What follows belongs to an exercise in optimizing a design on an open flow for small area, a short achievable clock period and few clock cycles; a production flow would make more cautious choices. Where RTL was checked, it was by simulation tests only, not by an equivalence proof against the original. Some runs may be left out. An edit can pass the tests and still lose a function that they never use. For runs 2 to 5, only the layout was checked, not whether the RTL still works.

run_1/m2.png
(1 px per um) Cells faint in the background.
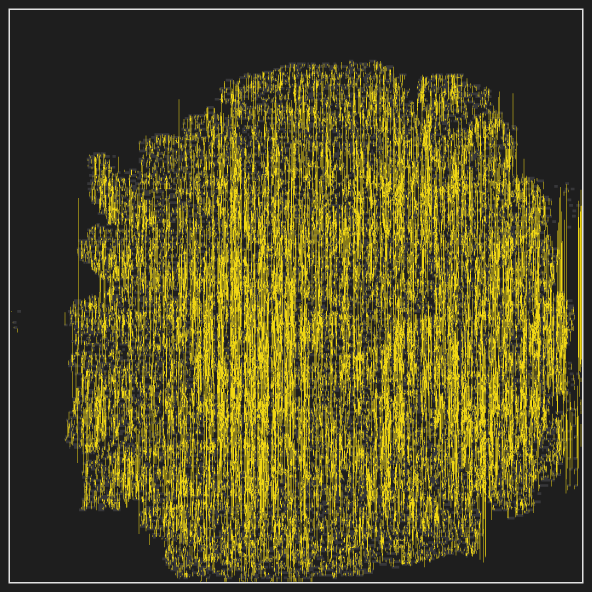
run_1/pinout.png
Pins as bars across the die edge, other pins in gray.
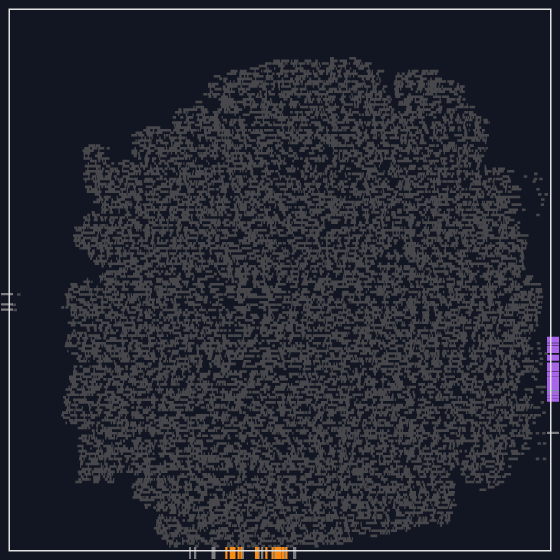
run_1/clock_wires.png
(1 px per um)
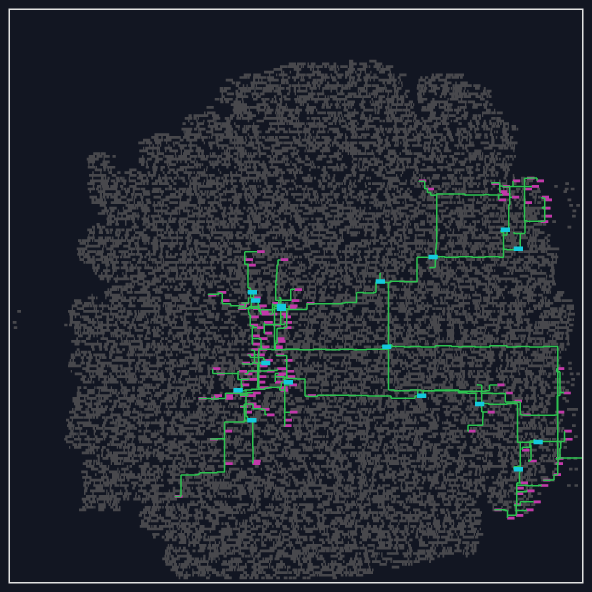
run_1/ir_map.png
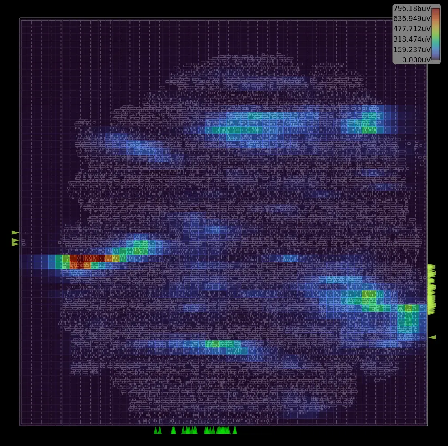
==> run.sh <==
#!/bin/bash
# synth_recipe.tcl (not shown) runs the flow's synth.tcl, then flattens the netlist and writes it again
# the make line also repeats each setting of config.mk as NAME=value (left out here)
make -C /OpenROAD-flow-scripts/flow DESIGN_CONFIG=/design/flow/config.mk WORK_HOME=/design/flow/orfs CLKGATE_MAP_FILE= SYNTH_SCRIPT=/design/flow/synth_recipe.tcl finish
==> config.mk <==
export PLATFORM = sky130hd
export DESIGN_NAME = CONVCOR
export DESIGN_NICKNAME = CONVCOR
export VERILOG_FILES = /design/flow/design.v
export SDC_FILE = /design/flow/constraint.sdc
export NUM_CORES = 4
export LEC_CHECK = 0
export CAP_MARGIN = 20
export CORE_MARGIN = 2
export CORE_UTILIZATION = 35
export PLACE_DENSITY = 0.55
export SLEW_MARGIN = 20
==> constraint.sdc <==
create_clock -name core_clock -period 10.0 [get_ports {clk}]
set_input_delay 2.0000 -clock core_clock [delete_from_list [all_inputs] [get_ports {clk}]]
set_output_delay 2.0000 -clock core_clock [all_outputs]
set_load 0.01 [all_outputs]
==> design.v <==
module convolution(outr,outi,a,b);
    input [15:0] a, b;
    output [17:0] outr, outi;
    wire signed [7:0] a_rea, a_ima, b_rea, b_ima;
    assign a_rea = a[15:8]; assign a_ima = a[7:0];
    assign b_rea = b[15:8]; assign b_ima = b[7:0];
    assign outr = a_rea*b_rea - a_ima*b_ima;
    assign outi = a_rea*b_ima + a_ima*b_rea;
endmodule
module correlation(outr,outi,a,b);
    input [15:0] a, b;
    output signed [17:0] outr, outi;
    wire signed [7:0] a_rea, a_ima, b_rea, b_ima;
    assign a_rea = a[15:8]; assign a_ima = a[7:0];
    assign b_rea = b[15:8]; assign b_ima = b[7:0];
    assign outr = a_rea*b_rea + a_ima*b_ima;
    assign outi = a_ima*b_rea - a_rea*b_ima;
endmodule
module CONVCOR(
	clk,
	rst_n,
	in_valid,
	in_a,
	in_b,
	in_mode,
	out_valid,
	out
);
input              clk;
input              rst_n;
input              in_valid;
input 	[15:0]     in_a;
input 	[15:0]     in_b;
input 	           in_mode;
output  reg        out_valid;
output  reg [35:0] out;
reg signed [15:0] a0, a1, a2;
reg signed [15:0] b0, b1, b2;
reg sta;
reg [1:0] cnt;
reg [5:0] start;
reg rst;
wire signed [17:0] out11r, out21r, out22r, out31r, out32r, out33r, out41r, out42r, out51r;
wire signed [17:0] out11i, out21i, out22i, out31i, out32i, out33i, out41i, out42i, out51i;
wire signed [17:0] crrout1r, crrout2r, crrout3r, crrout1i, crrout2i, crrout3i;
convolution cnv11(out11r,out11i,a0,b0);
convolution cnv21(out21r,out21i,a0,b1);
convolution cnv22(out22r,out22i,a1,b0);
convolution cnv31(out31r,out31i,a0,b2);
convolution cnv32(out32r,out32i,a1,b1);
convolution cnv33(out33r,out33i,a2,b0);
convolution cnv41(out41r,out41i,a1,b2);
convolution cnv42(out42r,out42i,a2,b1);
convolution cnv51(out51r,out51i,a2,b2);
correlation crr1(crrout1r,crrout1i,a0,b0);
correlation crr2(crrout2r,crrout2i,a1,b1);
correlation crr3(crrout3r,crrout3i,a2,b2);
always@(posedge clk) begin
    if(in_mode) sta = 1;
    if(rst_n == 0 || rst) begin
        out_valid = 0;
        out = 0;
        a0 = 0; a1 = 0; a2 = 0;
        b0 = 0; b1 = 0; b2 = 0;
        sta = 0;
        cnt = 0;
        start = 0;
        rst = 0;
    end
    if(in_valid) begin
        cnt = cnt+1;
        case(cnt)
            1: begin a0 = in_a; b0 = in_b; end
            2: begin a1 = in_a; b1 = in_b; end
            3: begin a2 = in_a; b2 = in_b; end
        endcase
    end
    if(cnt >= 3) begin
        start = start+1;
        case(sta)
            0: begin
	        case(start)
                    2: begin
	                out_valid = 1;
	                out[35:18] = out11r;
	                out[17:0] = out11i;
	            end
	            3: begin
	                out_valid = 1;
	                out[35:18] = out21r+out22r;
	                out[17:0] = out21i+out22i;
	            end
	            4: begin
	                out_valid = 1;
	                out[35:18] = out31r+out32r+out33r;
	                out[17:0] = out31i+out32i+out33i;
	            end
	            5: begin
	                out_valid = 1;
	                out[35:18] = out41r+out42r;
	                out[17:0] = out41i+out42i;
	            end
	            6: begin
	                out_valid = 1;
	                out[35:18] = out51r;
	                out[17:0] = out51i;
	            end
                    7: begin
                        out_valid = 0;
                        rst = 1;
                    end
                endcase
            end
            1: begin
                if(start == 2) begin
                    out[35:18] = crrout1r+crrout2r+crrout3r;
                    out[17:0] = crrout1i+crrout2i+crrout3i;
                    out_valid = 1;
                end
                if(start == 3) begin
                    out_valid = 0;
                    rst = 1;
                end
            end
	endcase
    end
end
endmodule
==> summary.md, run 1 <==
| Metric | Value |
|---|---|
| Largest family of logic cells by synthesized area | adder cells |
| Vias in the first global route | 86230 |
| Post-Synth XOR/XNOR Area | 6.20% |
| Setup Skew | 0.0285 ns |
| Synth Register Bits | 143 |
| WP data required | 10.43 ns |
| Syn nets | 16680 |
| Die Area | 327000 um2 |
| Final net count | 16493 |
| CTS Sinks | 143 |
| DRT Pass-1 Iters | 6 |
| Number of synthesized flops with an enable pin | 0 |
| Crit path max-delay family | adder cells |
| Status | timing/DRC/antenna clean |
| CTS Hold Bufs | 0 |
| I/O pin total | 73 |
| Utilization after layout | 37.4% |
| Area of the multi-input gates | 95200 um2 |
| Critical Path Source Type | flop |
| Period utilization | 94.4% |
| Critical-path top delay cell | dfxtp_2 |
| WL/cell | 22.7 um |
| DP Area | 119000 um2 |
| Crit path DAT | 9.87 ns |
| Min-Delay Path Class | reg2reg |
| Layout cells sized above 1 | 3.44% |
| Cell repeated most along the worst path | fa_1 |
| Grt ovf | 0 |
| Routed met2 length | 170000 um |
| Met3 routed WL | 31700 um |
| Final Hold Fails | 0 |
| Area delta synth->final | 6.35% |
| DP HPWL | 327000 um |
| Fill count | 33323 |
| Core ar. | 321000 um2 |
| Fmax | 106 MHz |
| All-Layer GR Usage | 24.3% |
| Reg clk slew, reported paths | 0.10 ns |
| Root Buffer | clkbuf_16 |
| Maxcap violations | 0 |
| Gp weighted congestion | 0.975 |
| Most common cell in the netlist | inv_1 |
| Clock Path Buffers | 2 |
| Sequential share of the synthesized area | 2.53% |
| Compound-Gate Fraction of Synth Area | 7.73% |
| DRT antenna net count | 0 |
| Cts repair resizes | 0 |
| Wl on met1 | 171000 um |
| Synth cell types | 80 |
| Commonest cells post-synth | 3430 x inv_1, 2345 x fa_1, 1320 x and2_1 |
| Initial antenna violation count | 35 |
| Avg Cell Area, Syn | 8.69 um2 |
| Mux contribution to synthesized area | 0.0975% |
| Top sig layer | met5 |
| Crit-path max FO | 26 |
| Initial drt markers | 6987 |
| Crit path buf inv count | 6 |
| Vias per inst | 4.92 |
| FF+latch area | 3010 um2 |
| Largest net degree at the start of global routing | 50 |
| Final setup violation count | 0 |
| CTS H-tree depth | 4 |
| Post-synthesis adder-cell area fraction | 56.0% |
Testbench counts for the RTL of run 1, summed over its fixed seeds: cycles 12,972.
Back to the opening pictures, m2.png:
longest straight run: 178 um
share of all routed wire: 44%
wire length on this layer: 170 mm
nets with wire on the layer: 13402
main direction: vertical
routed via count: 84349
grt met2 use: 37.9%
final wirelength: 389000 um

Back to the opening pictures, pinout.png:
legend:
  green:
    port: rst_n
    pins: 1
    direction: input
    edge: right
  purple:
    port: out
    pins: 36
    direction: output
    edge: right
  orange:
    port: in_a
    pins: 16
    direction: input
    edge: bottom
Chip Width: 572 um
Die Y: 572 um
IO buf count: 72

Back to the opening pictures, clock_wires.png:
legend:
  magenta:
    item: flip-flops
    count: 143
  cyan:
    item: clock-net drivers
    count: 17
  green:
    item: clock wires
    length: 3790 um
routed clock nets: 18
Clk Latency, worst-skew pair: 0.55 ns

Back to the opening pictures, ir_map.png:

[run 1: state kept, by name, indices dropped and copies added (netlist names), 6 cells and up]
signal / cells
a0: 16
b0: 16
a1: 16
start: 6
out: 36
a2: 16
b1: 16
b2: 16
[run 1: worst reg2reg max path: cells and delay by family, from the launching register on]
| family | cells | cell delay (ns) |
|---|---|---|
| fa+ha+maj | 9 | 3.89 |
| compound gates | 12 | 3.41 |
| flops | 1 | 0.81 |
| buf+inv | 6 | 0.53 |
| xor+xnor | 2 | 0.48 |
| simple gates | 2 | 0.20 |
[run 1: metrics by stage]
stage	hold slack, ns	setup slack, ns	cells
after global routing	0.519	0.307	17128
final	0.496	0.557	17144
after global placement	0.478	0.329	17093
after floorplan	0.493	2.03	12996
after CTS	0.500	0.704	17127
after detailed placement	0.483	0.749	17095
[run 1: area by class of cell]
type / count / area share (%)
well taps: 4305 / 4.48
multi-input cells: 8866 / 79.2
flip-flops and latches: 143 / 2.50
repair buffers: 345 / 2.51
clock buffers: 19 / 0.369
inverters: 3436 / 10.7
clock inverters: 13 / 0.122
diodes: 17 / 0.0354
[run 1: logic make-up (layout without fill, tap and decap cells)]
| logic type | Yosys count | count (layout) |
|---|---|---|
| simple gates | 3080 | 3080 |
| compound gates | 1328 | 1328 |
| other cells | 0 | 17 |
| mux | 11 | 11 |
| fa+ha+maj | 3648 | 3648 |
| buf+inv | 3987 | 3813 |
| xor+xnor | 799 | 799 |
| flops | 143 | 143 |
[run 1: routing by layer]
metal	GRT usage, %	vias to the layer above
li1	-	38221
met1	33.9	42717
met2	37.9	2934
met3	4.31	461
met4	8.42	16
met5	0	-
[run 1: worst paths after layout]
| check | from | endpoint | slack, ns | cells past startpoint |
|---|---|---|---|---|
| min | out[3] | out[3] | 0.50 | 2 |
| max | a1[10] | out[32] | 0.56 | 31 |
| max reg2reg | a1[10] | out[32] | 0.56 | 31 |
| min reg2reg | out[3] | out[3] | 0.50 | 2 |
==> inputs of run 2 (changes only) <==
==> design.v (replaced) <==
module CONVCOR(
    clk,
    rst_n,
    in_valid,
    in_a,
    in_b,
    in_mode,
    out_valid,
    out
);
input              clk;
input              rst_n;
input              in_valid;
input      [15:0]  in_a;
input      [15:0]  in_b;
input              in_mode;
output reg         out_valid;
output reg [35:0]  out;
reg [15:0] a0, a1, a2, b0, b1, b2;
reg [1:0]  icnt;      
reg        mode;      
reg        run;       
reg [4:0]  step;      
wire [3:0] p = step[4:1];
wire       h = step[0];
reg [1:0] ia, ib;
reg       pfirst, plast, tdone;
always @(*) begin
    ia = 2'd0; ib = 2'd0; pfirst = 1'b0; plast = 1'b0; tdone = 1'b0;
    if (mode) begin
        case (p)
            4'd0: begin ia = 2'd0; ib = 2'd0; pfirst = 1'b1; end
            4'd1: begin ia = 2'd1; ib = 2'd1; end
            default: begin ia = 2'd2; ib = 2'd2; plast = 1'b1; tdone = 1'b1; end
        endcase
    end else begin
        case (p)
            4'd0: begin ia = 2'd0; ib = 2'd0; pfirst = 1'b1; plast = 1'b1; end
            4'd1: begin ia = 2'd0; ib = 2'd1; pfirst = 1'b1; end
            4'd2: begin ia = 2'd1; ib = 2'd0; plast = 1'b1; end
            4'd3: begin ia = 2'd0; ib = 2'd2; pfirst = 1'b1; end
            4'd4: begin ia = 2'd1; ib = 2'd1; end
            4'd5: begin ia = 2'd2; ib = 2'd0; plast = 1'b1; end
            4'd6: begin ia = 2'd1; ib = 2'd2; pfirst = 1'b1; end
            4'd7: begin ia = 2'd2; ib = 2'd1; plast = 1'b1; end
            default: begin ia = 2'd2; ib = 2'd2; pfirst = 1'b1; plast = 1'b1; tdone = 1'b1; end
        endcase
    end
end
wire [15:0] sa = (ia == 2'd0) ? a0 : (ia == 2'd1) ? a1 : a2;
wire [15:0] sb = (ib == 2'd0) ? b0 : (ib == 2'd1) ? b1 : b2;
wire signed [7:0] ar = sa[15:8];
wire signed [7:0] ai = sa[7:0];
wire signed [4:0] brs = h ? {sb[15], sb[15:12]} : {1'b0, sb[11:8]};
wire signed [4:0] bin = h ? {sb[7],  sb[7:4]}   : {1'b0, sb[3:0]};
wire signed [4:0] bis = mode ? -bin : bin;
wire signed [13:0] tre = ar * brs - ai * bis;
wire signed [13:0] tim = ar * bis + ai * brs;
wire signed [17:0] tre_s = h ? {tre, 4'b0} : {{4{tre[13]}}, tre};
wire signed [17:0] tim_s = h ? {tim, 4'b0} : {{4{tim[13]}}, tim};
wire clr = pfirst & ~h;
wire signed [17:0] acc_re = clr ? 18'sd0 : out[35:18];
wire signed [17:0] acc_im = clr ? 18'sd0 : out[17:0];
always @(posedge clk) begin
    if (!rst_n) begin
        icnt <= 2'd0;
        run <= 1'b0;
        out_valid <= 1'b0;
    end else begin
        out_valid <= run & h & plast;
        if (in_valid) begin
            icnt <= (icnt == 2'd2) ? 2'd0 : icnt + 2'd1;
            if (icnt == 2'd0) begin
                run <= 1'b1;
                step <= 5'd0;
            end
        end
        if (run) begin
            step <= step + 5'd1;
            if (h & tdone) run <= 1'b0;
        end
    end
end
always @(posedge clk) begin
    if (in_valid) begin
        case (icnt)
            2'd0: begin a0 <= in_a; b0 <= in_b; mode <= in_mode; end
            2'd1: begin a1 <= in_a; b1 <= in_b; end
            default: begin a2 <= in_a; b2 <= in_b; end
        endcase
    end
    if (run) begin
        out[35:18] <= acc_re + tre_s;
        out[17:0]  <= acc_im + tim_s;
    end
end
endmodule
run_2/congestion_map.png
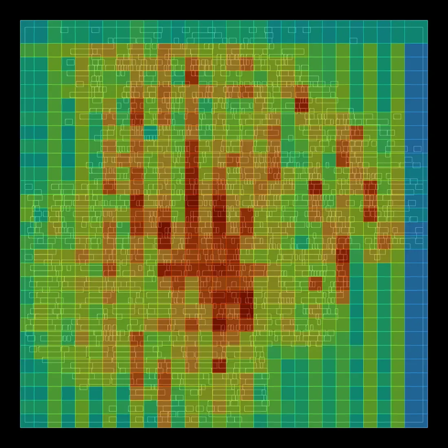
GRT Max-Usage Layer: met2
M1 GR Usage: 20.4%
grt met2 use: 29.1%
All-Layer GR Usage: 16.6%
utilization after layout: 40.7%

run_2/ir_map.png
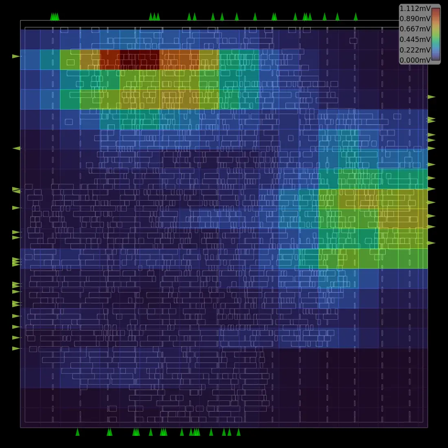

==> summary.md, run 2 <==
| Metric | Value |
|---|---|
| Status | timing/DRC/antenna clean |
| Commonest cells post-synth | 237 x inv_1, 152 x fa_1, 138 x edfxtp_1 |
| DRT Pass-1 Iters | 5 (-1) |
| Crit-path max FO | 13 (-50%) |
| Final wirelength | 31900 um (-92%) |
| Crit path kind | reg2reg |
| Reg clk slew, reported paths | 0.07 ns (-0.03 ns) |
| Clk Latency, worst-skew pair | 0.46 ns (-0.09 ns) |
| Period utilization | 93.0% (-1.4 points) |
| DP HPWL | 24900 um (-92%) |
| Cell repeated most along the worst path | fa_1 |
| Grt ovf | 0 (unchanged) |
| Fmax | 108 MHz (+1.5%) |
| Largest family of logic cells by synthesized area | adder cells |
| Die Y | 205 um (-64%) |
| CTS H-tree depth | 4 (unchanged) |
| WL/cell | 16.0 um (-30%) |
| WP data required | 10.22 ns (-0.21 ns) |
| Clock Path Buffers | 2 (unchanged) |
| Critical-path top delay cell | edfxtp_1 |
| Routed via count | 9566 (-89%) |
| Synth cell types | 69 (-14%) |
| Gp weighted congestion | 0.885 (-9.3%) |
| Post-synthesis adder-cell area fraction | 31.9% (-24 points) |
| CTS Hold Bufs | 0 (unchanged) |
| Vias in the first global route | 10368 (-88%) |
| Worst reg2reg path depth | 36 (+16%) |
| Setup Skew | 0.0190 ns (-0.00951 ns) |
| DRT antenna net count | 0 (unchanged) |
| Avg Cell Area, Syn | 10.3 um2 (+18%) |
| Root Buffer | clkbuf_16 |
| Maxcap violations | 0 (unchanged) |
| Initial antenna violation count | 0 (-100%) |
| Mux contribution to synthesized area | 4.21% (+4.1 points) |
| Min-Delay Path Class | reg2reg |
| Largest register FFs | 36 (unchanged) |
| Area delta synth->final | 14.5% |
| PnR worst setup slack | 0.699 ns (+0.142 ns) |
| Cell total after placement | 1961 (-89%) |
| Initial drt markers | 531 (-92%) |
| Largest net degree at the start of global routing | 49 (-2.0%) |
| Final Hold Fails | 0 (unchanged) |
| Core ar. | 39700 um2 (-88%) |
| Antenna diode count | 0 (-17) |
| Chip Width | 205 um (-64%) |
| Post-Synth XOR/XNOR Area | 4.30% (-1.9 points) |
| Sequential share of the synthesized area | 30.8% (+28 points) |
| Async S/R FF share, synth | 0% |
| Compound-Gate Fraction of Synth Area | 8.66% (+0.93 points) |
| Synth Register Bits | 148 (+3.5%) |
| RSZ-0062 raised after global routing | no |
| Syn nets | 1678 (-90%) |
| First-pass GRT wire length | 53800 um |
| Minimum clock period | 9.30 ns |
| Hold path depth | 2 (unchanged) |
| CTS Sinks | 148 (+3.5%) |
| Number of synthesized flops with an enable pin | 138 (+138) |
| Layout cells sized above 1 | 6.81% (+3.4 points) |
| IO buf count | 72 (unchanged) |
| Final max-slew violation count | 0 |
| Setup slack at placement | 0.431 ns (-0.319 ns) |
| Non-Filler Instances | 1993 (-88%) |
| I/O pin total | 73 (unchanged) |
| Most common cell in the netlist | inv_1 |
| Critical Path Source Type | flop |
| Final setup violation count | 0 (unchanged) |
| Final net count | 1759 (-89%) |
| Vias per inst | 4.80 (-2.4%) |
[run 2: cell types whose count changed after synthesis, moves of 193 or more]
| cell | change |
|---|---|
| nor2_1 | -225 |
| and2_1 | -1310 |
| inv_1 | -3193 |
| nand2b_1 | -193 |
| fa_1 | -2193 |
| nand2_1 | -788 |
| clkbuf_1 | -499 |
| a21oi_1 | -312 |
| xnor2_1 | -591 |
| ha_1 | -1187 |
[run 2: timing repair]
item	4_1_cts	5_1_grt
resized for setup	0	6
setup endpoints to repair	0	7
hold endpoints to repair	0	0
[run 2: layer usage]
metal	up-vias	track usage, %	part of all wire (%)
li1	4647	-	-
met1	4727	20.4	45
met2	152	29.1	50
met3	40	3.45	3.7
met4	0	4.89	2.1
met5	-	0	0
[run 2: metrics by stage]
stage,cell area [um2],util (%)
final,16200,40.7
after global routing,16200,40.7
after CTS,16100,40.6
after detailed placement,15500,39.1
after global placement,15500,39.1
after floorplan,14100,-
[run 2: critical path: cells and delay by family (launching register included)]
family / cells / cell delay [ns]
xor gates and xnor gates: 3 / 0.41
muxes: 1 / 0.27
DFF: 1 / 0.53
AOI/OAI and AO/OA: 12 / 2.85
adders and majority gates: 8 / 3.14
and+or+nand+nor: 5 / 0.83
buffers and inverters: 7 / 1.02
[run 2: final timing paths]
path	from	endpoint	slack, ns
max	mode	out[35]	0.70
min	icnt[0]	icnt[0]	0.63
max reg2reg	mode	out[35]	0.70
min reg2reg	icnt[0]	icnt[0]	0.63
[run 2: cell type report]
cell class	count	area, um2
Fill cell	3903	23600
Multi-Input combinational cell	958	8790
Sequential cell	148	4350
Inverter	238	893
Timing Repair Buffer	92	871
Tap cell	525	657
Clock buffer	20	447
Clock inverter	12	144
[run 2: cell families after synthesis]
kind of cell,count (synthesis)
and+or+nand+nor,380
adders and majority gates,268
buffers and inverters,268
xor gates and xnor gates,66
AOI/OAI and AO/OA,188
DFF,148
muxes,56
## Run 3: files that changed since run 2, shown whole
==> design.v <==
module CONVCOR(
    clk,
    rst_n,
    in_valid,
    in_a,
    in_b,
    in_mode,
    out_valid,
    out
);
input              clk;
input              rst_n;
input              in_valid;
input      [15:0]  in_a;
input      [15:0]  in_b;
input              in_mode;
output reg         out_valid;
output reg [35:0]  out;
reg [15:0] a0, a1, a2, b0, b1, b2;
reg [1:0]  icnt;     
reg        mode;     
reg        busy;     
reg [3:0]  st;       
wire [3:0] cs = busy ? st : 4'd0;
wire       md = busy ? mode : in_mode;
reg  [1:0] ia, ib;
reg        sclr, svld, slast;
always @(*) begin
    ia = 2'd0; ib = 2'd0; sclr = 1'b0; svld = 1'b0; slast = 1'b0;
    if (md) begin
        case (cs)
            4'd0: begin ia = 2'd0; ib = 2'd0; sclr = 1'b1; end
            4'd1: begin ia = 2'd1; ib = 2'd1; end
            default: begin ia = 2'd2; ib = 2'd2; svld = 1'b1; slast = 1'b1; end
        endcase
    end else begin
        case (cs)
            4'd0: begin ia = 2'd0; ib = 2'd0; sclr = 1'b1; svld = 1'b1; end
            4'd1: begin ia = 2'd0; ib = 2'd1; sclr = 1'b1; end
            4'd2: begin ia = 2'd1; ib = 2'd0; svld = 1'b1; end
            4'd3: begin ia = 2'd0; ib = 2'd2; sclr = 1'b1; end
            4'd4: begin ia = 2'd1; ib = 2'd1; end
            4'd5: begin ia = 2'd2; ib = 2'd0; svld = 1'b1; end
            4'd6: begin ia = 2'd1; ib = 2'd2; sclr = 1'b1; end
            4'd7: begin ia = 2'd2; ib = 2'd1; svld = 1'b1; end
            default: begin ia = 2'd2; ib = 2'd2; sclr = 1'b1; svld = 1'b1; slast = 1'b1; end
        endcase
    end
end
wire pa = !busy | mode;
wire pb = !busy | mode | (st == 4'd1);
wire [15:0] sa = pa ? in_a : (ia == 2'd0) ? a0 : (ia == 2'd1) ? a1 : a2;
wire [15:0] sb = pb ? in_b : (ib == 2'd0) ? b0 : (ib == 2'd1) ? b1 : b2;
wire [8:0] ebr = {sb[15:8], 1'b0};
wire [8:0] ebi = {sb[7:0], 1'b0};
wire [3:0] br_n_d, br_o_d, br_t_d, bi_n_d, bi_o_d, bi_t_d;
genvar gk;
generate
    for (gk = 0; gk < 4; gk = gk + 1) begin : benc
        assign br_n_d[gk] = ebr[2*gk+2];
        assign br_o_d[gk] = ebr[2*gk+1] ^ ebr[2*gk];
        assign br_t_d[gk] = (ebr[2*gk+2] & ~ebr[2*gk+1] & ~ebr[2*gk]) | (~ebr[2*gk+2] & ebr[2*gk+1] & ebr[2*gk]);
        assign bi_n_d[gk] = ebi[2*gk+2] ^ md;
        assign bi_o_d[gk] = ebi[2*gk+1] ^ ebi[2*gk];
        assign bi_t_d[gk] = (ebi[2*gk+2] & ~ebi[2*gk+1] & ~ebi[2*gk]) | (~ebi[2*gk+2] & ebi[2*gk+1] & ebi[2*gk]);
    end
endgenerate
reg [7:0] xr, xi;
reg [3:0] br_n, br_o, br_t, bi_n, bi_o, bi_t;
reg       clr1, vld1;
always @(posedge clk) begin
    if (!rst_n) begin
        icnt <= 2'd0;
        busy <= 1'b0;
        vld1 <= 1'b0;
        out_valid <= 1'b0;
    end else begin
        if (in_valid)
            icnt <= (icnt == 2'd2) ? 2'd0 : icnt + 2'd1;
        if (busy | (in_valid & (icnt == 2'd0))) begin
            st <= cs + 4'd1;
            busy <= ~slast;
        end
        vld1 <= (busy | (in_valid & (icnt == 2'd0))) & svld;
        out_valid <= vld1;
    end
end
always @(posedge clk) begin
    if (in_valid) begin
        case (icnt)
            2'd0: begin a0 <= in_a; b0 <= in_b; mode <= in_mode; end
            2'd1: begin a1 <= in_a; b1 <= in_b; end
            default: begin a2 <= in_a; b2 <= in_b; end
        endcase
    end
    xr <= sa[15:8];
    xi <= sa[7:0];
    br_n <= br_n_d; br_o <= br_o_d; br_t <= br_t_d;
    bi_n <= bi_n_d; bi_o <= bi_o_d; bi_t <= bi_t_d;
    clr1 <= sclr;
end
wire [17:0] acc_re = clr1 ? 18'd0 : out[35:18];
wire [17:0] acc_im = clr1 ? 18'd0 : out[17:0];
wire [8:0] sum_re_xr_br_m0 = br_o[0] ? {xr[7], xr} : (br_t[0] ? {xr, 1'b0} : 9'd0);
wire sum_re_xr_br_g0 = br_n[0];
wire [8:0] sum_re_xr_br_r0 = sum_re_xr_br_m0 ^ {9{sum_re_xr_br_g0}};
wire [8:0] sum_re_xr_br_m1 = br_o[1] ? {xr[7], xr} : (br_t[1] ? {xr, 1'b0} : 9'd0);
wire sum_re_xr_br_g1 = br_n[1];
wire [8:0] sum_re_xr_br_r1 = sum_re_xr_br_m1 ^ {9{sum_re_xr_br_g1}};
wire [8:0] sum_re_xr_br_m2 = br_o[2] ? {xr[7], xr} : (br_t[2] ? {xr, 1'b0} : 9'd0);
wire sum_re_xr_br_g2 = br_n[2];
wire [8:0] sum_re_xr_br_r2 = sum_re_xr_br_m2 ^ {9{sum_re_xr_br_g2}};
wire [8:0] sum_re_xr_br_m3 = br_o[3] ? {xr[7], xr} : (br_t[3] ? {xr, 1'b0} : 9'd0);
wire sum_re_xr_br_g3 = br_n[3];
wire [8:0] sum_re_xr_br_r3 = sum_re_xr_br_m3 ^ {9{sum_re_xr_br_g3}};
wire [8:0] sum_re_xi_bi_m0 = bi_o[0] ? {xi[7], xi} : (bi_t[0] ? {xi, 1'b0} : 9'd0);
wire sum_re_xi_bi_g0 = ~bi_n[0];
wire [8:0] sum_re_xi_bi_r0 = sum_re_xi_bi_m0 ^ {9{sum_re_xi_bi_g0}};
wire [8:0] sum_re_xi_bi_m1 = bi_o[1] ? {xi[7], xi} : (bi_t[1] ? {xi, 1'b0} : 9'd0);
wire sum_re_xi_bi_g1 = ~bi_n[1];
wire [8:0] sum_re_xi_bi_r1 = sum_re_xi_bi_m1 ^ {9{sum_re_xi_bi_g1}};
wire [8:0] sum_re_xi_bi_m2 = bi_o[2] ? {xi[7], xi} : (bi_t[2] ? {xi, 1'b0} : 9'd0);
wire sum_re_xi_bi_g2 = ~bi_n[2];
wire [8:0] sum_re_xi_bi_r2 = sum_re_xi_bi_m2 ^ {9{sum_re_xi_bi_g2}};
wire [8:0] sum_re_xi_bi_m3 = bi_o[3] ? {xi[7], xi} : (bi_t[3] ? {xi, 1'b0} : 9'd0);
wire sum_re_xi_bi_g3 = ~bi_n[3];
wire [8:0] sum_re_xi_bi_r3 = sum_re_xi_bi_m3 ^ {9{sum_re_xi_bi_g3}};
wire sum_re_w1 = sum_re_xr_br_r0[6] ^ sum_re_xr_br_r1[4] ^ sum_re_xr_br_r2[2];
wire sum_re_w2 = (sum_re_xr_br_r0[6] & sum_re_xr_br_r1[4]) | (sum_re_xr_br_r0[6] & sum_re_xr_br_r2[2]) | (sum_re_xr_br_r1[4] & sum_re_xr_br_r2[2]);
wire sum_re_w3 = sum_re_xr_br_r0[7] ^ sum_re_xr_br_r1[5];
wire sum_re_w4 = sum_re_xr_br_r0[7] & sum_re_xr_br_r1[5];
wire sum_re_w5 = ~sum_re_xr_br_r0[8] ^ sum_re_xr_br_r1[6];
wire sum_re_w6 = ~sum_re_xr_br_r0[8] & sum_re_xr_br_r1[6];
wire sum_re_w7 = sum_re_xr_br_r0[2] ^ sum_re_xr_br_r1[0];
wire sum_re_w8 = sum_re_xr_br_r0[2] & sum_re_xr_br_r1[0];
wire sum_re_w9 = sum_re_xr_br_r0[4] ^ sum_re_xr_br_r1[2] ^ sum_re_xr_br_r2[0];
wire sum_re_w10 = (sum_re_xr_br_r0[4] & sum_re_xr_br_r1[2]) | (sum_re_xr_br_r0[4] & sum_re_xr_br_r2[0]) | (sum_re_xr_br_r1[2] & sum_re_xr_br_r2[0]);
wire sum_re_w11 = sum_re_xr_br_g2 ^ sum_re_xi_bi_r0[4];
wire sum_re_w12 = sum_re_xr_br_g2 & sum_re_xi_bi_r0[4];
wire sum_re_w13 = sum_re_xr_br_r0[5] ^ sum_re_xr_br_r1[3] ^ sum_re_xr_br_r2[1];
wire sum_re_w14 = (sum_re_xr_br_r0[5] & sum_re_xr_br_r1[3]) | (sum_re_xr_br_r0[5] & sum_re_xr_br_r2[1]) | (sum_re_xr_br_r1[3] & sum_re_xr_br_r2[1]);
wire sum_re_w15 = sum_re_xi_bi_r0[5] ^ sum_re_xi_bi_r1[3];
wire sum_re_w16 = sum_re_xi_bi_r0[5] & sum_re_xi_bi_r1[3];
wire sum_re_w17 = sum_re_w1 ^ sum_re_xr_br_r3[0] ^ sum_re_xr_br_g3;
wire sum_re_w18 = (sum_re_w1 & sum_re_xr_br_r3[0]) | (sum_re_w1 & sum_re_xr_br_g3) | (sum_re_xr_br_r3[0] & sum_re_xr_br_g3);
wire sum_re_w19 = sum_re_xi_bi_r0[6] ^ sum_re_xi_bi_r1[4] ^ sum_re_xi_bi_r2[2];
wire sum_re_w20 = (sum_re_xi_bi_r0[6] & sum_re_xi_bi_r1[4]) | (sum_re_xi_bi_r0[6] & sum_re_xi_bi_r2[2]) | (sum_re_xi_bi_r1[4] & sum_re_xi_bi_r2[2]);
wire sum_re_w21 = sum_re_xi_bi_r3[0] ^ sum_re_xi_bi_g3;
wire sum_re_w22 = sum_re_xi_bi_r3[0] & sum_re_xi_bi_g3;
wire sum_re_w23 = sum_re_w2 ^ sum_re_w3 ^ sum_re_xr_br_r2[3];
wire sum_re_w24 = (sum_re_w2 & sum_re_w3) | (sum_re_w2 & sum_re_xr_br_r2[3]) | (sum_re_w3 & sum_re_xr_br_r2[3]);
wire sum_re_w25 = sum_re_xr_br_r3[1] ^ sum_re_xi_bi_r0[7] ^ sum_re_xi_bi_r1[5];
wire sum_re_w26 = (sum_re_xr_br_r3[1] & sum_re_xi_bi_r0[7]) | (sum_re_xr_br_r3[1] & sum_re_xi_bi_r1[5]) | (sum_re_xi_bi_r0[7] & sum_re_xi_bi_r1[5]);
wire sum_re_w27 = sum_re_xi_bi_r2[3] ^ sum_re_xi_bi_r3[1] ^ acc_re[7];
wire sum_re_w28 = (sum_re_xi_bi_r2[3] & sum_re_xi_bi_r3[1]) | (sum_re_xi_bi_r2[3] & acc_re[7]) | (sum_re_xi_bi_r3[1] & acc_re[7]);
wire sum_re_w29 = sum_re_w4 ^ sum_re_w5 ^ sum_re_xr_br_r2[4];
wire sum_re_w30 = (sum_re_w4 & sum_re_w5) | (sum_re_w4 & sum_re_xr_br_r2[4]) | (sum_re_w5 & sum_re_xr_br_r2[4]);
wire sum_re_w31 = sum_re_xr_br_r3[2] ^ ~sum_re_xi_bi_r0[8] ^ sum_re_xi_bi_r1[6];
wire sum_re_w32 = (sum_re_xr_br_r3[2] & ~sum_re_xi_bi_r0[8]) | (sum_re_xr_br_r3[2] & sum_re_xi_bi_r1[6]) | (~sum_re_xi_bi_r0[8] & sum_re_xi_bi_r1[6]);
wire sum_re_w33 = sum_re_xi_bi_r2[4] ^ sum_re_xi_bi_r3[2] ^ acc_re[8];
wire sum_re_w34 = (sum_re_xi_bi_r2[4] & sum_re_xi_bi_r3[2]) | (sum_re_xi_bi_r2[4] & acc_re[8]) | (sum_re_xi_bi_r3[2] & acc_re[8]);
wire sum_re_w35 = sum_re_w6 ^ sum_re_xr_br_r1[7] ^ sum_re_xr_br_r2[5];
wire sum_re_w36 = (sum_re_w6 & sum_re_xr_br_r1[7]) | (sum_re_w6 & sum_re_xr_br_r2[5]) | (sum_re_xr_br_r1[7] & sum_re_xr_br_r2[5]);
wire sum_re_w37 = sum_re_xr_br_r3[3] ^ sum_re_xi_bi_r1[7] ^ sum_re_xi_bi_r2[5];
wire sum_re_w38 = (sum_re_xr_br_r3[3] & sum_re_xi_bi_r1[7]) | (sum_re_xr_br_r3[3] & sum_re_xi_bi_r2[5]) | (sum_re_xi_bi_r1[7] & sum_re_xi_bi_r2[5]);
wire sum_re_w39 = sum_re_xi_bi_r3[3] ^ acc_re[9] ^ 1'b1;
wire sum_re_w40 = (sum_re_xi_bi_r3[3] & acc_re[9]) | (sum_re_xi_bi_r3[3] & 1'b1) | (acc_re[9] & 1'b1);
wire sum_re_w41 = ~sum_re_xr_br_r1[8] ^ sum_re_xr_br_r2[6] ^ sum_re_xr_br_r3[4];
wire sum_re_w42 = (~sum_re_xr_br_r1[8] & sum_re_xr_br_r2[6]) | (~sum_re_xr_br_r1[8] & sum_re_xr_br_r3[4]) | (sum_re_xr_br_r2[6] & sum_re_xr_br_r3[4]);
wire sum_re_w43 = ~sum_re_xi_bi_r1[8] ^ sum_re_xi_bi_r2[6] ^ sum_re_xi_bi_r3[4];
wire sum_re_w44 = (~sum_re_xi_bi_r1[8] & sum_re_xi_bi_r2[6]) | (~sum_re_xi_bi_r1[8] & sum_re_xi_bi_r3[4]) | (sum_re_xi_bi_r2[6] & sum_re_xi_bi_r3[4]);
wire sum_re_w45 = acc_re[10] ^ 1'b1;
wire sum_re_w46 = acc_re[10] & 1'b1;
wire sum_re_w47 = sum_re_xr_br_r2[7] ^ sum_re_xr_br_r3[5] ^ sum_re_xi_bi_r2[7];
wire sum_re_w48 = (sum_re_xr_br_r2[7] & sum_re_xr_br_r3[5]) | (sum_re_xr_br_r2[7] & sum_re_xi_bi_r2[7]) | (sum_re_xr_br_r3[5] & sum_re_xi_bi_r2[7]);
wire sum_re_w49 = ~sum_re_xr_br_r2[8] ^ sum_re_xr_br_r3[6];
wire sum_re_w50 = ~sum_re_xr_br_r2[8] & sum_re_xr_br_r3[6];
wire sum_re_w51 = sum_re_xr_br_r0[0] ^ sum_re_xr_br_g0;
wire sum_re_w52 = sum_re_xr_br_r0[0] & sum_re_xr_br_g0;
wire sum_re_w53 = sum_re_w7 ^ sum_re_xr_br_g1 ^ sum_re_xi_bi_r0[2];
wire sum_re_w54 = (sum_re_w7 & sum_re_xr_br_g1) | (sum_re_w7 & sum_re_xi_bi_r0[2]) | (sum_re_xr_br_g1 & sum_re_xi_bi_r0[2]);
wire sum_re_w55 = sum_re_w8 ^ sum_re_xr_br_r0[3] ^ sum_re_xr_br_r1[1];
wire sum_re_w56 = (sum_re_w8 & sum_re_xr_br_r0[3]) | (sum_re_w8 & sum_re_xr_br_r1[1]) | (sum_re_xr_br_r0[3] & sum_re_xr_br_r1[1]);
wire sum_re_w57 = sum_re_xi_bi_r0[3] ^ sum_re_xi_bi_r1[1];
wire sum_re_w58 = sum_re_xi_bi_r0[3] & sum_re_xi_bi_r1[1];
wire sum_re_w59 = sum_re_w9 ^ sum_re_w11 ^ sum_re_xi_bi_r1[2];
wire sum_re_w60 = (sum_re_w9 & sum_re_w11) | (sum_re_w9 & sum_re_xi_bi_r1[2]) | (sum_re_w11 & sum_re_xi_bi_r1[2]);
wire sum_re_w61 = sum_re_xi_bi_r2[0] ^ sum_re_xi_bi_g2 ^ acc_re[4];
wire sum_re_w62 = (sum_re_xi_bi_r2[0] & sum_re_xi_bi_g2) | (sum_re_xi_bi_r2[0] & acc_re[4]) | (sum_re_xi_bi_g2 & acc_re[4]);
wire sum_re_w63 = sum_re_w10 ^ sum_re_w12 ^ sum_re_w13;
wire sum_re_w64 = (sum_re_w10 & sum_re_w12) | (sum_re_w10 & sum_re_w13) | (sum_re_w12 & sum_re_w13);
wire sum_re_w65 = sum_re_w15 ^ sum_re_xi_bi_r2[1] ^ acc_re[5];
wire sum_re_w66 = (sum_re_w15 & sum_re_xi_bi_r2[1]) | (sum_re_w15 & acc_re[5]) | (sum_re_xi_bi_r2[1] & acc_re[5]);
wire sum_re_w67 = sum_re_w14 ^ sum_re_w16 ^ sum_re_w17;
wire sum_re_w68 = (sum_re_w14 & sum_re_w16) | (sum_re_w14 & sum_re_w17) | (sum_re_w16 & sum_re_w17);
wire sum_re_w69 = sum_re_w19 ^ sum_re_w21 ^ acc_re[6];
wire sum_re_w70 = (sum_re_w19 & sum_re_w21) | (sum_re_w19 & acc_re[6]) | (sum_re_w21 & acc_re[6]);
wire sum_re_w71 = sum_re_w18 ^ sum_re_w20 ^ sum_re_w22;
wire sum_re_w72 = (sum_re_w18 & sum_re_w20) | (sum_re_w18 & sum_re_w22) | (sum_re_w20 & sum_re_w22);
wire sum_re_w73 = sum_re_w23 ^ sum_re_w25 ^ sum_re_w27;
wire sum_re_w74 = (sum_re_w23 & sum_re_w25) | (sum_re_w23 & sum_re_w27) | (sum_re_w25 & sum_re_w27);
wire sum_re_w75 = sum_re_w24 ^ sum_re_w26 ^ sum_re_w28;
wire sum_re_w76 = (sum_re_w24 & sum_re_w26) | (sum_re_w24 & sum_re_w28) | (sum_re_w26 & sum_re_w28);
wire sum_re_w77 = sum_re_w29 ^ sum_re_w31 ^ sum_re_w33;
wire sum_re_w78 = (sum_re_w29 & sum_re_w31) | (sum_re_w29 & sum_re_w33) | (sum_re_w31 & sum_re_w33);
wire sum_re_w79 = sum_re_w30 ^ sum_re_w32 ^ sum_re_w34;
wire sum_re_w80 = (sum_re_w30 & sum_re_w32) | (sum_re_w30 & sum_re_w34) | (sum_re_w32 & sum_re_w34);
wire sum_re_w81 = sum_re_w35 ^ sum_re_w37 ^ sum_re_w39;
wire sum_re_w82 = (sum_re_w35 & sum_re_w37) | (sum_re_w35 & sum_re_w39) | (sum_re_w37 & sum_re_w39);
wire sum_re_w83 = sum_re_w36 ^ sum_re_w38 ^ sum_re_w40;
wire sum_re_w84 = (sum_re_w36 & sum_re_w38) | (sum_re_w36 & sum_re_w40) | (sum_re_w38 & sum_re_w40);
wire sum_re_w85 = sum_re_w41 ^ sum_re_w43 ^ sum_re_w45;
wire sum_re_w86 = (sum_re_w41 & sum_re_w43) | (sum_re_w41 & sum_re_w45) | (sum_re_w43 & sum_re_w45);
wire sum_re_w87 = sum_re_w42 ^ sum_re_w44 ^ sum_re_w46;
wire sum_re_w88 = (sum_re_w42 & sum_re_w44) | (sum_re_w42 & sum_re_w46) | (sum_re_w44 & sum_re_w46);
wire sum_re_w89 = sum_re_w47 ^ sum_re_xi_bi_r3[5] ^ acc_re[11];
wire sum_re_w90 = (sum_re_w47 & sum_re_xi_bi_r3[5]) | (sum_re_w47 & acc_re[11]) | (sum_re_xi_bi_r3[5] & acc_re[11]);
wire sum_re_w91 = sum_re_w48 ^ sum_re_w49 ^ ~sum_re_xi_bi_r2[8];
wire sum_re_w92 = (sum_re_w48 & sum_re_w49) | (sum_re_w48 & ~sum_re_xi_bi_r2[8]) | (sum_re_w49 & ~sum_re_xi_bi_r2[8]);
wire sum_re_w93 = sum_re_xi_bi_r3[6] ^ acc_re[12] ^ 1'b1;
wire sum_re_w94 = (sum_re_xi_bi_r3[6] & acc_re[12]) | (sum_re_xi_bi_r3[6] & 1'b1) | (acc_re[12] & 1'b1);
wire sum_re_w95 = sum_re_w50 ^ sum_re_xr_br_r3[7] ^ sum_re_xi_bi_r3[7];
wire sum_re_w96 = (sum_re_w50 & sum_re_xr_br_r3[7]) | (sum_re_w50 & sum_re_xi_bi_r3[7]) | (sum_re_xr_br_r3[7] & sum_re_xi_bi_r3[7]);
wire sum_re_w97 = ~sum_re_xr_br_r3[8] ^ ~sum_re_xi_bi_r3[8];
wire sum_re_w98 = ~sum_re_xr_br_r3[8] & ~sum_re_xi_bi_r3[8];
wire sum_re_w99 = sum_re_w51 ^ sum_re_xi_bi_r0[0];
wire sum_re_w100 = sum_re_w51 & sum_re_xi_bi_r0[0];
wire sum_re_w101 = sum_re_w52 ^ sum_re_xr_br_r0[1] ^ sum_re_xi_bi_r0[1];
wire sum_re_w102 = (sum_re_w52 & sum_re_xr_br_r0[1]) | (sum_re_w52 & sum_re_xi_bi_r0[1]) | (sum_re_xr_br_r0[1] & sum_re_xi_bi_r0[1]);
wire sum_re_w103 = sum_re_w53 ^ sum_re_xi_bi_r1[0] ^ sum_re_xi_bi_g1;
wire sum_re_w104 = (sum_re_w53 & sum_re_xi_bi_r1[0]) | (sum_re_w53 & sum_re_xi_bi_g1) | (sum_re_xi_bi_r1[0] & sum_re_xi_bi_g1);
wire sum_re_w105 = sum_re_w54 ^ sum_re_w55 ^ sum_re_w57;
wire sum_re_w106 = (sum_re_w54 & sum_re_w55) | (sum_re_w54 & sum_re_w57) | (sum_re_w55 & sum_re_w57);
wire sum_re_w107 = sum_re_w56 ^ sum_re_w58 ^ sum_re_w59;
wire sum_re_w108 = (sum_re_w56 & sum_re_w58) | (sum_re_w56 & sum_re_w59) | (sum_re_w58 & sum_re_w59);
wire sum_re_w109 = sum_re_w60 ^ sum_re_w62 ^ sum_re_w63;
wire sum_re_w110 = (sum_re_w60 & sum_re_w62) | (sum_re_w60 & sum_re_w63) | (sum_re_w62 & sum_re_w63);
wire sum_re_w111 = sum_re_w64 ^ sum_re_w66 ^ sum_re_w67;
wire sum_re_w112 = (sum_re_w64 & sum_re_w66) | (sum_re_w64 & sum_re_w67) | (sum_re_w66 & sum_re_w67);
wire sum_re_w113 = sum_re_w68 ^ sum_re_w70 ^ sum_re_w71;
wire sum_re_w114 = (sum_re_w68 & sum_re_w70) | (sum_re_w68 & sum_re_w71) | (sum_re_w70 & sum_re_w71);
wire sum_re_w115 = sum_re_w72 ^ sum_re_w74 ^ sum_re_w75;
wire sum_re_w116 = (sum_re_w72 & sum_re_w74) | (sum_re_w72 & sum_re_w75) | (sum_re_w74 & sum_re_w75);
wire sum_re_w117 = sum_re_w76 ^ sum_re_w78 ^ sum_re_w79;
wire sum_re_w118 = (sum_re_w76 & sum_re_w78) | (sum_re_w76 & sum_re_w79) | (sum_re_w78 & sum_re_w79);
wire sum_re_w119 = sum_re_w80 ^ sum_re_w82 ^ sum_re_w83;
wire sum_re_w120 = (sum_re_w80 & sum_re_w82) | (sum_re_w80 & sum_re_w83) | (sum_re_w82 & sum_re_w83);
wire sum_re_w121 = sum_re_w84 ^ sum_re_w86 ^ sum_re_w87;
wire sum_re_w122 = (sum_re_w84 & sum_re_w86) | (sum_re_w84 & sum_re_w87) | (sum_re_w86 & sum_re_w87);
wire sum_re_w123 = sum_re_w88 ^ sum_re_w90 ^ sum_re_w91;
wire sum_re_w124 = (sum_re_w88 & sum_re_w90) | (sum_re_w88 & sum_re_w91) | (sum_re_w90 & sum_re_w91);
wire sum_re_w125 = sum_re_w92 ^ sum_re_w94 ^ sum_re_w95;
wire sum_re_w126 = (sum_re_w92 & sum_re_w94) | (sum_re_w92 & sum_re_w95) | (sum_re_w94 & sum_re_w95);
wire sum_re_w127 = sum_re_w96 ^ sum_re_w97 ^ acc_re[14];
wire sum_re_w128 = (sum_re_w96 & sum_re_w97) | (sum_re_w96 & acc_re[14]) | (sum_re_w97 & acc_re[14]);
wire sum_re_w129 = sum_re_w99 ^ sum_re_xi_bi_g0;
wire sum_re_w130 = sum_re_w99 & sum_re_xi_bi_g0;
wire sum_re_w131 = sum_re_w100 ^ sum_re_w101 ^ acc_re[1];
wire sum_re_w132 = (sum_re_w100 & sum_re_w101) | (sum_re_w100 & acc_re[1]) | (sum_re_w101 & acc_re[1]);
wire sum_re_w133 = sum_re_w102 ^ sum_re_w103 ^ acc_re[2];
wire sum_re_w134 = (sum_re_w102 & sum_re_w103) | (sum_re_w102 & acc_re[2]) | (sum_re_w103 & acc_re[2]);
wire sum_re_w135 = sum_re_w104 ^ sum_re_w105 ^ acc_re[3];
wire sum_re_w136 = (sum_re_w104 & sum_re_w105) | (sum_re_w104 & acc_re[3]) | (sum_re_w105 & acc_re[3]);
wire sum_re_w137 = sum_re_w106 ^ sum_re_w107 ^ sum_re_w61;
wire sum_re_w138 = (sum_re_w106 & sum_re_w107) | (sum_re_w106 & sum_re_w61) | (sum_re_w107 & sum_re_w61);
wire sum_re_w139 = sum_re_w108 ^ sum_re_w109 ^ sum_re_w65;
wire sum_re_w140 = (sum_re_w108 & sum_re_w109) | (sum_re_w108 & sum_re_w65) | (sum_re_w109 & sum_re_w65);
wire sum_re_w141 = sum_re_w110 ^ sum_re_w111 ^ sum_re_w69;
wire sum_re_w142 = (sum_re_w110 & sum_re_w111) | (sum_re_w110 & sum_re_w69) | (sum_re_w111 & sum_re_w69);
wire sum_re_w143 = sum_re_w112 ^ sum_re_w113 ^ sum_re_w73;
wire sum_re_w144 = (sum_re_w112 & sum_re_w113) | (sum_re_w112 & sum_re_w73) | (sum_re_w113 & sum_re_w73);
wire sum_re_w145 = sum_re_w114 ^ sum_re_w115 ^ sum_re_w77;
wire sum_re_w146 = (sum_re_w114 & sum_re_w115) | (sum_re_w114 & sum_re_w77) | (sum_re_w115 & sum_re_w77);
wire sum_re_w147 = sum_re_w116 ^ sum_re_w117 ^ sum_re_w81;
wire sum_re_w148 = (sum_re_w116 & sum_re_w117) | (sum_re_w116 & sum_re_w81) | (sum_re_w117 & sum_re_w81);
wire sum_re_w149 = sum_re_w118 ^ sum_re_w119 ^ sum_re_w85;
wire sum_re_w150 = (sum_re_w118 & sum_re_w119) | (sum_re_w118 & sum_re_w85) | (sum_re_w119 & sum_re_w85);
wire sum_re_w151 = sum_re_w120 ^ sum_re_w121 ^ sum_re_w89;
wire sum_re_w152 = (sum_re_w120 & sum_re_w121) | (sum_re_w120 & sum_re_w89) | (sum_re_w121 & sum_re_w89);
wire sum_re_w153 = sum_re_w122 ^ sum_re_w123 ^ sum_re_w93;
wire sum_re_w154 = (sum_re_w122 & sum_re_w123) | (sum_re_w122 & sum_re_w93) | (sum_re_w123 & sum_re_w93);
wire sum_re_w155 = sum_re_w124 ^ sum_re_w125 ^ acc_re[13];
wire sum_re_w156 = (sum_re_w124 & sum_re_w125) | (sum_re_w124 & acc_re[13]) | (sum_re_w125 & acc_re[13]);
wire sum_re_w157 = sum_re_w126 ^ sum_re_w127 ^ 1'b1;
wire sum_re_w158 = (sum_re_w126 & sum_re_w127) | (sum_re_w126 & 1'b1) | (sum_re_w127 & 1'b1);
wire sum_re_w159 = sum_re_w128 ^ sum_re_w98 ^ acc_re[15];
wire sum_re_w160 = (sum_re_w128 & sum_re_w98) | (sum_re_w128 & acc_re[15]) | (sum_re_w98 & acc_re[15]);
wire sum_re_w161 = acc_re[16] ^ 1'b1;
wire sum_re_w162 = acc_re[16] & 1'b1;
wire sum_re_w163 = acc_re[17] ^ 1'b1;
wire sum_re_w164 = acc_re[17] & 1'b1;
wire [17:0] sum_re_s = {sum_re_w162, sum_re_w160, sum_re_w158, sum_re_w156, sum_re_w154, sum_re_w152, sum_re_w150, sum_re_w148, sum_re_w146, sum_re_w144, sum_re_w142, sum_re_w140, sum_re_w138, sum_re_w136, sum_re_w134, sum_re_w132, sum_re_w130, sum_re_w129};
wire [17:0] sum_re_c = {sum_re_w163, sum_re_w161, sum_re_w159, sum_re_w157, sum_re_w155, sum_re_w153, sum_re_w151, sum_re_w149, sum_re_w147, sum_re_w145, sum_re_w143, sum_re_w141, sum_re_w139, sum_re_w137, sum_re_w135, sum_re_w133, sum_re_w131, acc_re[0]};
wire [17:0] sum_re = sum_re_s + sum_re_c;
wire [8:0] sum_im_xr_bi_m0 = bi_o[0] ? {xr[7], xr} : (bi_t[0] ? {xr, 1'b0} : 9'd0);
wire sum_im_xr_bi_g0 = bi_n[0];
wire [8:0] sum_im_xr_bi_r0 = sum_im_xr_bi_m0 ^ {9{sum_im_xr_bi_g0}};
wire [8:0] sum_im_xr_bi_m1 = bi_o[1] ? {xr[7], xr} : (bi_t[1] ? {xr, 1'b0} : 9'd0);
wire sum_im_xr_bi_g1 = bi_n[1];
wire [8:0] sum_im_xr_bi_r1 = sum_im_xr_bi_m1 ^ {9{sum_im_xr_bi_g1}};
wire [8:0] sum_im_xr_bi_m2 = bi_o[2] ? {xr[7], xr} : (bi_t[2] ? {xr, 1'b0} : 9'd0);
wire sum_im_xr_bi_g2 = bi_n[2];
wire [8:0] sum_im_xr_bi_r2 = sum_im_xr_bi_m2 ^ {9{sum_im_xr_bi_g2}};
wire [8:0] sum_im_xr_bi_m3 = bi_o[3] ? {xr[7], xr} : (bi_t[3] ? {xr, 1'b0} : 9'd0);
wire sum_im_xr_bi_g3 = bi_n[3];
wire [8:0] sum_im_xr_bi_r3 = sum_im_xr_bi_m3 ^ {9{sum_im_xr_bi_g3}};
wire [8:0] sum_im_xi_br_m0 = br_o[0] ? {xi[7], xi} : (br_t[0] ? {xi, 1'b0} : 9'd0);
wire sum_im_xi_br_g0 = br_n[0];
wire [8:0] sum_im_xi_br_r0 = sum_im_xi_br_m0 ^ {9{sum_im_xi_br_g0}};
wire [8:0] sum_im_xi_br_m1 = br_o[1] ? {xi[7], xi} : (br_t[1] ? {xi, 1'b0} : 9'd0);
wire sum_im_xi_br_g1 = br_n[1];
wire [8:0] sum_im_xi_br_r1 = sum_im_xi_br_m1 ^ {9{sum_im_xi_br_g1}};
wire [8:0] sum_im_xi_br_m2 = br_o[2] ? {xi[7], xi} : (br_t[2] ? {xi, 1'b0} : 9'd0);
wire sum_im_xi_br_g2 = br_n[2];
wire [8:0] sum_im_xi_br_r2 = sum_im_xi_br_m2 ^ {9{sum_im_xi_br_g2}};
wire [8:0] sum_im_xi_br_m3 = br_o[3] ? {xi[7], xi} : (br_t[3] ? {xi, 1'b0} : 9'd0);
wire sum_im_xi_br_g3 = br_n[3];
wire [8:0] sum_im_xi_br_r3 = sum_im_xi_br_m3 ^ {9{sum_im_xi_br_g3}};
wire sum_im_w1 = sum_im_xr_bi_r0[6] ^ sum_im_xr_bi_r1[4] ^ sum_im_xr_bi_r2[2];
wire sum_im_w2 = (sum_im_xr_bi_r0[6] & sum_im_xr_bi_r1[4]) | (sum_im_xr_bi_r0[6] & sum_im_xr_bi_r2[2]) | (sum_im_xr_bi_r1[4] & sum_im_xr_bi_r2[2]);
wire sum_im_w3 = sum_im_xr_bi_r0[7] ^ sum_im_xr_bi_r1[5];
wire sum_im_w4 = sum_im_xr_bi_r0[7] & sum_im_xr_bi_r1[5];
wire sum_im_w5 = ~sum_im_xr_bi_r0[8] ^ sum_im_xr_bi_r1[6];
wire sum_im_w6 = ~sum_im_xr_bi_r0[8] & sum_im_xr_bi_r1[6];
wire sum_im_w7 = sum_im_xr_bi_r0[2] ^ sum_im_xr_bi_r1[0];
wire sum_im_w8 = sum_im_xr_bi_r0[2] & sum_im_xr_bi_r1[0];
wire sum_im_w9 = sum_im_xr_bi_r0[4] ^ sum_im_xr_bi_r1[2] ^ sum_im_xr_bi_r2[0];
wire sum_im_w10 = (sum_im_xr_bi_r0[4] & sum_im_xr_bi_r1[2]) | (sum_im_xr_bi_r0[4] & sum_im_xr_bi_r2[0]) | (sum_im_xr_bi_r1[2] & sum_im_xr_bi_r2[0]);
wire sum_im_w11 = sum_im_xr_bi_g2 ^ sum_im_xi_br_r0[4];
wire sum_im_w12 = sum_im_xr_bi_g2 & sum_im_xi_br_r0[4];
wire sum_im_w13 = sum_im_xr_bi_r0[5] ^ sum_im_xr_bi_r1[3] ^ sum_im_xr_bi_r2[1];
wire sum_im_w14 = (sum_im_xr_bi_r0[5] & sum_im_xr_bi_r1[3]) | (sum_im_xr_bi_r0[5] & sum_im_xr_bi_r2[1]) | (sum_im_xr_bi_r1[3] & sum_im_xr_bi_r2[1]);
wire sum_im_w15 = sum_im_xi_br_r0[5] ^ sum_im_xi_br_r1[3];
wire sum_im_w16 = sum_im_xi_br_r0[5] & sum_im_xi_br_r1[3];
wire sum_im_w17 = sum_im_w1 ^ sum_im_xr_bi_r3[0] ^ sum_im_xr_bi_g3;
wire sum_im_w18 = (sum_im_w1 & sum_im_xr_bi_r3[0]) | (sum_im_w1 & sum_im_xr_bi_g3) | (sum_im_xr_bi_r3[0] & sum_im_xr_bi_g3);
wire sum_im_w19 = sum_im_xi_br_r0[6] ^ sum_im_xi_br_r1[4] ^ sum_im_xi_br_r2[2];
wire sum_im_w20 = (sum_im_xi_br_r0[6] & sum_im_xi_br_r1[4]) | (sum_im_xi_br_r0[6] & sum_im_xi_br_r2[2]) | (sum_im_xi_br_r1[4] & sum_im_xi_br_r2[2]);
wire sum_im_w21 = sum_im_xi_br_r3[0] ^ sum_im_xi_br_g3;
wire sum_im_w22 = sum_im_xi_br_r3[0] & sum_im_xi_br_g3;
wire sum_im_w23 = sum_im_w2 ^ sum_im_w3 ^ sum_im_xr_bi_r2[3];
wire sum_im_w24 = (sum_im_w2 & sum_im_w3) | (sum_im_w2 & sum_im_xr_bi_r2[3]) | (sum_im_w3 & sum_im_xr_bi_r2[3]);
wire sum_im_w25 = sum_im_xr_bi_r3[1] ^ sum_im_xi_br_r0[7] ^ sum_im_xi_br_r1[5];
wire sum_im_w26 = (sum_im_xr_bi_r3[1] & sum_im_xi_br_r0[7]) | (sum_im_xr_bi_r3[1] & sum_im_xi_br_r1[5]) | (sum_im_xi_br_r0[7] & sum_im_xi_br_r1[5]);
wire sum_im_w27 = sum_im_xi_br_r2[3] ^ sum_im_xi_br_r3[1] ^ acc_im[7];
wire sum_im_w28 = (sum_im_xi_br_r2[3] & sum_im_xi_br_r3[1]) | (sum_im_xi_br_r2[3] & acc_im[7]) | (sum_im_xi_br_r3[1] & acc_im[7]);
wire sum_im_w29 = sum_im_w4 ^ sum_im_w5 ^ sum_im_xr_bi_r2[4];
wire sum_im_w30 = (sum_im_w4 & sum_im_w5) | (sum_im_w4 & sum_im_xr_bi_r2[4]) | (sum_im_w5 & sum_im_xr_bi_r2[4]);
wire sum_im_w31 = sum_im_xr_bi_r3[2] ^ ~sum_im_xi_br_r0[8] ^ sum_im_xi_br_r1[6];
wire sum_im_w32 = (sum_im_xr_bi_r3[2] & ~sum_im_xi_br_r0[8]) | (sum_im_xr_bi_r3[2] & sum_im_xi_br_r1[6]) | (~sum_im_xi_br_r0[8] & sum_im_xi_br_r1[6]);
wire sum_im_w33 = sum_im_xi_br_r2[4] ^ sum_im_xi_br_r3[2] ^ acc_im[8];
wire sum_im_w34 = (sum_im_xi_br_r2[4] & sum_im_xi_br_r3[2]) | (sum_im_xi_br_r2[4] & acc_im[8]) | (sum_im_xi_br_r3[2] & acc_im[8]);
wire sum_im_w35 = sum_im_w6 ^ sum_im_xr_bi_r1[7] ^ sum_im_xr_bi_r2[5];
wire sum_im_w36 = (sum_im_w6 & sum_im_xr_bi_r1[7]) | (sum_im_w6 & sum_im_xr_bi_r2[5]) | (sum_im_xr_bi_r1[7] & sum_im_xr_bi_r2[5]);
wire sum_im_w37 = sum_im_xr_bi_r3[3] ^ sum_im_xi_br_r1[7] ^ sum_im_xi_br_r2[5];
wire sum_im_w38 = (sum_im_xr_bi_r3[3] & sum_im_xi_br_r1[7]) | (sum_im_xr_bi_r3[3] & sum_im_xi_br_r2[5]) | (sum_im_xi_br_r1[7] & sum_im_xi_br_r2[5]);
wire sum_im_w39 = sum_im_xi_br_r3[3] ^ acc_im[9] ^ 1'b1;
wire sum_im_w40 = (sum_im_xi_br_r3[3] & acc_im[9]) | (sum_im_xi_br_r3[3] & 1'b1) | (acc_im[9] & 1'b1);
wire sum_im_w41 = ~sum_im_xr_bi_r1[8] ^ sum_im_xr_bi_r2[6] ^ sum_im_xr_bi_r3[4];
wire sum_im_w42 = (~sum_im_xr_bi_r1[8] & sum_im_xr_bi_r2[6]) | (~sum_im_xr_bi_r1[8] & sum_im_xr_bi_r3[4]) | (sum_im_xr_bi_r2[6] & sum_im_xr_bi_r3[4]);
wire sum_im_w43 = ~sum_im_xi_br_r1[8] ^ sum_im_xi_br_r2[6] ^ sum_im_xi_br_r3[4];
wire sum_im_w44 = (~sum_im_xi_br_r1[8] & sum_im_xi_br_r2[6]) | (~sum_im_xi_br_r1[8] & sum_im_xi_br_r3[4]) | (sum_im_xi_br_r2[6] & sum_im_xi_br_r3[4]);
wire sum_im_w45 = acc_im[10] ^ 1'b1;
wire sum_im_w46 = acc_im[10] & 1'b1;
wire sum_im_w47 = sum_im_xr_bi_r2[7] ^ sum_im_xr_bi_r3[5] ^ sum_im_xi_br_r2[7];
wire sum_im_w48 = (sum_im_xr_bi_r2[7] & sum_im_xr_bi_r3[5]) | (sum_im_xr_bi_r2[7] & sum_im_xi_br_r2[7]) | (sum_im_xr_bi_r3[5] & sum_im_xi_br_r2[7]);
wire sum_im_w49 = ~sum_im_xr_bi_r2[8] ^ sum_im_xr_bi_r3[6];
wire sum_im_w50 = ~sum_im_xr_bi_r2[8] & sum_im_xr_bi_r3[6];
wire sum_im_w51 = sum_im_xr_bi_r0[0] ^ sum_im_xr_bi_g0;
wire sum_im_w52 = sum_im_xr_bi_r0[0] & sum_im_xr_bi_g0;
wire sum_im_w53 = sum_im_w7 ^ sum_im_xr_bi_g1 ^ sum_im_xi_br_r0[2];
wire sum_im_w54 = (sum_im_w7 & sum_im_xr_bi_g1) | (sum_im_w7 & sum_im_xi_br_r0[2]) | (sum_im_xr_bi_g1 & sum_im_xi_br_r0[2]);
wire sum_im_w55 = sum_im_w8 ^ sum_im_xr_bi_r0[3] ^ sum_im_xr_bi_r1[1];
wire sum_im_w56 = (sum_im_w8 & sum_im_xr_bi_r0[3]) | (sum_im_w8 & sum_im_xr_bi_r1[1]) | (sum_im_xr_bi_r0[3] & sum_im_xr_bi_r1[1]);
wire sum_im_w57 = sum_im_xi_br_r0[3] ^ sum_im_xi_br_r1[1];
wire sum_im_w58 = sum_im_xi_br_r0[3] & sum_im_xi_br_r1[1];
wire sum_im_w59 = sum_im_w9 ^ sum_im_w11 ^ sum_im_xi_br_r1[2];
wire sum_im_w60 = (sum_im_w9 & sum_im_w11) | (sum_im_w9 & sum_im_xi_br_r1[2]) | (sum_im_w11 & sum_im_xi_br_r1[2]);
wire sum_im_w61 = sum_im_xi_br_r2[0] ^ sum_im_xi_br_g2 ^ acc_im[4];
wire sum_im_w62 = (sum_im_xi_br_r2[0] & sum_im_xi_br_g2) | (sum_im_xi_br_r2[0] & acc_im[4]) | (sum_im_xi_br_g2 & acc_im[4]);
wire sum_im_w63 = sum_im_w10 ^ sum_im_w12 ^ sum_im_w13;
wire sum_im_w64 = (sum_im_w10 & sum_im_w12) | (sum_im_w10 & sum_im_w13) | (sum_im_w12 & sum_im_w13);
wire sum_im_w65 = sum_im_w15 ^ sum_im_xi_br_r2[1] ^ acc_im[5];
wire sum_im_w66 = (sum_im_w15 & sum_im_xi_br_r2[1]) | (sum_im_w15 & acc_im[5]) | (sum_im_xi_br_r2[1] & acc_im[5]);
wire sum_im_w67 = sum_im_w14 ^ sum_im_w16 ^ sum_im_w17;
wire sum_im_w68 = (sum_im_w14 & sum_im_w16) | (sum_im_w14 & sum_im_w17) | (sum_im_w16 & sum_im_w17);
wire sum_im_w69 = sum_im_w19 ^ sum_im_w21 ^ acc_im[6];
wire sum_im_w70 = (sum_im_w19 & sum_im_w21) | (sum_im_w19 & acc_im[6]) | (sum_im_w21 & acc_im[6]);
wire sum_im_w71 = sum_im_w18 ^ sum_im_w20 ^ sum_im_w22;
wire sum_im_w72 = (sum_im_w18 & sum_im_w20) | (sum_im_w18 & sum_im_w22) | (sum_im_w20 & sum_im_w22);
wire sum_im_w73 = sum_im_w23 ^ sum_im_w25 ^ sum_im_w27;
wire sum_im_w74 = (sum_im_w23 & sum_im_w25) | (sum_im_w23 & sum_im_w27) | (sum_im_w25 & sum_im_w27);
wire sum_im_w75 = sum_im_w24 ^ sum_im_w26 ^ sum_im_w28;
wire sum_im_w76 = (sum_im_w24 & sum_im_w26) | (sum_im_w24 & sum_im_w28) | (sum_im_w26 & sum_im_w28);
wire sum_im_w77 = sum_im_w29 ^ sum_im_w31 ^ sum_im_w33;
wire sum_im_w78 = (sum_im_w29 & sum_im_w31) | (sum_im_w29 & sum_im_w33) | (sum_im_w31 & sum_im_w33);
wire sum_im_w79 = sum_im_w30 ^ sum_im_w32 ^ sum_im_w34;
wire sum_im_w80 = (sum_im_w30 & sum_im_w32) | (sum_im_w30 & sum_im_w34) | (sum_im_w32 & sum_im_w34);
wire sum_im_w81 = sum_im_w35 ^ sum_im_w37 ^ sum_im_w39;
wire sum_im_w82 = (sum_im_w35 & sum_im_w37) | (sum_im_w35 & sum_im_w39) | (sum_im_w37 & sum_im_w39);
wire sum_im_w83 = sum_im_w36 ^ sum_im_w38 ^ sum_im_w40;
wire sum_im_w84 = (sum_im_w36 & sum_im_w38) | (sum_im_w36 & sum_im_w40) | (sum_im_w38 & sum_im_w40);
wire sum_im_w85 = sum_im_w41 ^ sum_im_w43 ^ sum_im_w45;
wire sum_im_w86 = (sum_im_w41 & sum_im_w43) | (sum_im_w41 & sum_im_w45) | (sum_im_w43 & sum_im_w45);
wire sum_im_w87 = sum_im_w42 ^ sum_im_w44 ^ sum_im_w46;
wire sum_im_w88 = (sum_im_w42 & sum_im_w44) | (sum_im_w42 & sum_im_w46) | (sum_im_w44 & sum_im_w46);
wire sum_im_w89 = sum_im_w47 ^ sum_im_xi_br_r3[5] ^ acc_im[11];
wire sum_im_w90 = (sum_im_w47 & sum_im_xi_br_r3[5]) | (sum_im_w47 & acc_im[11]) | (sum_im_xi_br_r3[5] & acc_im[11]);
wire sum_im_w91 = sum_im_w48 ^ sum_im_w49 ^ ~sum_im_xi_br_r2[8];
wire sum_im_w92 = (sum_im_w48 & sum_im_w49) | (sum_im_w48 & ~sum_im_xi_br_r2[8]) | (sum_im_w49 & ~sum_im_xi_br_r2[8]);
wire sum_im_w93 = sum_im_xi_br_r3[6] ^ acc_im[12] ^ 1'b1;
wire sum_im_w94 = (sum_im_xi_br_r3[6] & acc_im[12]) | (sum_im_xi_br_r3[6] & 1'b1) | (acc_im[12] & 1'b1);
wire sum_im_w95 = sum_im_w50 ^ sum_im_xr_bi_r3[7] ^ sum_im_xi_br_r3[7];
wire sum_im_w96 = (sum_im_w50 & sum_im_xr_bi_r3[7]) | (sum_im_w50 & sum_im_xi_br_r3[7]) | (sum_im_xr_bi_r3[7] & sum_im_xi_br_r3[7]);
wire sum_im_w97 = ~sum_im_xr_bi_r3[8] ^ ~sum_im_xi_br_r3[8];
wire sum_im_w98 = ~sum_im_xr_bi_r3[8] & ~sum_im_xi_br_r3[8];
wire sum_im_w99 = sum_im_w51 ^ sum_im_xi_br_r0[0];
wire sum_im_w100 = sum_im_w51 & sum_im_xi_br_r0[0];
wire sum_im_w101 = sum_im_w52 ^ sum_im_xr_bi_r0[1] ^ sum_im_xi_br_r0[1];
wire sum_im_w102 = (sum_im_w52 & sum_im_xr_bi_r0[1]) | (sum_im_w52 & sum_im_xi_br_r0[1]) | (sum_im_xr_bi_r0[1] & sum_im_xi_br_r0[1]);
wire sum_im_w103 = sum_im_w53 ^ sum_im_xi_br_r1[0] ^ sum_im_xi_br_g1;
wire sum_im_w104 = (sum_im_w53 & sum_im_xi_br_r1[0]) | (sum_im_w53 & sum_im_xi_br_g1) | (sum_im_xi_br_r1[0] & sum_im_xi_br_g1);
wire sum_im_w105 = sum_im_w54 ^ sum_im_w55 ^ sum_im_w57;
wire sum_im_w106 = (sum_im_w54 & sum_im_w55) | (sum_im_w54 & sum_im_w57) | (sum_im_w55 & sum_im_w57);
wire sum_im_w107 = sum_im_w56 ^ sum_im_w58 ^ sum_im_w59;
wire sum_im_w108 = (sum_im_w56 & sum_im_w58) | (sum_im_w56 & sum_im_w59) | (sum_im_w58 & sum_im_w59);
wire sum_im_w109 = sum_im_w60 ^ sum_im_w62 ^ sum_im_w63;
wire sum_im_w110 = (sum_im_w60 & sum_im_w62) | (sum_im_w60 & sum_im_w63) | (sum_im_w62 & sum_im_w63);
wire sum_im_w111 = sum_im_w64 ^ sum_im_w66 ^ sum_im_w67;
wire sum_im_w112 = (sum_im_w64 & sum_im_w66) | (sum_im_w64 & sum_im_w67) | (sum_im_w66 & sum_im_w67);
wire sum_im_w113 = sum_im_w68 ^ sum_im_w70 ^ sum_im_w71;
wire sum_im_w114 = (sum_im_w68 & sum_im_w70) | (sum_im_w68 & sum_im_w71) | (sum_im_w70 & sum_im_w71);
wire sum_im_w115 = sum_im_w72 ^ sum_im_w74 ^ sum_im_w75;
wire sum_im_w116 = (sum_im_w72 & sum_im_w74) | (sum_im_w72 & sum_im_w75) | (sum_im_w74 & sum_im_w75);
wire sum_im_w117 = sum_im_w76 ^ sum_im_w78 ^ sum_im_w79;
wire sum_im_w118 = (sum_im_w76 & sum_im_w78) | (sum_im_w76 & sum_im_w79) | (sum_im_w78 & sum_im_w79);
wire sum_im_w119 = sum_im_w80 ^ sum_im_w82 ^ sum_im_w83;
wire sum_im_w120 = (sum_im_w80 & sum_im_w82) | (sum_im_w80 & sum_im_w83) | (sum_im_w82 & sum_im_w83);
wire sum_im_w121 = sum_im_w84 ^ sum_im_w86 ^ sum_im_w87;
wire sum_im_w122 = (sum_im_w84 & sum_im_w86) | (sum_im_w84 & sum_im_w87) | (sum_im_w86 & sum_im_w87);
wire sum_im_w123 = sum_im_w88 ^ sum_im_w90 ^ sum_im_w91;
wire sum_im_w124 = (sum_im_w88 & sum_im_w90) | (sum_im_w88 & sum_im_w91) | (sum_im_w90 & sum_im_w91);
wire sum_im_w125 = sum_im_w92 ^ sum_im_w94 ^ sum_im_w95;
wire sum_im_w126 = (sum_im_w92 & sum_im_w94) | (sum_im_w92 & sum_im_w95) | (sum_im_w94 & sum_im_w95);
wire sum_im_w127 = sum_im_w96 ^ sum_im_w97 ^ acc_im[14];
wire sum_im_w128 = (sum_im_w96 & sum_im_w97) | (sum_im_w96 & acc_im[14]) | (sum_im_w97 & acc_im[14]);
wire sum_im_w129 = sum_im_w99 ^ sum_im_xi_br_g0;
wire sum_im_w130 = sum_im_w99 & sum_im_xi_br_g0;
wire sum_im_w131 = sum_im_w100 ^ sum_im_w101 ^ acc_im[1];
wire sum_im_w132 = (sum_im_w100 & sum_im_w101) | (sum_im_w100 & acc_im[1]) | (sum_im_w101 & acc_im[1]);
wire sum_im_w133 = sum_im_w102 ^ sum_im_w103 ^ acc_im[2];
wire sum_im_w134 = (sum_im_w102 & sum_im_w103) | (sum_im_w102 & acc_im[2]) | (sum_im_w103 & acc_im[2]);
wire sum_im_w135 = sum_im_w104 ^ sum_im_w105 ^ acc_im[3];
wire sum_im_w136 = (sum_im_w104 & sum_im_w105) | (sum_im_w104 & acc_im[3]) | (sum_im_w105 & acc_im[3]);
wire sum_im_w137 = sum_im_w106 ^ sum_im_w107 ^ sum_im_w61;
wire sum_im_w138 = (sum_im_w106 & sum_im_w107) | (sum_im_w106 & sum_im_w61) | (sum_im_w107 & sum_im_w61);
wire sum_im_w139 = sum_im_w108 ^ sum_im_w109 ^ sum_im_w65;
wire sum_im_w140 = (sum_im_w108 & sum_im_w109) | (sum_im_w108 & sum_im_w65) | (sum_im_w109 & sum_im_w65);
wire sum_im_w141 = sum_im_w110 ^ sum_im_w111 ^ sum_im_w69;
wire sum_im_w142 = (sum_im_w110 & sum_im_w111) | (sum_im_w110 & sum_im_w69) | (sum_im_w111 & sum_im_w69);
wire sum_im_w143 = sum_im_w112 ^ sum_im_w113 ^ sum_im_w73;
wire sum_im_w144 = (sum_im_w112 & sum_im_w113) | (sum_im_w112 & sum_im_w73) | (sum_im_w113 & sum_im_w73);
wire sum_im_w145 = sum_im_w114 ^ sum_im_w115 ^ sum_im_w77;
wire sum_im_w146 = (sum_im_w114 & sum_im_w115) | (sum_im_w114 & sum_im_w77) | (sum_im_w115 & sum_im_w77);
wire sum_im_w147 = sum_im_w116 ^ sum_im_w117 ^ sum_im_w81;
wire sum_im_w148 = (sum_im_w116 & sum_im_w117) | (sum_im_w116 & sum_im_w81) | (sum_im_w117 & sum_im_w81);
wire sum_im_w149 = sum_im_w118 ^ sum_im_w119 ^ sum_im_w85;
wire sum_im_w150 = (sum_im_w118 & sum_im_w119) | (sum_im_w118 & sum_im_w85) | (sum_im_w119 & sum_im_w85);
wire sum_im_w151 = sum_im_w120 ^ sum_im_w121 ^ sum_im_w89;
wire sum_im_w152 = (sum_im_w120 & sum_im_w121) | (sum_im_w120 & sum_im_w89) | (sum_im_w121 & sum_im_w89);
wire sum_im_w153 = sum_im_w122 ^ sum_im_w123 ^ sum_im_w93;
wire sum_im_w154 = (sum_im_w122 & sum_im_w123) | (sum_im_w122 & sum_im_w93) | (sum_im_w123 & sum_im_w93);
wire sum_im_w155 = sum_im_w124 ^ sum_im_w125 ^ acc_im[13];
wire sum_im_w156 = (sum_im_w124 & sum_im_w125) | (sum_im_w124 & acc_im[13]) | (sum_im_w125 & acc_im[13]);
wire sum_im_w157 = sum_im_w126 ^ sum_im_w127 ^ 1'b1;
wire sum_im_w158 = (sum_im_w126 & sum_im_w127) | (sum_im_w126 & 1'b1) | (sum_im_w127 & 1'b1);
wire sum_im_w159 = sum_im_w128 ^ sum_im_w98 ^ acc_im[15];
wire sum_im_w160 = (sum_im_w128 & sum_im_w98) | (sum_im_w128 & acc_im[15]) | (sum_im_w98 & acc_im[15]);
wire sum_im_w161 = acc_im[16] ^ 1'b1;
wire sum_im_w162 = acc_im[16] & 1'b1;
wire sum_im_w163 = acc_im[17] ^ 1'b1;
wire sum_im_w164 = acc_im[17] & 1'b1;
wire [17:0] sum_im_s = {sum_im_w162, sum_im_w160, sum_im_w158, sum_im_w156, sum_im_w154, sum_im_w152, sum_im_w150, sum_im_w148, sum_im_w146, sum_im_w144, sum_im_w142, sum_im_w140, sum_im_w138, sum_im_w136, sum_im_w134, sum_im_w132, sum_im_w130, sum_im_w129};
wire [17:0] sum_im_c = {sum_im_w163, sum_im_w161, sum_im_w159, sum_im_w157, sum_im_w155, sum_im_w153, sum_im_w151, sum_im_w149, sum_im_w147, sum_im_w145, sum_im_w143, sum_im_w141, sum_im_w139, sum_im_w137, sum_im_w135, sum_im_w133, sum_im_w131, acc_im[0]};
wire [17:0] sum_im = sum_im_s + sum_im_c;
always @(posedge clk) begin
    out <= {sum_re, sum_im};
end
endmodule
run_3/util_map.png
(2 px per um) The die is cut into 21 by 21 equal tiles; dark blue is low, red is high, 0 to 100% covered.
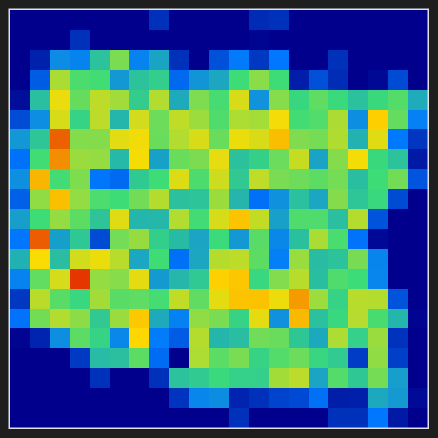
nearly empty tiles: 23%
fullest tile: 94%
tiles over 75% full: 3.9%
mean over tiles: 36%
starting density of the core: 35.2%
utilization after layout: 39.4%
Core ar.: 41700 um2

run_3/ir_map.png
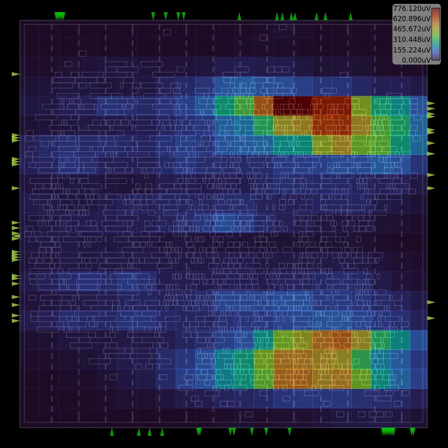

==> summary.md, run 3 <==
| Metric | Value |
|---|---|
| Vias per inst | 4.95 (+3.1%) |
| Crit-path max FO | 29 (+16) |
| Post-synth top area share | 20.7% |
| DRT Pass-1 Iters | 6 (+1) |
| Grt ovf | 0 (unchanged) |
| Final max-slew violation count | 0 (unchanged) |
| Flop2flop setup slack | 4.13 ns (+3.43 ns) |
| Setup TNS Final | 0 ns |
| Vias in the first global route | 10317 (-0.49%) |
| Most common cell in the netlist | inv_1 |
| Chip Width | 209 um (+2.0%) |
| WP data required | 10.38 ns (+0.16 ns) |
| Die Y | 209 um (+2.0%) |
| Mapped Area | 14700 um2 |
| Avg Cell Area, Syn | 9.87 um2 (-3.9%) |
| Cts repair resizes | 0 (unchanged) |
| Antenna diode count | 0 (unchanged) |
| Sequential share of the synthesized area | 31.8% (+1.0 points) |
| Setup Skew | 0.0127 ns (-0.00625 ns) |
| Number of synthesized flops with an enable pin | 101 (-27%) |
| WL/cell | 17.7 um (+11%) |
| Slew margin rel. | 24.9% |
| Maxcap violations | 0 (unchanged) |
| Non-Filler Instances | 2056 (+3.2%) |
| Final Hold Fails | 0 (unchanged) |
| Cell total after placement | 2024 (+3.2%) |
| I/O pin total | 73 (unchanged) |
| CTS Sinks | 183 (+24%) |
| Final setup violation count | 0 (unchanged) |
| Most common cell after layout, fill and taps aside | inv_1 |
| Status | timing/DRC/antenna clean |
| Synth Register Bits | 183 (+24%) |
| Largest register FFs | 36 (unchanged) |
| Crit path max-delay family | adder cells |
| DRC | 0 |
| Critical-path top delay cell | dfxtp_1 |
| Critical Path Source Type | flop |
| Area delta synth->final | 11.8% |
| Crit path buf inv count | 4 (-3) |
| All-Layer GR Usage | 17.2% (+0.67 points) |
| Routed via count | 10170 (+6.3%) |
| Gp weighted congestion | 0.851 (-3.8%) |
| CTS Hold Bufs | 0 (unchanged) |
| Final wirelength | 36400 um (+14%) |
| DP HPWL | 26700 um (+7.1%) |
| Crit path DAT | 6.25 ns |
| IO buf count | 72 (unchanged) |
| RSZ-0062 raised after global routing | no |
| Synth cell types | 68 (-1.4%) |
| Period utilization | 58.7% (-34 points) |
| Die Area | 43600 um2 |
| Minimum clock period | 5.87 ns (-3.43 ns) |
| Worst-margin pin slew | 1.12 ns |
| CTS tree | built |
| Crit path kind | reg2reg |
| Hold Path Sink | out_valid |
| Syn nets | 1717 (+2.3%) |
| Hold path depth | 1 (-1) |
| FF-to-FF Start | bi_o[2] |
| Reg clk slew, reported paths | 0.08 ns (about the same) |
| Num rows | 75 |
| Async S/R FF share, synth | 0% (unchanged) |
| DRT antenna net count | 0 (unchanged) |
| First-pass GRT wire length | 58600 um (+8.9%) |
| Fmax | 170 MHz (+58%) |
| Final net count | 1733 (-1.5%) |
| Layout cells sized above 1 | 5.54% (-1.3 points) |
| Largest net degree at the start of global routing | 37 (-24%) |
| Reg2reg end | out[15] |
| Initial antenna violation count | 1 (+1) |
| Commonest cells post-synth | 201 x inv_1, 165 x nand2_1, 141 x xnor2_1 |
| Max incr delay on CP | 0.86 ns |
| Commonest cells after routing, fill and taps aside | 201 x inv_1, 165 x nand2_1, 141 x xnor2_1 |
| YS warnings | 1 |
| Clock Path Buffers | 2 (unchanged) |
| Post-CTS Setup Inserts | 0 |
| Worst hold start | vld1 |
| Clk Latency, worst-skew pair | 0.45 ns (about the same) |
| Cell repeated most along the worst path | fa_1 |
| Syn Inst Count | 1488 |
| Yosys top cell by area | edfxtp_1 |
| Root Buffer | clkbuf_16 |
| Min-Delay Path Class | reg2reg |
| CTS H-tree depth | 4 (unchanged) |
| Worst reg2reg path depth | 19 (-47%) |
| CP endpoint kind | flop |
| TritonCTS buffer count | 17 |
| Initial drt markers | 815 (+53%) |
| Top FF cell, synth | edfxtp_1 |
| Critical Path, Cell by Cell | nor2b_1 > a22oi_1 > xnor2_1 > fa_1 > fa_1 > inv_1 > fa_1 > inv_1 > fa_1 > inv_1 > fa_1 > inv_1 > ha_1 > and4_1 > a21o_1 > a2111oi_0 > a311oi_1 > o41ai_1 > xnor2_1 |
| Synth top area cells | edfxtp_1 21%, fa_1 17%, dfxtp_1 11% |
## run 3: cell count changes after synthesis, moves of 49 or more
cell and change:
a22oi_1 +60, clkbuf_1 +58, dfxtp_1 +72, nand2_1 +62, nor2_1 -91, o21ai_0 +49
xnor2_1 +89
## run 3: worst max path at each step
| stage | startpoint | endpoint | slack, ns | depth (start not counted) |
|---|---|---|---|---|
| after CTS | bi_o[2] | out[15] | 4.24 | 19 |
| after global routing | bi_o[2] | out[15] | 3.73 | 19 |
| after global placement | bi_o[2] | out[15] | 4.39 | 19 |
| final | bi_o[2] | out[15] | 4.13 | 19 |
| after detailed placement | bi_o[2] | out[15] | 4.28 | 19 |
| after floorplan | in_valid | st[0] | 4.45 | 3 |
## run 3: cell families (layout without fill, tap and decap cells)
family	count (synthesis)	after routing	synth area share [%]
buf+inv	296	325	7.98
compound gates	281	281	13.3
fa+ha+maj	193	193	22.8
flops	183	183	31.8
xor+xnor	188	188	11.2
simple gates	298	298	9.32
mux	49	49	3.53
## run 3: worst register-to-register path, cell delays in order, from the launching register on
cell and delay, ns:
dfxtp_1 0.86, nor2b_1 0.22, a22oi_1 0.25, xnor2_1 0.12
fa_1 0.48, fa_1 0.52, inv_1 0.06, fa_1 0.36
inv_1 0.08, fa_1 0.41, inv_1 0.09, fa_1 0.41
inv_1 0.06, ha_1 0.26, and4_1 0.25, a21o_1 0.20
a2111oi_0 0.45, a311oi_1 0.19, o41ai_1 0.36, xnor2_1 0.16
## run 3: layout make-up
cell class	instances	area (um2)
Clock buffer	17	425
Clock inverter	15	174
Fill cell	4123	25300
Inverter	205	769
Multi-Input combinational cell	1009	8850
Sequential cell	183	4670
Tap cell	539	674
Timing Repair Buffer	88	841
## run 3: per-stage QoR
step	instance area [um2]	hold WS [ns]	setup WS (ns)	utilization (%)
2_1_floorplan	14700	0.412	4.45	-
3_3_place_gp	15800	0.436	4.39	37.9
3_5_place_dp	15800	0.444	4.28	37.9
4_1_cts	16400	0.453	4.24	39.4
5_1_grt	16400	0.469	3.73	39.4
6_report	16400	0.445	4.13	39.4
## run 3: per-layer routing
metal	vias to the layer above	track usage (%)	share of wire [%]
li1	4917	-	-
met3	36	2.87	4.7
met1	4968	23.8	46
met4	0	3.99	1.6
met2	249	28.3	47
met5	-	0	0
==> inputs of run 4 (changes only) <==
--- a/config.mk
+++ b/config.mk
@@ -6,7 +6,9 @@
 export NUM_CORES = 4
 export LEC_CHECK = 0
+export ABC_CLOCK_PERIOD_IN_PS = 3000
 export CAP_MARGIN = 20
 export CORE_MARGIN = 2
 export CORE_UTILIZATION = 35
 export PLACE_DENSITY = 0.55
+export SETUP_SLACK_MARGIN = 5
 export SLEW_MARGIN = 20
run_4/pinout.png
(2 px per um) Pins as bars across the die edge, other pins in gray.
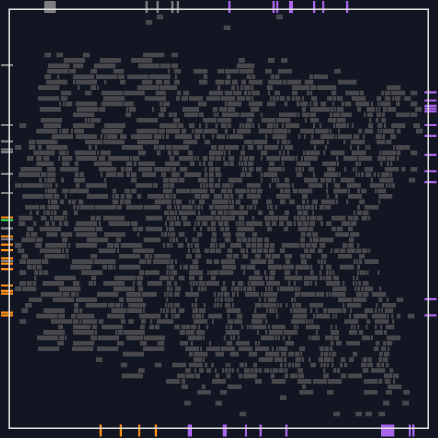
legend:
  orange:
    port: in_a
    pins: 16
    direction: input
    edge: 12 left, 4 bottom
  green:
    port: rst_n
    pins: 1
    direction: input
    edge: left
  purple:
    port: out
    pins: 36
    direction: output
    edge: 16 bottom, 12 right, 8 top
all pins by edge: 23 left, 20 bottom, 18 top, 12 right
Die Y: 209 um
Chip Width: 209 um

==> summary.md, run 4 <==
| Metric | Value |
|---|---|
| Status | timing/DRC/antenna clean |
| DRT Pass-1 Iters | 5 (-1) |
| Crit-path max FO | 16 (-45%) |
| DRT antenna net count | 0 (unchanged) |
| DP Area | 15800 um2 (about the same) |
| RSZ-0062 raised after global routing | yes |
| Reg clk slew, reported paths | 0.07 ns (about the same) |
| Maxcap violations | 0 (unchanged) |
| Avg Cell Area, Syn | 9.87 um2 (unchanged) |
| Vias in the first global route | 10537 (+2.1%) |
| Final Hold Fails | 0 (unchanged) |
| Core ar. | 41700 um2 (unchanged) |
| Die Area | 43600 um2 (unchanged) |
| Largest register FFs | 36 (unchanged) |
| Final setup violation count | 0 (unchanged) |
| Top FF cell, synth | edfxtp_1 |
| YS warnings | 1 (unchanged) |
| Starting density of the core | 35.2% (unchanged) |
| Root Buffer | clkbuf_16 |
| Vias per inst | 4.95 (about the same) |
| WP data required | 10.34 ns (-0.04 ns) |
| IO buf count | 72 (unchanged) |
| Worst reg2reg path depth | 15 (-4) |
| DP HPWL | 26300 um (-1.5%) |
| Wl on met1 | 17300 um (+2.2%) |
| Most common cell after layout, fill and taps aside | inv_1 |
| Routed met2 length | 17600 um (+2.1%) |
| Syn Inst Count | 1488 (unchanged) |
| CTS Sinks | 183 (unchanged) |
| All-Layer GR Usage | 17.3% (+0.11 points) |
| Top sig layer | met4 |
| Gp weighted congestion | 0.824 (-3.1%) |
| Syn nets | 1717 (unchanged) |
| Mapped Area | 14700 um2 (unchanged) |
| Setup TNS Final | 0 ns (unchanged) |
| Flop2flop setup slack | 5.16 ns (+1.03 ns) |
| Clock Path Buffers | 2 (unchanged) |
| Crit path kind | reg2reg |
| CTS H-tree depth | 4 (unchanged) |
| DRC | 0 (unchanged) |
| Worst-margin pin slew | 0.759 ns (-0.365 ns) |
| Reg2reg end | out[17] |
| Most common cell in the netlist | inv_1 |
| Minimum clock period | 4.84 ns (-1.03 ns) |
| Min-Delay Path Class | reg2reg |
| Clk Latency, worst-skew pair | 0.47 ns (+0.02 ns) |
| Largest net degree at the start of global routing | 37 (unchanged) |
| CP endpoint kind | flop |
| Crit path DAT | 5.18 ns (-1.07 ns) |
| Synth Register Bits | 183 (unchanged) |
| Final net count | 1772 (+2.3%) |
| Synth cell types | 68 (unchanged) |
| Fmax | 207 MHz (+21%) |
| Number of synthesized flops with an enable pin | 101 (unchanged) |
| Final max-slew violation count | 0 (unchanged) |
| WL/cell | 17.7 um (about the same) |
| Initial antenna violation count | 0 (-1) |
| Commonest cells after routing, fill and taps aside | 201 x inv_1, 165 x nand2_1, 139 x xnor2_1 |
| I/O pin total | 73 (unchanged) |
| Yosys top cell by area | edfxtp_1 |
| Antenna diode count | 0 (unchanged) |
| Slew margin rel. | 49.2% (+24 points) |
| Async S/R FF share, synth | 0% (unchanged) |
| Initial drt markers | 752 (-7.7%) |
| Final instance area | 17000 um2 (+3.9%) |
| CTS tree | built |
| Grt ovf | 0 (unchanged) |
| Synth top area cells | edfxtp_1 21%, fa_1 17%, dfxtp_1 11% |
| Layout cells sized above 1 | 12.0% (+6.4 points) |
| Hold path depth | 1 (unchanged) |
| Setup Skew | 0.0213 ns (+0.00857 ns) |
| Critical Path Source Type | flop |
| Met3 routed WL | 1340 um (-22%) |
| TritonCTS buffer count | 17 (unchanged) |
| Hold Path Sink | out_valid |
| Period utilization | 48.4% (-10 points) |
| FF-to-FF Start | xr[0] |
| Sequential share of the synthesized area | 31.8% (unchanged) |
| Area delta synth->final | 16.1% |
| Commonest cells post-synth | 201 x inv_1, 165 x nand2_1, 141 x xnor2_1 |
| Num rows | 75 (unchanged) |
| First-pass GRT wire length | 58700 um (+0.22%) |
| Post-synth top area share | 20.7% (unchanged) |
| Worst hold start | vld1 |
run_4/m2.png
(2 px per um) Cells faint in the background.
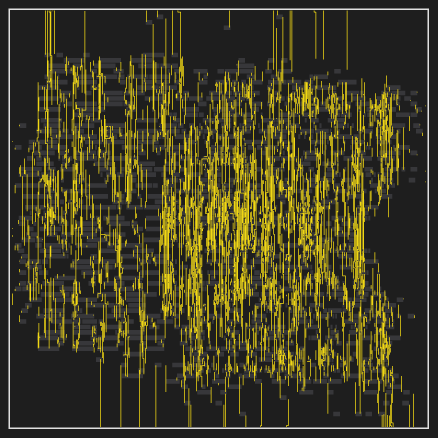
share of all routed wire: 47%
main direction: vertical
longest straight run: 59.2 um
final wirelength: 37100 um
routed via count: 10370

-- run 4: cell counts after synthesis --
Identical to the previous run, type by type.
-- run 4: through the flow --
step | setup WS (ns) | hold WS [ns] | instances | utilization [%]
detailed placement | 4.14 | 0.439 | 2022 | 37.9
finish | 5.16 | 0.447 | 2095 | 40.9
CTS | 4.96 | 0.455 | 2068 | 39.9
global placement | 4.27 | 0.430 | 2022 | 37.9
global route | 4.98 | 0.471 | 2095 | 40.9
floorplan | 5.00 | 0.412 | 1488 | -
-- run 4: cells by family (layout without fill, tap and decap cells) --
group                      Yosys count  after routing  share of synthesized area [%]
AOI/OAI and AO/OA                  281            281                           13.3
buffers and inverters              296            364                           7.98
DFF                                183            183                           31.8
xor gates and xnor gates           188            188                           11.2
adders and majority gates          193            193                           22.8
muxes                               49             49                           3.53
and+or+nand+nor                    298            298                           9.32
-- run 4: what timing repair did --
action	in CTS	in global routing
hold buffers	0	0
gates resized for setup	62	50
buffers inserted	14	27
pin swaps	2	15
endpoints found under the setup margin	20	16
cloned	0	0
-- run 4: worst max path at each step --
| stage | startpoint | end | slack [ns] | cells past startpoint |
|---|---|---|---|---|
| finish | xr[0] | out[17] | 5.16 | 15 |
| global route | xr[0] | out[16] | 4.98 | 15 |
| CTS | bi_n[1] | out[15] | 4.96 | 16 |
| detailed placement | bi_o[2] | out[15] | 4.14 | 19 |
| global placement | bi_o[2] | out[15] | 4.27 | 19 |
| floorplan | xr[1] | out[15] | 5.00 | 20 |
-- run 4: metal layers --
metal / up-vias / global-route usage, %
met5: - / 0
met4: 0 / 6.03
met3: 58 / 2.39
met2: 234 / 28.6
met1: 5092 / 23.3
li1: 4986 / -
-- run 4: area by class of cell --
type,instances,area [um2]
clock inverters,14,134
flip-flops and latches,183,4780
repair buffers,127,1150
clock buffers,18,450
inverters,205,772
well taps,539,674
fillers,4121,24600
multi-input cells,1009,9080
-- run 4: critical path: stages, from the launching register on --
cell       delay [ns]
dfxtp_2          0.58
nand2_1          0.08
o21ai_0          0.21
xnor2_1          0.13
fa_1             0.54
fa_1             0.54
fa_1             0.55
inv_1            0.05
fa_1             0.45
ha_1             0.38
and4_4           0.28
a21o_1           0.18
a2111oi_4        0.06
a311oi_4         0.38
o221ai_2         0.14
xor2_1           0.17
run_4/util_map.png
(2 px per um) The die is cut into 21 by 21 equal tiles; dark blue is low, red is high, 0 to 100% covered.
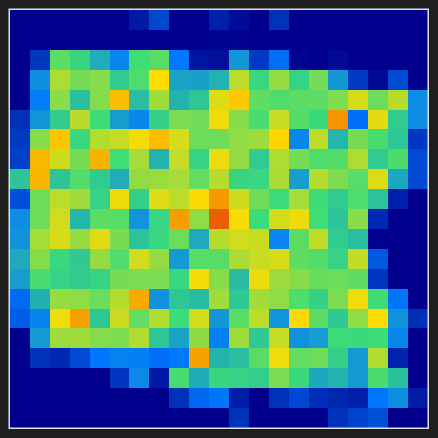

--- run 5: outline of the changes from run 4 ---
design.v: 489 -> 458 lines; modules unchanged: 0
  CONVCOR: edited, 489 -> 458 lines
==> flow/run.sh (new file) <==
#!/bin/bash
# The standard layout (standard.sh, with the standard synthesis
# unchanged), with two make variables changed:
#  - BUFFER_PORTS_ARGS: every input and output port still gets a buffer, but a
#    plain buffer cell instead of the delay buffer that buffer_ports picks.
# Each tool's output goes to the ORFS logs under orfs/ and to standard.log here.
set -euo pipefail
SETUP_MARGIN=${SETUP_MARGIN:-5.6}
PORT_BUF=${PORT_BUF:-sky130_fd_sc_hd__buf_2}
sed -e "s/SETUP_SLACK_MARGIN=[0-9.]*/SETUP_SLACK_MARGIN=${SETUP_MARGIN} BUFFER_PORTS_ARGS='-buffer_cell ${PORT_BUF}'/" standard.sh > standard_margin.sh
grep -q "SETUP_SLACK_MARGIN=${SETUP_MARGIN} " standard_margin.sh
bash standard_margin.sh > standard.log 2>&1
==> standard.sh (new file) <==
#!/bin/bash
# synth_recipe.tcl (not shown) runs the flow's synth.tcl, then flattens the netlist and writes it again
# the make line also repeats each setting of config.mk as NAME=value (left out here)
make -C /OpenROAD-flow-scripts/flow DESIGN_CONFIG=/design/flow/config.mk WORK_HOME=/design/flow/orfs CLKGATE_MAP_FILE= SYNTH_SCRIPT=/design/flow/synth_recipe.tcl "${@:-finish}"
--- a/config.mk
+++ b/config.mk
@@ -10,4 +10,6 @@
 export CORE_MARGIN = 2
 export CORE_UTILIZATION = 35
+export CTS_CLUSTER_DIAMETER = 80
+export CTS_CLUSTER_SIZE = 18
 export PLACE_DENSITY = 0.55
 export SETUP_SLACK_MARGIN = 5
removed: run.sh
run_5/util_map.png
(2 px per um) The die is cut into 20 by 20 equal tiles; dark blue is low, red is high, 0 to 100% covered.
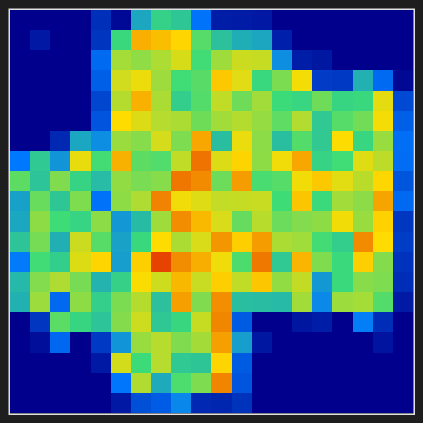
nearly empty tiles: 24%
tiles over 75% full: 11%
emptiest ninth of the die: bottom right
utilization after layout: 43.4%
starting density of the core: 35.4%
Core ar.: 38600 um2

run_5/ir_map.png
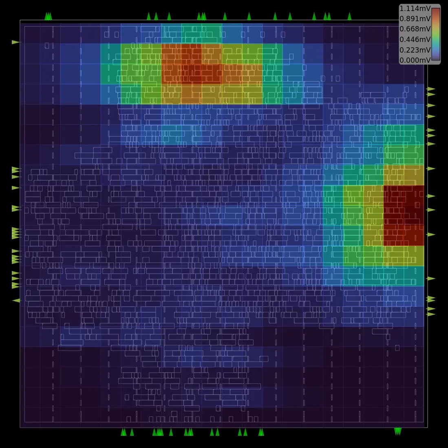

==> summary.md, run 5 <==
| Metric | Value |
|---|---|
| Crit path kind | reg2reg |
| Root Buffer | clkbuf_16 |
| CTS Sinks | 183 (unchanged) |
| Cell repeated most along the worst path | fa_1 |
| Num rows | 72 (-4.0%) |
| YS warnings | 1 (unchanged) |
| Slew margin rel. | 32.4% (-17 points) |
| Final setup violation count | 0 (unchanged) |
| Final instance area | 16800 um2 (-1.6%) |
| Worst reg2reg path depth | 15 (unchanged) |
| WL/cell | 17.6 um (-0.54%) |
| Period utilization | 47.2% (-1.2 points) |
| Gp weighted congestion | 0.875 (+6.1%) |
| Setup Skew | 0.0126 ns (-0.00873 ns) |
| Hold WS | 0.351 ns (-0.0957 ns) |
| Largest net degree at the start of global routing | 37 (unchanged) |
| Post-synth top area share | 26.0% (+5.4 points) |
| First-pass GRT wire length | 59600 um (+1.5%) |
| Commonest cells after routing, fill and taps aside | 182 x inv_1, 149 x nand2_1, 146 x dfxtp_1 |
| IO buf count | 72 (unchanged) |
| Yosys top cell by area | dfxtp_1 |
| CTS tree | built |
| DP HPWL | 25800 um (-1.9%) |
| Crit path DAT | 5.06 ns (-0.12 ns) |
| Final net count | 1853 (+4.6%) |
| Mapped Area | 13700 um2 (-6.8%) |
| CTS Hold Bufs | 0 (unchanged) |
| DRT Pass-1 Iters | 6 (+1) |
| Max incr delay on CP | 0.57 ns (about the same) |
| Critical Path, Cell by Cell | inv_2 > xnor2_2 > fa_1 > fa_1 > fa_1 > inv_1 > fa_1 > ha_1 > o21a_4 > o21ai_4 > o31ai_4 > a41o_1 > a211oi_2 > o21bai_2 > xnor2_1 |
| Worst-margin pin slew | 1.01 ns (+0.248 ns) |
| RSZ-0062 raised after global routing | yes |
| Async S/R FF share, synth | 0% (unchanged) |
| DRT antenna net count | 0 (unchanged) |
| Number of synthesized flops with an enable pin | 5 (-95%) |
| I/O pin total | 73 (unchanged) |
| WP data required | 10.34 ns (about the same) |
| Top FF cell, synth | dfxtp_1 |
| Minimum clock period | 4.72 ns (-0.124 ns) |
| CP endpoint kind | flop |
| Setup TNS Final | 0 ns (unchanged) |
| Clock Path Buffers | 2 (unchanged) |
| DRC | 0 (unchanged) |
| Largest register FFs | 36 (unchanged) |
| Chip Width | 202 um (-3.4%) |
| Final wirelength | 37800 um (+2.0%) |
| Maxcap violations | 0 (unchanged) |
| Area delta synth->final | 22.5% |
| Vias in the first global route | 10836 (+2.8%) |
| Status | timing/DRC/antenna clean |
| Final Hold Fails | 0 (unchanged) |
| CTS H-tree depth | 4 (unchanged) |
| Most common cell after layout, fill and taps aside | inv_1 |
| Syn Inst Count | 1502 (+0.94%) |
| TritonCTS buffer count | 17 (unchanged) |
| Layout cells sized above 1 | 27.2% (+15 points) |
| Synth Register Bits | 183 (unchanged) |
| Clk Latency, worst-skew pair | 0.45 ns (-0.02 ns) |
| DP Area | 14600 um2 (-7.7%) |
| Initial drt markers | 913 (+21%) |
| Vias per inst | 4.92 (-0.67%) |
| Final max-slew violation count | 0 (unchanged) |
| Critical-path top delay cell | fa_1 |
| Crit-path max FO | 11 (-5) |
| Avg Cell Area, Syn | 9.11 um2 (-7.7%) |
| Hold path depth | 0 (-1) |
| Grt ovf | 0 (unchanged) |
| Die Area | 40700 um2 (-6.7%) |
| Min-Delay Path Class | reg2reg |
| Routed via count | 10566 (+1.9%) |
| Commonest cells post-synth | 204 x inv_1, 178 x dfxtp_1, 155 x nand2_1 |
| Die Y | 202 um (-3.4%) |
| All-Layer GR Usage | 18.9% (+1.6 points) |
| Most common cell in the netlist | inv_1 |
| Fmax | 212 MHz (+2.6%) |
| Syn nets | 1738 (+1.2%) |
| Reg clk slew, reported paths | 0.08 ns (about the same) |
| Synth top area cells | dfxtp_1 26%, fa_1 19%, xnor2_1 9.0% |
| Sequential share of the synthesized area | 27.1% (-4.7 points) |
| Critical Path Source Type | flop |
| Synth cell types | 58 (-15%) |
| Initial antenna violation count | 1 (+1) |
## run 5: cell types whose count changed in the layout (fill, tap and decap cells not counted), sizes merged, moves of 16 or more
cell           delta
mux2             +25
buf             +141
clkdlybuf4s50    -72
edfxtp           -96
a21oi            +16
mux2i            -42
o22ai            +21
dfxtp            +96
## run 5: path summary, 6_finish.rpt
| check | from | to | slack, ns |
|---|---|---|---|
| worst max-delay path | bi_n[2] | out[17] | 5.28 |
| worst min-delay path | rb2[15] | rb1[15] | 0.35 |
| worst max register to register | bi_n[2] | out[17] | 5.28 |
| worst min register to register | rb2[15] | rb1[15] | 0.35 |
## run 5: kinds of logic after synthesis
logic type      share of synthesized area [%]
compound gates                           13.9
buf+inv                                  8.50
fa+ha+maj                                25.4
xor+xnor                                 12.0
simple gates                             10.5
flops                                    27.1
mux                                      2.63
## run 5: metal layers
layer	part of all wire, %	track usage, %	vias up	wire length, um
met5	0	0	-	0
met1	44	24.0	5122	16700
met3	5.2	3.87	75	1960
met4	4.3	8.25	0	1630
met2	47	31.1	301	17600
li1	-	-	5068	-
## run 5: cell type report
type | instances | area [um2]
tap | 518 | 648
timing repair buffer | 195 | 1370
inverter | 206 | 781
clock inverter | 12 | 184
multi-input combinational | 1014 | 9510
fill | 3674 | 21900
clock buffer | 20 | 437
sequential | 183 | 3830
antenna | 1 | 2.50
## run 5: worst max-delay path, delay by kind of cell, from the launching register on
family | cells | cell delay [ns]
AO/OA/AOI/OAI | 6 | 1.17
adder cells (fa/ha/maj) | 5 | 2.36
XOR/XNOR | 2 | 0.33
buffers and inverters | 2 | 0.24
flip-flops | 1 | 0.49
## run 5: timing repair
item,CTS,global route
gates cloned,1,0
endpoints found under the setup margin,25,21
buffers inserted,88,21
gates resized for setup,148,69
pin swaps,63,55
endpoints found under the hold margin,0,0
## run 5: per-stage QoR
step	util (%)	std cells	worst slack [ns]
2_1_floorplan	-	1502	5.31
3_3_place_gp	37.7	2006	4.55
3_5_place_dp	37.7	2006	4.50
4_1_cts	42.3	2127	5.31
5_1_grt	43.4	2149	5.13
6_report	43.4	2149	5.28
--- run 6: outline of the changes from run 5 ---
design.v: 458 -> 400 lines; modules unchanged: 0
  CONVCOR: edited, 458 -> 400 lines
==> run.sh (new file) <==
#!/bin/bash
# synth_recipe.tcl (not shown) runs the flow's synth.tcl, then flattens the netlist and writes it again
# the make line also repeats each setting of config.mk as NAME=value (left out here)
make -C /OpenROAD-flow-scripts/flow DESIGN_CONFIG=/design/flow/config.mk WORK_HOME=/design/flow/orfs CLKGATE_MAP_FILE= SYNTH_SCRIPT=/design/flow/synth_recipe.tcl finish
--- a/config.mk
+++ b/config.mk
@@ -10,6 +10,4 @@
 export CORE_MARGIN = 2
 export CORE_UTILIZATION = 35
-export CTS_CLUSTER_DIAMETER = 80
-export CTS_CLUSTER_SIZE = 18
 export PLACE_DENSITY = 0.55
 export SETUP_SLACK_MARGIN = 5
removed: flow/run.sh
removed: standard.sh
run_6/pinout.png
(2 px per um) Pins as bars across the die edge, other pins in gray.
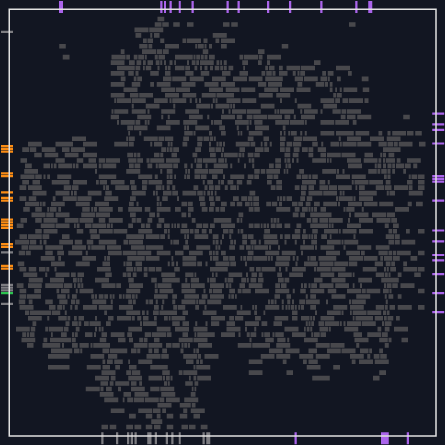
legend:
  purple:
    port: out
    pins: 36
    direction: output
    edge: 15 right, 15 top, 6 bottom
  orange:
    port: in_a
    pins: 16
    direction: input
    edge: left
  green:
    port: rst_n
    pins: 1
    direction: input
    edge: left
Die Y: 213 um
Chip Width: 213 um

run_6/ir_map.png
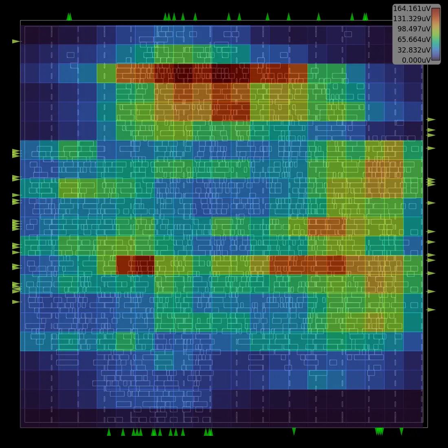

==> summary.md, run 6 <==
| Metric | Value |
|---|---|
| Initial drt markers | 644 (-29%) |
| DRT Pass-1 Iters | 5 (-1) |
| Clock Path Buffers | 3 (+1) |
| Avg Cell Area, Syn | 10.0 um2 (+10%) |
| Final Hold Fails | 0 (unchanged) |
| Cell total after placement | 2096 (+4.5%) |
| TritonCTS buffer count | 30 (+13) |
| Mux contribution to synthesized area | 2.89% (+0.26 points) |
| Core ar. | 43000 um2 (+11%) |
| Crit path DAT | 4.56 ns (-0.50 ns) |
| First-pass GRT wire length | 61200 um (+2.7%) |
| I/O pin total | 73 (unchanged) |
| Setup TNS Final | 0 ns (unchanged) |
| Top FF cell, synth | dfxtp_1 |
| Largest family of logic cells by synthesized area | adder cells |
| Worst-margin pin slew | 1.06 ns (+0.0479 ns) |
| Simple-Gate Fraction of Synth Area | 9.09% (-1.4 points) |
| Num rows | 76 (+5.6%) |
| Die Area | 45200 um2 (+11%) |
| CTS Sinks | 265 (+45%) |
| Vias per inst | 4.90 (-0.42%) |
| WL/cell | 17.5 um (-0.68%) |
| CTS tree | built |
| Largest register FFs | 36 (unchanged) |
| Period utilization | 41.3% (-5.9 points) |
| Status | timing/DRC/antenna clean |
| Final wirelength | 37600 um (-0.63%) |
| RSZ-0062 raised after global routing | no |
| Reg2reg end | pim_c[6] |
| Syn nets | 1761 (+1.3%) |
| Most common cell in the netlist | dfxtp_1 |
| Final instance area | 17400 um2 (+3.9%) |
| Crit-path max FO | 23 (+12) |
| Maxcap violations | 0 (unchanged) |
| Number of synthesized flops with an enable pin | 5 (unchanged) |
| Final setup violation count | 0 (unchanged) |
| Commonest cells after routing, fill and taps aside | 259 x dfxtp_1, 141 x nand2_1, 141 x inv_1 |
| Initial antenna violation count | 0 (-1) |
| Grt ovf | 0 (unchanged) |
| Mapped Area | 15200 um2 (+11%) |
| Crit path kind | reg2reg |
| Cts repair resizes | 0 (-100%) |
| Worst reg2reg path depth | 10 (-5) |
| Synth Register Bits | 265 (+45%) |
| All-Layer GR Usage | 17.3% (-1.6 points) |
| DRC | 0 (unchanged) |
| Reg clk slew, reported paths | 0.06 ns (-0.02 ns) |
| Vias in the first global route | 11207 (+3.4%) |
| Starting density of the core | 35.4% (about the same) |
| Synth cell types | 63 (+8.6%) |
| Fill count | 4289 (+17%) |
| CTS H-tree depth | 1 (-3) |
| Largest net degree at the start of global routing | 41 (+11%) |
| Gp weighted congestion | 0.838 (-4.3%) |
| Setup slack at placement | 5.94 ns (+1.43 ns) |
| Post-synth top area share | 34.2% (+8.1 points) |
| Final max-slew violation count | 0 (unchanged) |
| FF+latch area | 5360 um2 (+40%) |
| Flop2flop setup slack | 5.87 ns (+0.59 ns) |
| CTS Hold Bufs | 0 (unchanged) |
| DP Area | 16400 um2 (+13%) |
| Non-Filler Instances | 2150 (+0.047%) |
| Compound-Gate Fraction of Synth Area | 13.0% (-0.91 points) |
| Worst Setup SP | bi_o[2] |
| Setup Skew | 0.0435 ns (+0.0309 ns) |
| IO buf count | 72 (unchanged) |
| YS warnings | 1 (unchanged) |
| Yosys top cell by area | dfxtp_1 |
| WP data required | 10.43 ns (+0.09 ns) |
| Min-Delay Path Class | reg2reg |
| Antenna diode count | 0 (-1) |
| Clk Latency, worst-skew pair | 0.59 ns (+0.14 ns) |
| Minimum clock period | 4.13 ns (-0.587 ns) |
| Commonest cells post-synth | 260 x dfxtp_1, 141 x inv_1, 141 x nand2_1 |
| Hold path depth | 0 (unchanged) |
| DRT antenna net count | 0 (unchanged) |
| Synth top area cells | dfxtp_1 34%, fa_1 17%, ha_1 6.0% |
| Layout cells sized above 1 | 7.60% (-20 points) |
| CP endpoint kind | flop |
| Area of the multi-input gates | 8970 um2 (-5.7%) |
| Critical Path Source Type | flop |
| Syn Inst Count | 1520 (+1.2%) |
| Fmax | 242 MHz (+14%) |
| Slew margin rel. | 29.6% (-2.8 points) |
| Async S/R FF share, synth | 0% (unchanged) |
| Post-synthesis adder-cell area fraction | 23.3% (-2.1 points) |
| Most common cell after layout, fill and taps aside | dfxtp_1 |
| Area delta synth->final | 14.4% |
| Hold Path Sink | clr2 |
| DP HPWL | 26500 um (+2.9%) |
| Post-Synth XOR/XNOR Area | 10.5% (-1.4 points) |
| Final net count | 1784 (-3.7%) |
| Routed via count | 10527 (-0.37%) |
| FF-to-FF Start | bi_o[2] |
| PnR worst setup slack | 5.87 ns (+0.587 ns) |
| Worst hold start | clr1 |
| Root Buffer | clkbuf_16 |
| Sequential share of the synthesized area | 35.2% (+8.0 points) |
| Post-CTS Setup Inserts | 0 (-100%) |
Testbench counts for the RTL of run 6, summed over its fixed seeds: cycles 16,262.
run 6: changes by cell type after synthesis, sizes merged, moves of 12 or more:
| cell | change |
|---|---|
| dfxtp | +82 |
| inv | -65 |
| xnor2 | -45 |
| xor2 | +41 |
| nand2b | -17 |
| nor2b | +17 |
| nand2 | -14 |
| o22ai | -14 |
| a222oi | +12 |
| nor3 | -12 |
run 6: final cells by class:
| type | instances | area share, % |
|---|---|---|
| Tap cell | 585 | 4.20 |
| Multi-Input combinational cell | 1015 | 51.5 |
| Timing Repair Buffer | 90 | 4.91 |
| Inverter | 141 | 3.04 |
| Clock inverter | 12 | 0.567 |
| Clock buffer | 42 | 5.08 |
| Sequential cell | 265 | 30.7 |
run 6: through the flow:
step	hold slack, ns	utilization [%]
2_1_floorplan	0.310	-
3_5_place_dp	0.321	38.2
3_3_place_gp	0.319	38.2
6_report	0.330	40.5
4_1_cts	0.332	40.5
5_1_grt	0.334	40.5
run 6: worst max-delay path by stage:
| stage | end | slack (ns) | depth (start not counted) |
|---|---|---|---|
| after global routing | pim_c[7] | 5.70 | 9 |
| after floorplan | pim_c[6] | 6.43 | 10 |
| after CTS | pim_c[6] | 5.92 | 10 |
| after detailed placement | st[3] | 5.94 | 5 |
| after global placement | xr[7] | 5.73 | 7 |
| final | pim_c[6] | 5.87 | 10 |
run 6: logic make-up (layout without fill, tap and decap cells):
group	Yosys count	count (layout)
buf+inv	240	285
mux	40	40
compound gates	293	293
fa+ha+maj	205	205
simple gates	294	294
flops	265	265
xor+xnor	183	183
run 6: worst max-delay path, cell delays in order (launching register included):
cell     delay (ns)
dfxtp_1        0.58
nor2b_1        0.80
a22oi_1        0.18
xor2_1         0.21
fa_1           0.56
inv_1          0.05
fa_1           0.50
inv_1          0.06
fa_1           0.52
inv_1          0.05
fa_1           0.45
run 6: layer usage:
metal / global-route usage, % / vias up / wire length (um)
li1: - / 5035 / -
met1: 23.1 / 5121 / 17100
met2: 29.1 / 308 / 17300
met3: 2.60 / 63 / 2140
met4: 5.11 / 0 / 1060
met5: 0 / - / 0
run_6/congestion_map.png
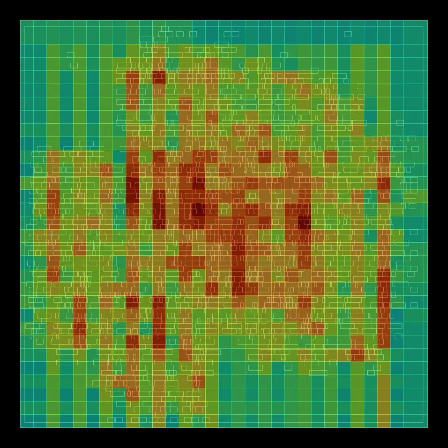

==> inputs of run 7 (changes only) <==
==> flow/run.sh (new file) <==
#!/bin/bash
set -euo pipefail
SETUP_MARGIN=${SETUP_MARGIN:-6.6}
sed "s/SETUP_SLACK_MARGIN=[0-9.]*/SETUP_SLACK_MARGIN=${SETUP_MARGIN}/" standard.sh > standard_margin.sh
grep -q "SETUP_SLACK_MARGIN=${SETUP_MARGIN}" standard_margin.sh
bash standard_margin.sh > standard.log 2>&1
==> standard.sh (new file) <==
#!/bin/bash
# synth_recipe.tcl (not shown) runs the flow's synth.tcl, then flattens the netlist and writes it again
# the make line also repeats each setting of config.mk as NAME=value (left out here)
make -C /OpenROAD-flow-scripts/flow DESIGN_CONFIG=/design/flow/config.mk WORK_HOME=/design/flow/orfs CLKGATE_MAP_FILE= SYNTH_SCRIPT=/design/flow/synth_recipe.tcl "${@:-finish}"
removed: run.sh
run_7/congestion_map.png
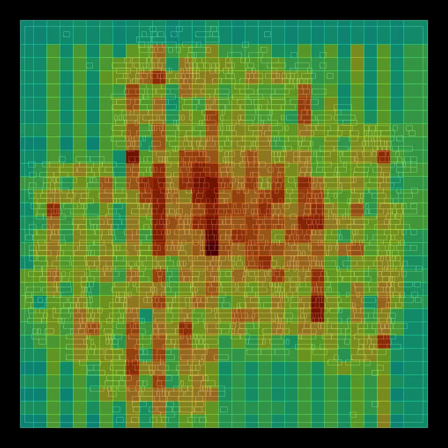
utilization after layout: 41.4%
WL/cell: 17.2 um
M1 GR Usage: 22.3%

run_7/m2.png
(2 px per um) Cells faint in the background.
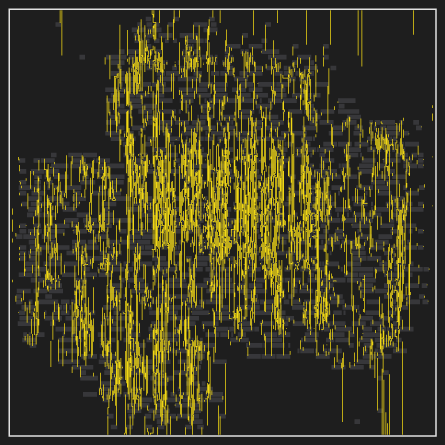
share of all routed wire: 47%
main direction: vertical
routed via count: 10684
final wirelength: 37200 um

==> summary.md, run 7 <==
| Metric | Value |
|---|---|
| Status | timing/DRC/antenna clean |
| WP data required | 10.50 ns (+0.07 ns) |
| Initial drt markers | 763 (+18%) |
| RSZ-0062 raised after global routing | yes |
| Area delta synth->final | 16.8% |
| Setup TNS Final | 0 ns (unchanged) |
| Mapped Area | 15200 um2 (unchanged) |
| Crit path DAT | 3.83 ns (-0.73 ns) |
| Most common cell in the netlist | dfxtp_1 |
| Synth cell types | 63 (unchanged) |
| Critical-path top delay cell | fa_1 |
| Final setup violation count | 0 (unchanged) |
| Initial antenna violation count | 1 (+1) |
| Max incr delay on CP | 0.47 ns (-0.33 ns) |
| Largest register FFs | 36 (unchanged) |
| All-Layer GR Usage | 16.8% (-0.50 points) |
| Most common cell after layout, fill and taps aside | dfxtp_1 |
| Fmax | 300 MHz (+24%) |
| IO buf count | 72 (unchanged) |
| First-pass GRT wire length | 59700 um (-2.4%) |
| Crit path kind | reg2reg |
| Commonest cells after routing, fill and taps aside | 228 x dfxtp_1, 141 x inv_1, 140 x nand2_1 |
| Yosys top cell by area | dfxtp_1 |
| Final Hold Fails | 0 (unchanged) |
| Crit-path max FO | 4 (-83%) |
| Critical Path Source Type | flop |
| Clk Latency, worst-skew pair | 0.58 ns (about the same) |
| Area of the multi-input gates | 9070 um2 (+1.2%) |
| Sequential share of the synthesized area | 35.2% (unchanged) |
| Worst-margin pin slew | 0.648 ns (-0.407 ns) |
| Non-Filler Instances | 2169 (+0.88%) |
| Maxcap violations | 0 (unchanged) |
| Synth top area cells | dfxtp_1 34%, fa_1 17%, ha_1 6.0% |
| Starting density of the core | 35.4% (unchanged) |
| Num rows | 76 (unchanged) |
| DP Area | 16400 um2 (about the same) |
| Synth Register Bits | 265 (unchanged) |
| CTS Sinks | 265 (unchanged) |
| Fill count | 4221 (-1.6%) |
| CP endpoint kind | flop |
| Grt ovf | 0 (unchanged) |
| TritonCTS buffer count | 29 (-3.3%) |
| Vias per inst | 4.93 (+0.60%) |
| DRC | 0 (unchanged) |
| Commonest cells post-synth | 260 x dfxtp_1, 141 x inv_1, 141 x nand2_1 |
| Async S/R FF share, synth | 0% (unchanged) |
| CTS H-tree depth | 1 (unchanged) |
| Setup Skew | 0.0170 ns (-0.0265 ns) |
| YS warnings | 1 (unchanged) |
| Cell total after placement | 2094 (-0.095%) |
| CTS Hold Bufs | 0 (unchanged) |
| Hold WS | 0.328 ns (-0.00222 ns) |
| Gp weighted congestion | 0.832 (-0.68%) |
| Layout cells sized above 1 | 11.5% (+3.9 points) |
| DRT antenna net count | 0 (unchanged) |
| FF+latch area | 5440 um2 (+1.6%) |
| Reg clk slew, reported paths | 0.07 ns (about the same) |
| Crit path buf inv count | 0 (-3) |
| Critical Path, Cell by Cell | nor2b_2 > fa_1 > ha_4 > fa_1 > a21o_1 > a311o_1 > o31a_1 > a211o_1 > a31oi_1 > xor2_1 |
| Syn Inst Count | 1520 (unchanged) |
| Chip Width | 213 um (unchanged) |
| CTS tree | built |
| Root Buffer | clkbuf_16 |
| Minimum clock period | 3.33 ns (-0.799 ns) |
| Post-synth top area share | 34.2% (unchanged) |
| Final instance area | 17800 um2 (+2.1%) |
| DP HPWL | 26100 um (-1.3%) |
| I/O pin total | 73 (unchanged) |
| Min-Delay Path Class | reg2reg |
| DRT Pass-1 Iters | 6 (+1) |
| Final net count | 1803 (+1.1%) |
| Syn nets | 1761 (unchanged) |
| Slew margin rel. | 56.3% (+27 points) |
| Period utilization | 33.3% (-8.0 points) |
| Antenna diode count | 0 (unchanged) |
| Core ar. | 43000 um2 (unchanged) |
| Cell repeated most along the worst path | fa_1 |
| Die Y | 213 um (unchanged) |
| Top FF cell, synth | dfxtp_1 |
| Final max-slew violation count | 0 (unchanged) |
| Crit path max-delay family | compound AO/OA/AOI/OAI gates |
| Clock Path Buffers | 3 (unchanged) |
| Largest net degree at the start of global routing | 41 (unchanged) |
| Number of synthesized flops with an enable pin | 5 (unchanged) |
| Die Area | 45200 um2 (unchanged) |
| Vias in the first global route | 10953 (-2.3%) |
| Avg Cell Area, Syn | 10.0 um2 (unchanged) |
-- run 7: per-layer routing --
layer	wire (um)	vias up	track usage, %	share of wire [%]
met5	0	-	0	0
met1	16700	5200	22.3	45
met3	2020	66	2.17	5.4
met4	1180	0	5.52	3.2
met2	17300	333	28.4	47
li1	-	5085	-	-
-- run 7: final cells by class --
class / count / share of cell area (%)
repair buffers: 110 / 5.56
clock inverters: 14 / 1.28
inverters: 141 / 2.98
flip-flops and latches: 265 / 30.6
well taps: 585 / 4.12
multi-input cells: 1015 / 51.0
clock buffers: 39 / 4.46
-- run 7: final timing paths --
kind	start	end	slack [ns]	cells after the start
setup / recovery	out[1]	out[17]	6.67	10
hold reg to reg	nre[0]	pre_c[0]	0.33	0
hold / removal	nre[0]	pre_c[0]	0.33	0
setup reg to reg	out[1]	out[17]	6.67	10
-- run 7: timing repair --
item,CTS,global route
setup buffers,10,12
pin swaps,0,0
resized for setup,85,33
setup endpoints to repair,146,64
-- run 7: through the flow --
stage | utilization [%] | setup WS (ns)
floorplan | - | 6.56
global placement | 38.2 | 5.76
detailed placement | 38.2 | 5.74
CTS | 40.9 | 6.61
global route | 41.4 | 6.55
finish | 41.4 | 6.67
-- run 7: kinds of logic (layout without fill, tap and decap cells) --
logic type / Yosys count / after routing / share of synthesized area (%)
adder cells (fa/ha/maj): 205 / 205 / 23.3
multiplexers: 40 / 40 / 2.89
AO/OA/AOI/OAI: 293 / 293 / 13.0
XOR/XNOR: 183 / 183 / 10.5
buffers and inverters: 240 / 304 / 6.01
AND/OR/NAND/NOR: 294 / 294 / 9.09
flip-flops: 265 / 265 / 35.2
==> inputs of run 8 (changes only) <==
==> flow/run.sh (replaced) <==
#!/bin/bash
set -euo pipefail
SETUP_MARGIN=${SETUP_MARGIN:-7}
sed "s/SETUP_SLACK_MARGIN=[0-9.]*/SETUP_SLACK_MARGIN=${SETUP_MARGIN}/" standard.sh > standard_margin.sh
grep -q "SETUP_SLACK_MARGIN=${SETUP_MARGIN}" standard_margin.sh
bash standard_margin.sh > standard.log 2>&1
run_8/congestion_map.png
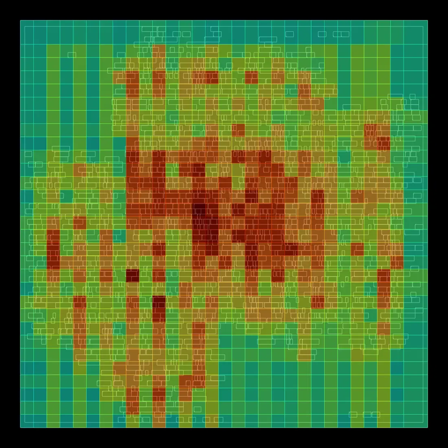
All-Layer GR Usage: 18.4%
WL/cell: 18.1 um
utilization after layout: 46.6%
grt met2 use: 29.9%

run_8/m2.png
(2 px per um) Cells faint in the background.
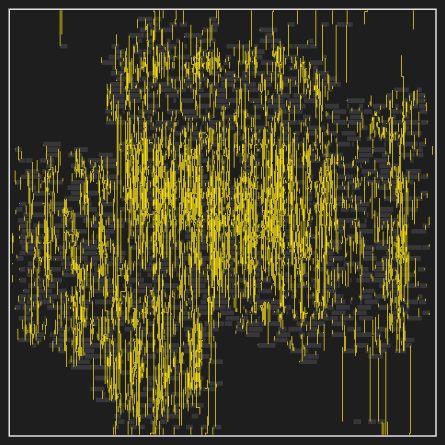
longest straight run: 89.7 um
wire length on this layer: 19200 um
final wirelength: 41400 um
routed via count: 11472

==> summary.md, run 8 <==
| Metric | Value |
|---|---|
| Crit path DAT | 3.68 ns (-0.15 ns) |
| DP HPWL | 25800 um (-1.4%) |
| Largest net degree at the start of global routing | 33 (-20%) |
| CTS H-tree depth | 1 (unchanged) |
| Final setup violation count | 0 (unchanged) |
| CTS Sinks | 265 (unchanged) |
| FF+latch area | 5520 um2 (+1.5%) |
| Status | timing/DRC/antenna clean |
| Sequential share of the synthesized area | 35.2% (unchanged) |
| Critical Path, Cell by Cell | buf_4 > o21ai_1 > xor2_1 > fa_1 > inv_1 > fa_1 > inv_1 > fa_1 > inv_1 > fa_2 |
| Clock Path Buffers | 3 (unchanged) |
| Top FF cell, synth | dfxtp_1 |
| Area delta synth->final | 31.5% |
| Largest register FFs | 36 (unchanged) |
| Num rows | 76 (unchanged) |
| Initial drt markers | 862 (+13%) |
| DRT antenna net count | 0 (unchanged) |
| Vias per inst | 5.01 (+1.6%) |
| Final net count | 1924 (+6.7%) |
| Avg Cell Area, Syn | 10.0 um2 (unchanged) |
| Most common cell after layout, fill and taps aside | dfxtp_1 |
| Area of the multi-input gates | 9840 um2 (+8.4%) |
| Gp weighted congestion | 0.818 (-1.6%) |
| Crit-path max FO | 6 (+2) |
| WP data required | 10.53 ns (+0.03 ns) |
| Most common cell in the netlist | dfxtp_1 |
| Synth Register Bits | 265 (unchanged) |
| Commonest cells post-synth | 260 x dfxtp_1, 141 x inv_1, 141 x nand2_1 |
| DRC | 0 (unchanged) |
| Async S/R FF share, synth | 0% (unchanged) |
| Syn nets | 1761 (unchanged) |
| Core ar. | 43000 um2 (unchanged) |
| Chip Width | 213 um (unchanged) |
| Commonest cells after routing, fill and taps aside | 190 x dfxtp_1, 135 x nand2_1, 119 x inv_1 |
| Setup Skew | 0.0139 ns (-0.00315 ns) |
| Worst-margin pin slew | 0.526 ns (-0.122 ns) |
| CTS tree | built |
| Minimum clock period | 3.15 ns (-0.177 ns) |
| Synth top area cells | dfxtp_1 34%, fa_1 17%, ha_1 6.0% |
| Clk Latency, worst-skew pair | 0.59 ns (about the same) |
| Crit path kind | reg2reg |
| Final max-slew violation count | 0 (unchanged) |
| Layout cells sized above 1 | 31.5% (+20 points) |
| Starting density of the core | 35.4% (unchanged) |
| TritonCTS buffer count | 31 (+6.9%) |
| Yosys top cell by area | dfxtp_1 |
| Period utilization | 31.5% (-1.8 points) |
| I/O pin total | 73 (unchanged) |
| Vias in the first global route | 11956 (+9.2%) |
| Critical-path top delay cell | fa_1 |
| YS warnings | 1 (unchanged) |
| Min-Delay Path Class | reg2reg |
| Die Y | 213 um (unchanged) |
| DRT Pass-1 Iters | 7 (+1) |
| Synth cell types | 63 (unchanged) |
| Post-synth top area share | 34.2% (unchanged) |
| Critical Path Source Type | flop |
| Slew margin rel. | 64.6% (+8.2 points) |
| Grt ovf | 0 (unchanged) |
| Final instance area | 20000 um2 (+13%) |
| Reg clk slew, reported paths | 0.06 ns (about the same) |
| Maxcap violations | 0 (unchanged) |
| Die Area | 45200 um2 (unchanged) |
| Syn Inst Count | 1520 (unchanged) |
| First-pass GRT wire length | 64700 um (+8.3%) |
| Mapped Area | 15200 um2 (unchanged) |
| RSZ-0062 raised after global routing | yes |
| Max incr delay on CP | 0.55 ns (+0.08 ns) |
| Fill count | 4012 (-5.0%) |
| Number of synthesized flops with an enable pin | 5 (unchanged) |
| Fmax | 317 MHz (+5.6%) |
| Root Buffer | clkbuf_16 |
| Setup TNS Final | 0 ns (unchanged) |
| Antenna diode count | 0 (unchanged) |
| DP Area | 16500 um2 (+0.59%) |
| CP endpoint kind | flop |
| IO buf count | 72 (unchanged) |
| Initial antenna violation count | 0 (-1) |
| Final Hold Fails | 0 (unchanged) |
[run 8: cell counts after synthesis]
Identical to the previous run, type by type.
[run 8: cell families (layout without fill, tap and decap cells)]
group                      after synthesis  count (layout)  synth area share, %
AOI/OAI and AO/OA                      293             293                 13.0
xor gates and xnor gates               183             183                 10.5
adders and majority gates              205             205                 23.3
buffers and inverters                  240             427                 6.01
DFF                                    265             265                 35.2
muxes                                   40              40                 2.89
and+or+nand+nor                        294             294                 9.09
[run 8: critical path, delay by kind of cell (launching register included)]
kind                       cells  cell delay (ns)
adders and majority gates      4             2.06
buffers and inverters          4             0.35
DFF                            1             0.41
AOI/OAI and AO/OA              1             0.10
xor gates and xnor gates       1             0.19
[run 8: final timing paths]
path | startpoint | end | slack (ns) | cells after the start
worst max-delay path | bi_o[0] | pre_c[6] | 6.85 | 10
worst min-delay path | clr1 | clr2 | 0.32 | 0
worst min register to register | clr1 | clr2 | 0.32 | 0
worst max register to register | bi_o[0] | pre_c[6] | 6.85 | 10
[run 8: per-layer routing]
metal / track usage [%] / vias to the layer above / wire length [um]
li1: - / 5327 / -
met1: 23.6 / 5608 / 17600
met2: 29.9 / 433 / 19200
met3: 3.26 / 104 / 2740
met4: 8.83 / 0 / 1870
met5: 0 / - / 0
[run 8: timing repair]
item	CTS	global route
cloned	4	2
endpoints found under the setup margin	154	96
resized for setup	362	166
buffers inserted	91	46
hold buffers	0	0
pin swaps	32	93
[run 8: area by class of cell]
type,count,share of cell area (%)
Clock inverter,10,0.475
Multi-Input combinational cell,1015,49.1
Tap cell,585,3.65
Inverter,141,2.64
Sequential cell,265,27.6
Timing Repair Buffer,229,11.9
Clock buffer,47,4.63
[run 8: stage by stage]
stage	utilization (%)	hold WS (ns)	setup WS [ns]	std cells
floorplan	-	0.309	6.95	1520
global placement	38.4	0.309	5.24	2092
detailed placement	38.4	0.312	5.18	2092
CTS	44.3	0.323	6.89	2244
global route	46.6	0.332	6.76	2292
finish	46.6	0.322	6.85	2292

[afterwards: timing with drivers on the ports]
Ports are ideal in the flow. The routed layouts listed here were re-timed in OpenROAD. Step 1 (the two cells are an assumption about what drives the block):
set clk [get_ports {clk}]
set_driving_cell -lib_cell sky130_fd_sc_hd__clkbuf_16 $clk
set_driving_cell -lib_cell sky130_fd_sc_hd__buf_2 [delete_from_list [all_inputs] $clk]
Step 2, shift: input delay + t, output delay - t, t = (earliest + latest rising clock arrival at the registers) / 2. This alone moves slack from input paths to output paths. Slacks: no drivers / after step 1 / after step 2; pairs: no drivers / after step 1.
run	t, ns	setup slack, ns	latest minus earliest clock arrival (ns)	slew at the worst register clock pin (ns)
run 1	0.621	0.557 / 0.557 / 0.557	0.033 / 0.033	0.10 / 0.10
run 2	0.508	0.699 / 0.699 / 0.699	0.019 / 0.019	0.07 / 0.07
run 3	0.496	4.128 / 4.128 / 4.128	0.013 / 0.014	0.09 / 0.09
run 4	0.506	5.159 / 5.159 / 5.159	0.023 / 0.023	0.09 / 0.09
run 5	0.504	5.283 / 5.283 / 5.283	0.013 / 0.012	0.08 / 0.08
run 6	0.623	5.870 / 5.870 / 5.870	0.044 / 0.044	0.07 / 0.07
run 7	0.628	6.669 / 6.669 / 6.175	0.018 / 0.018	0.07 / 0.07
run 8	0.635	6.846 / 6.846 / 6.462	0.015 / 0.015	0.06 / 0.06
After both steps setup and hold are still met in every run listed. The setup slack of run 7, which loses most, moves by 0.000 ns with the drivers and by -0.494 ns with both steps.
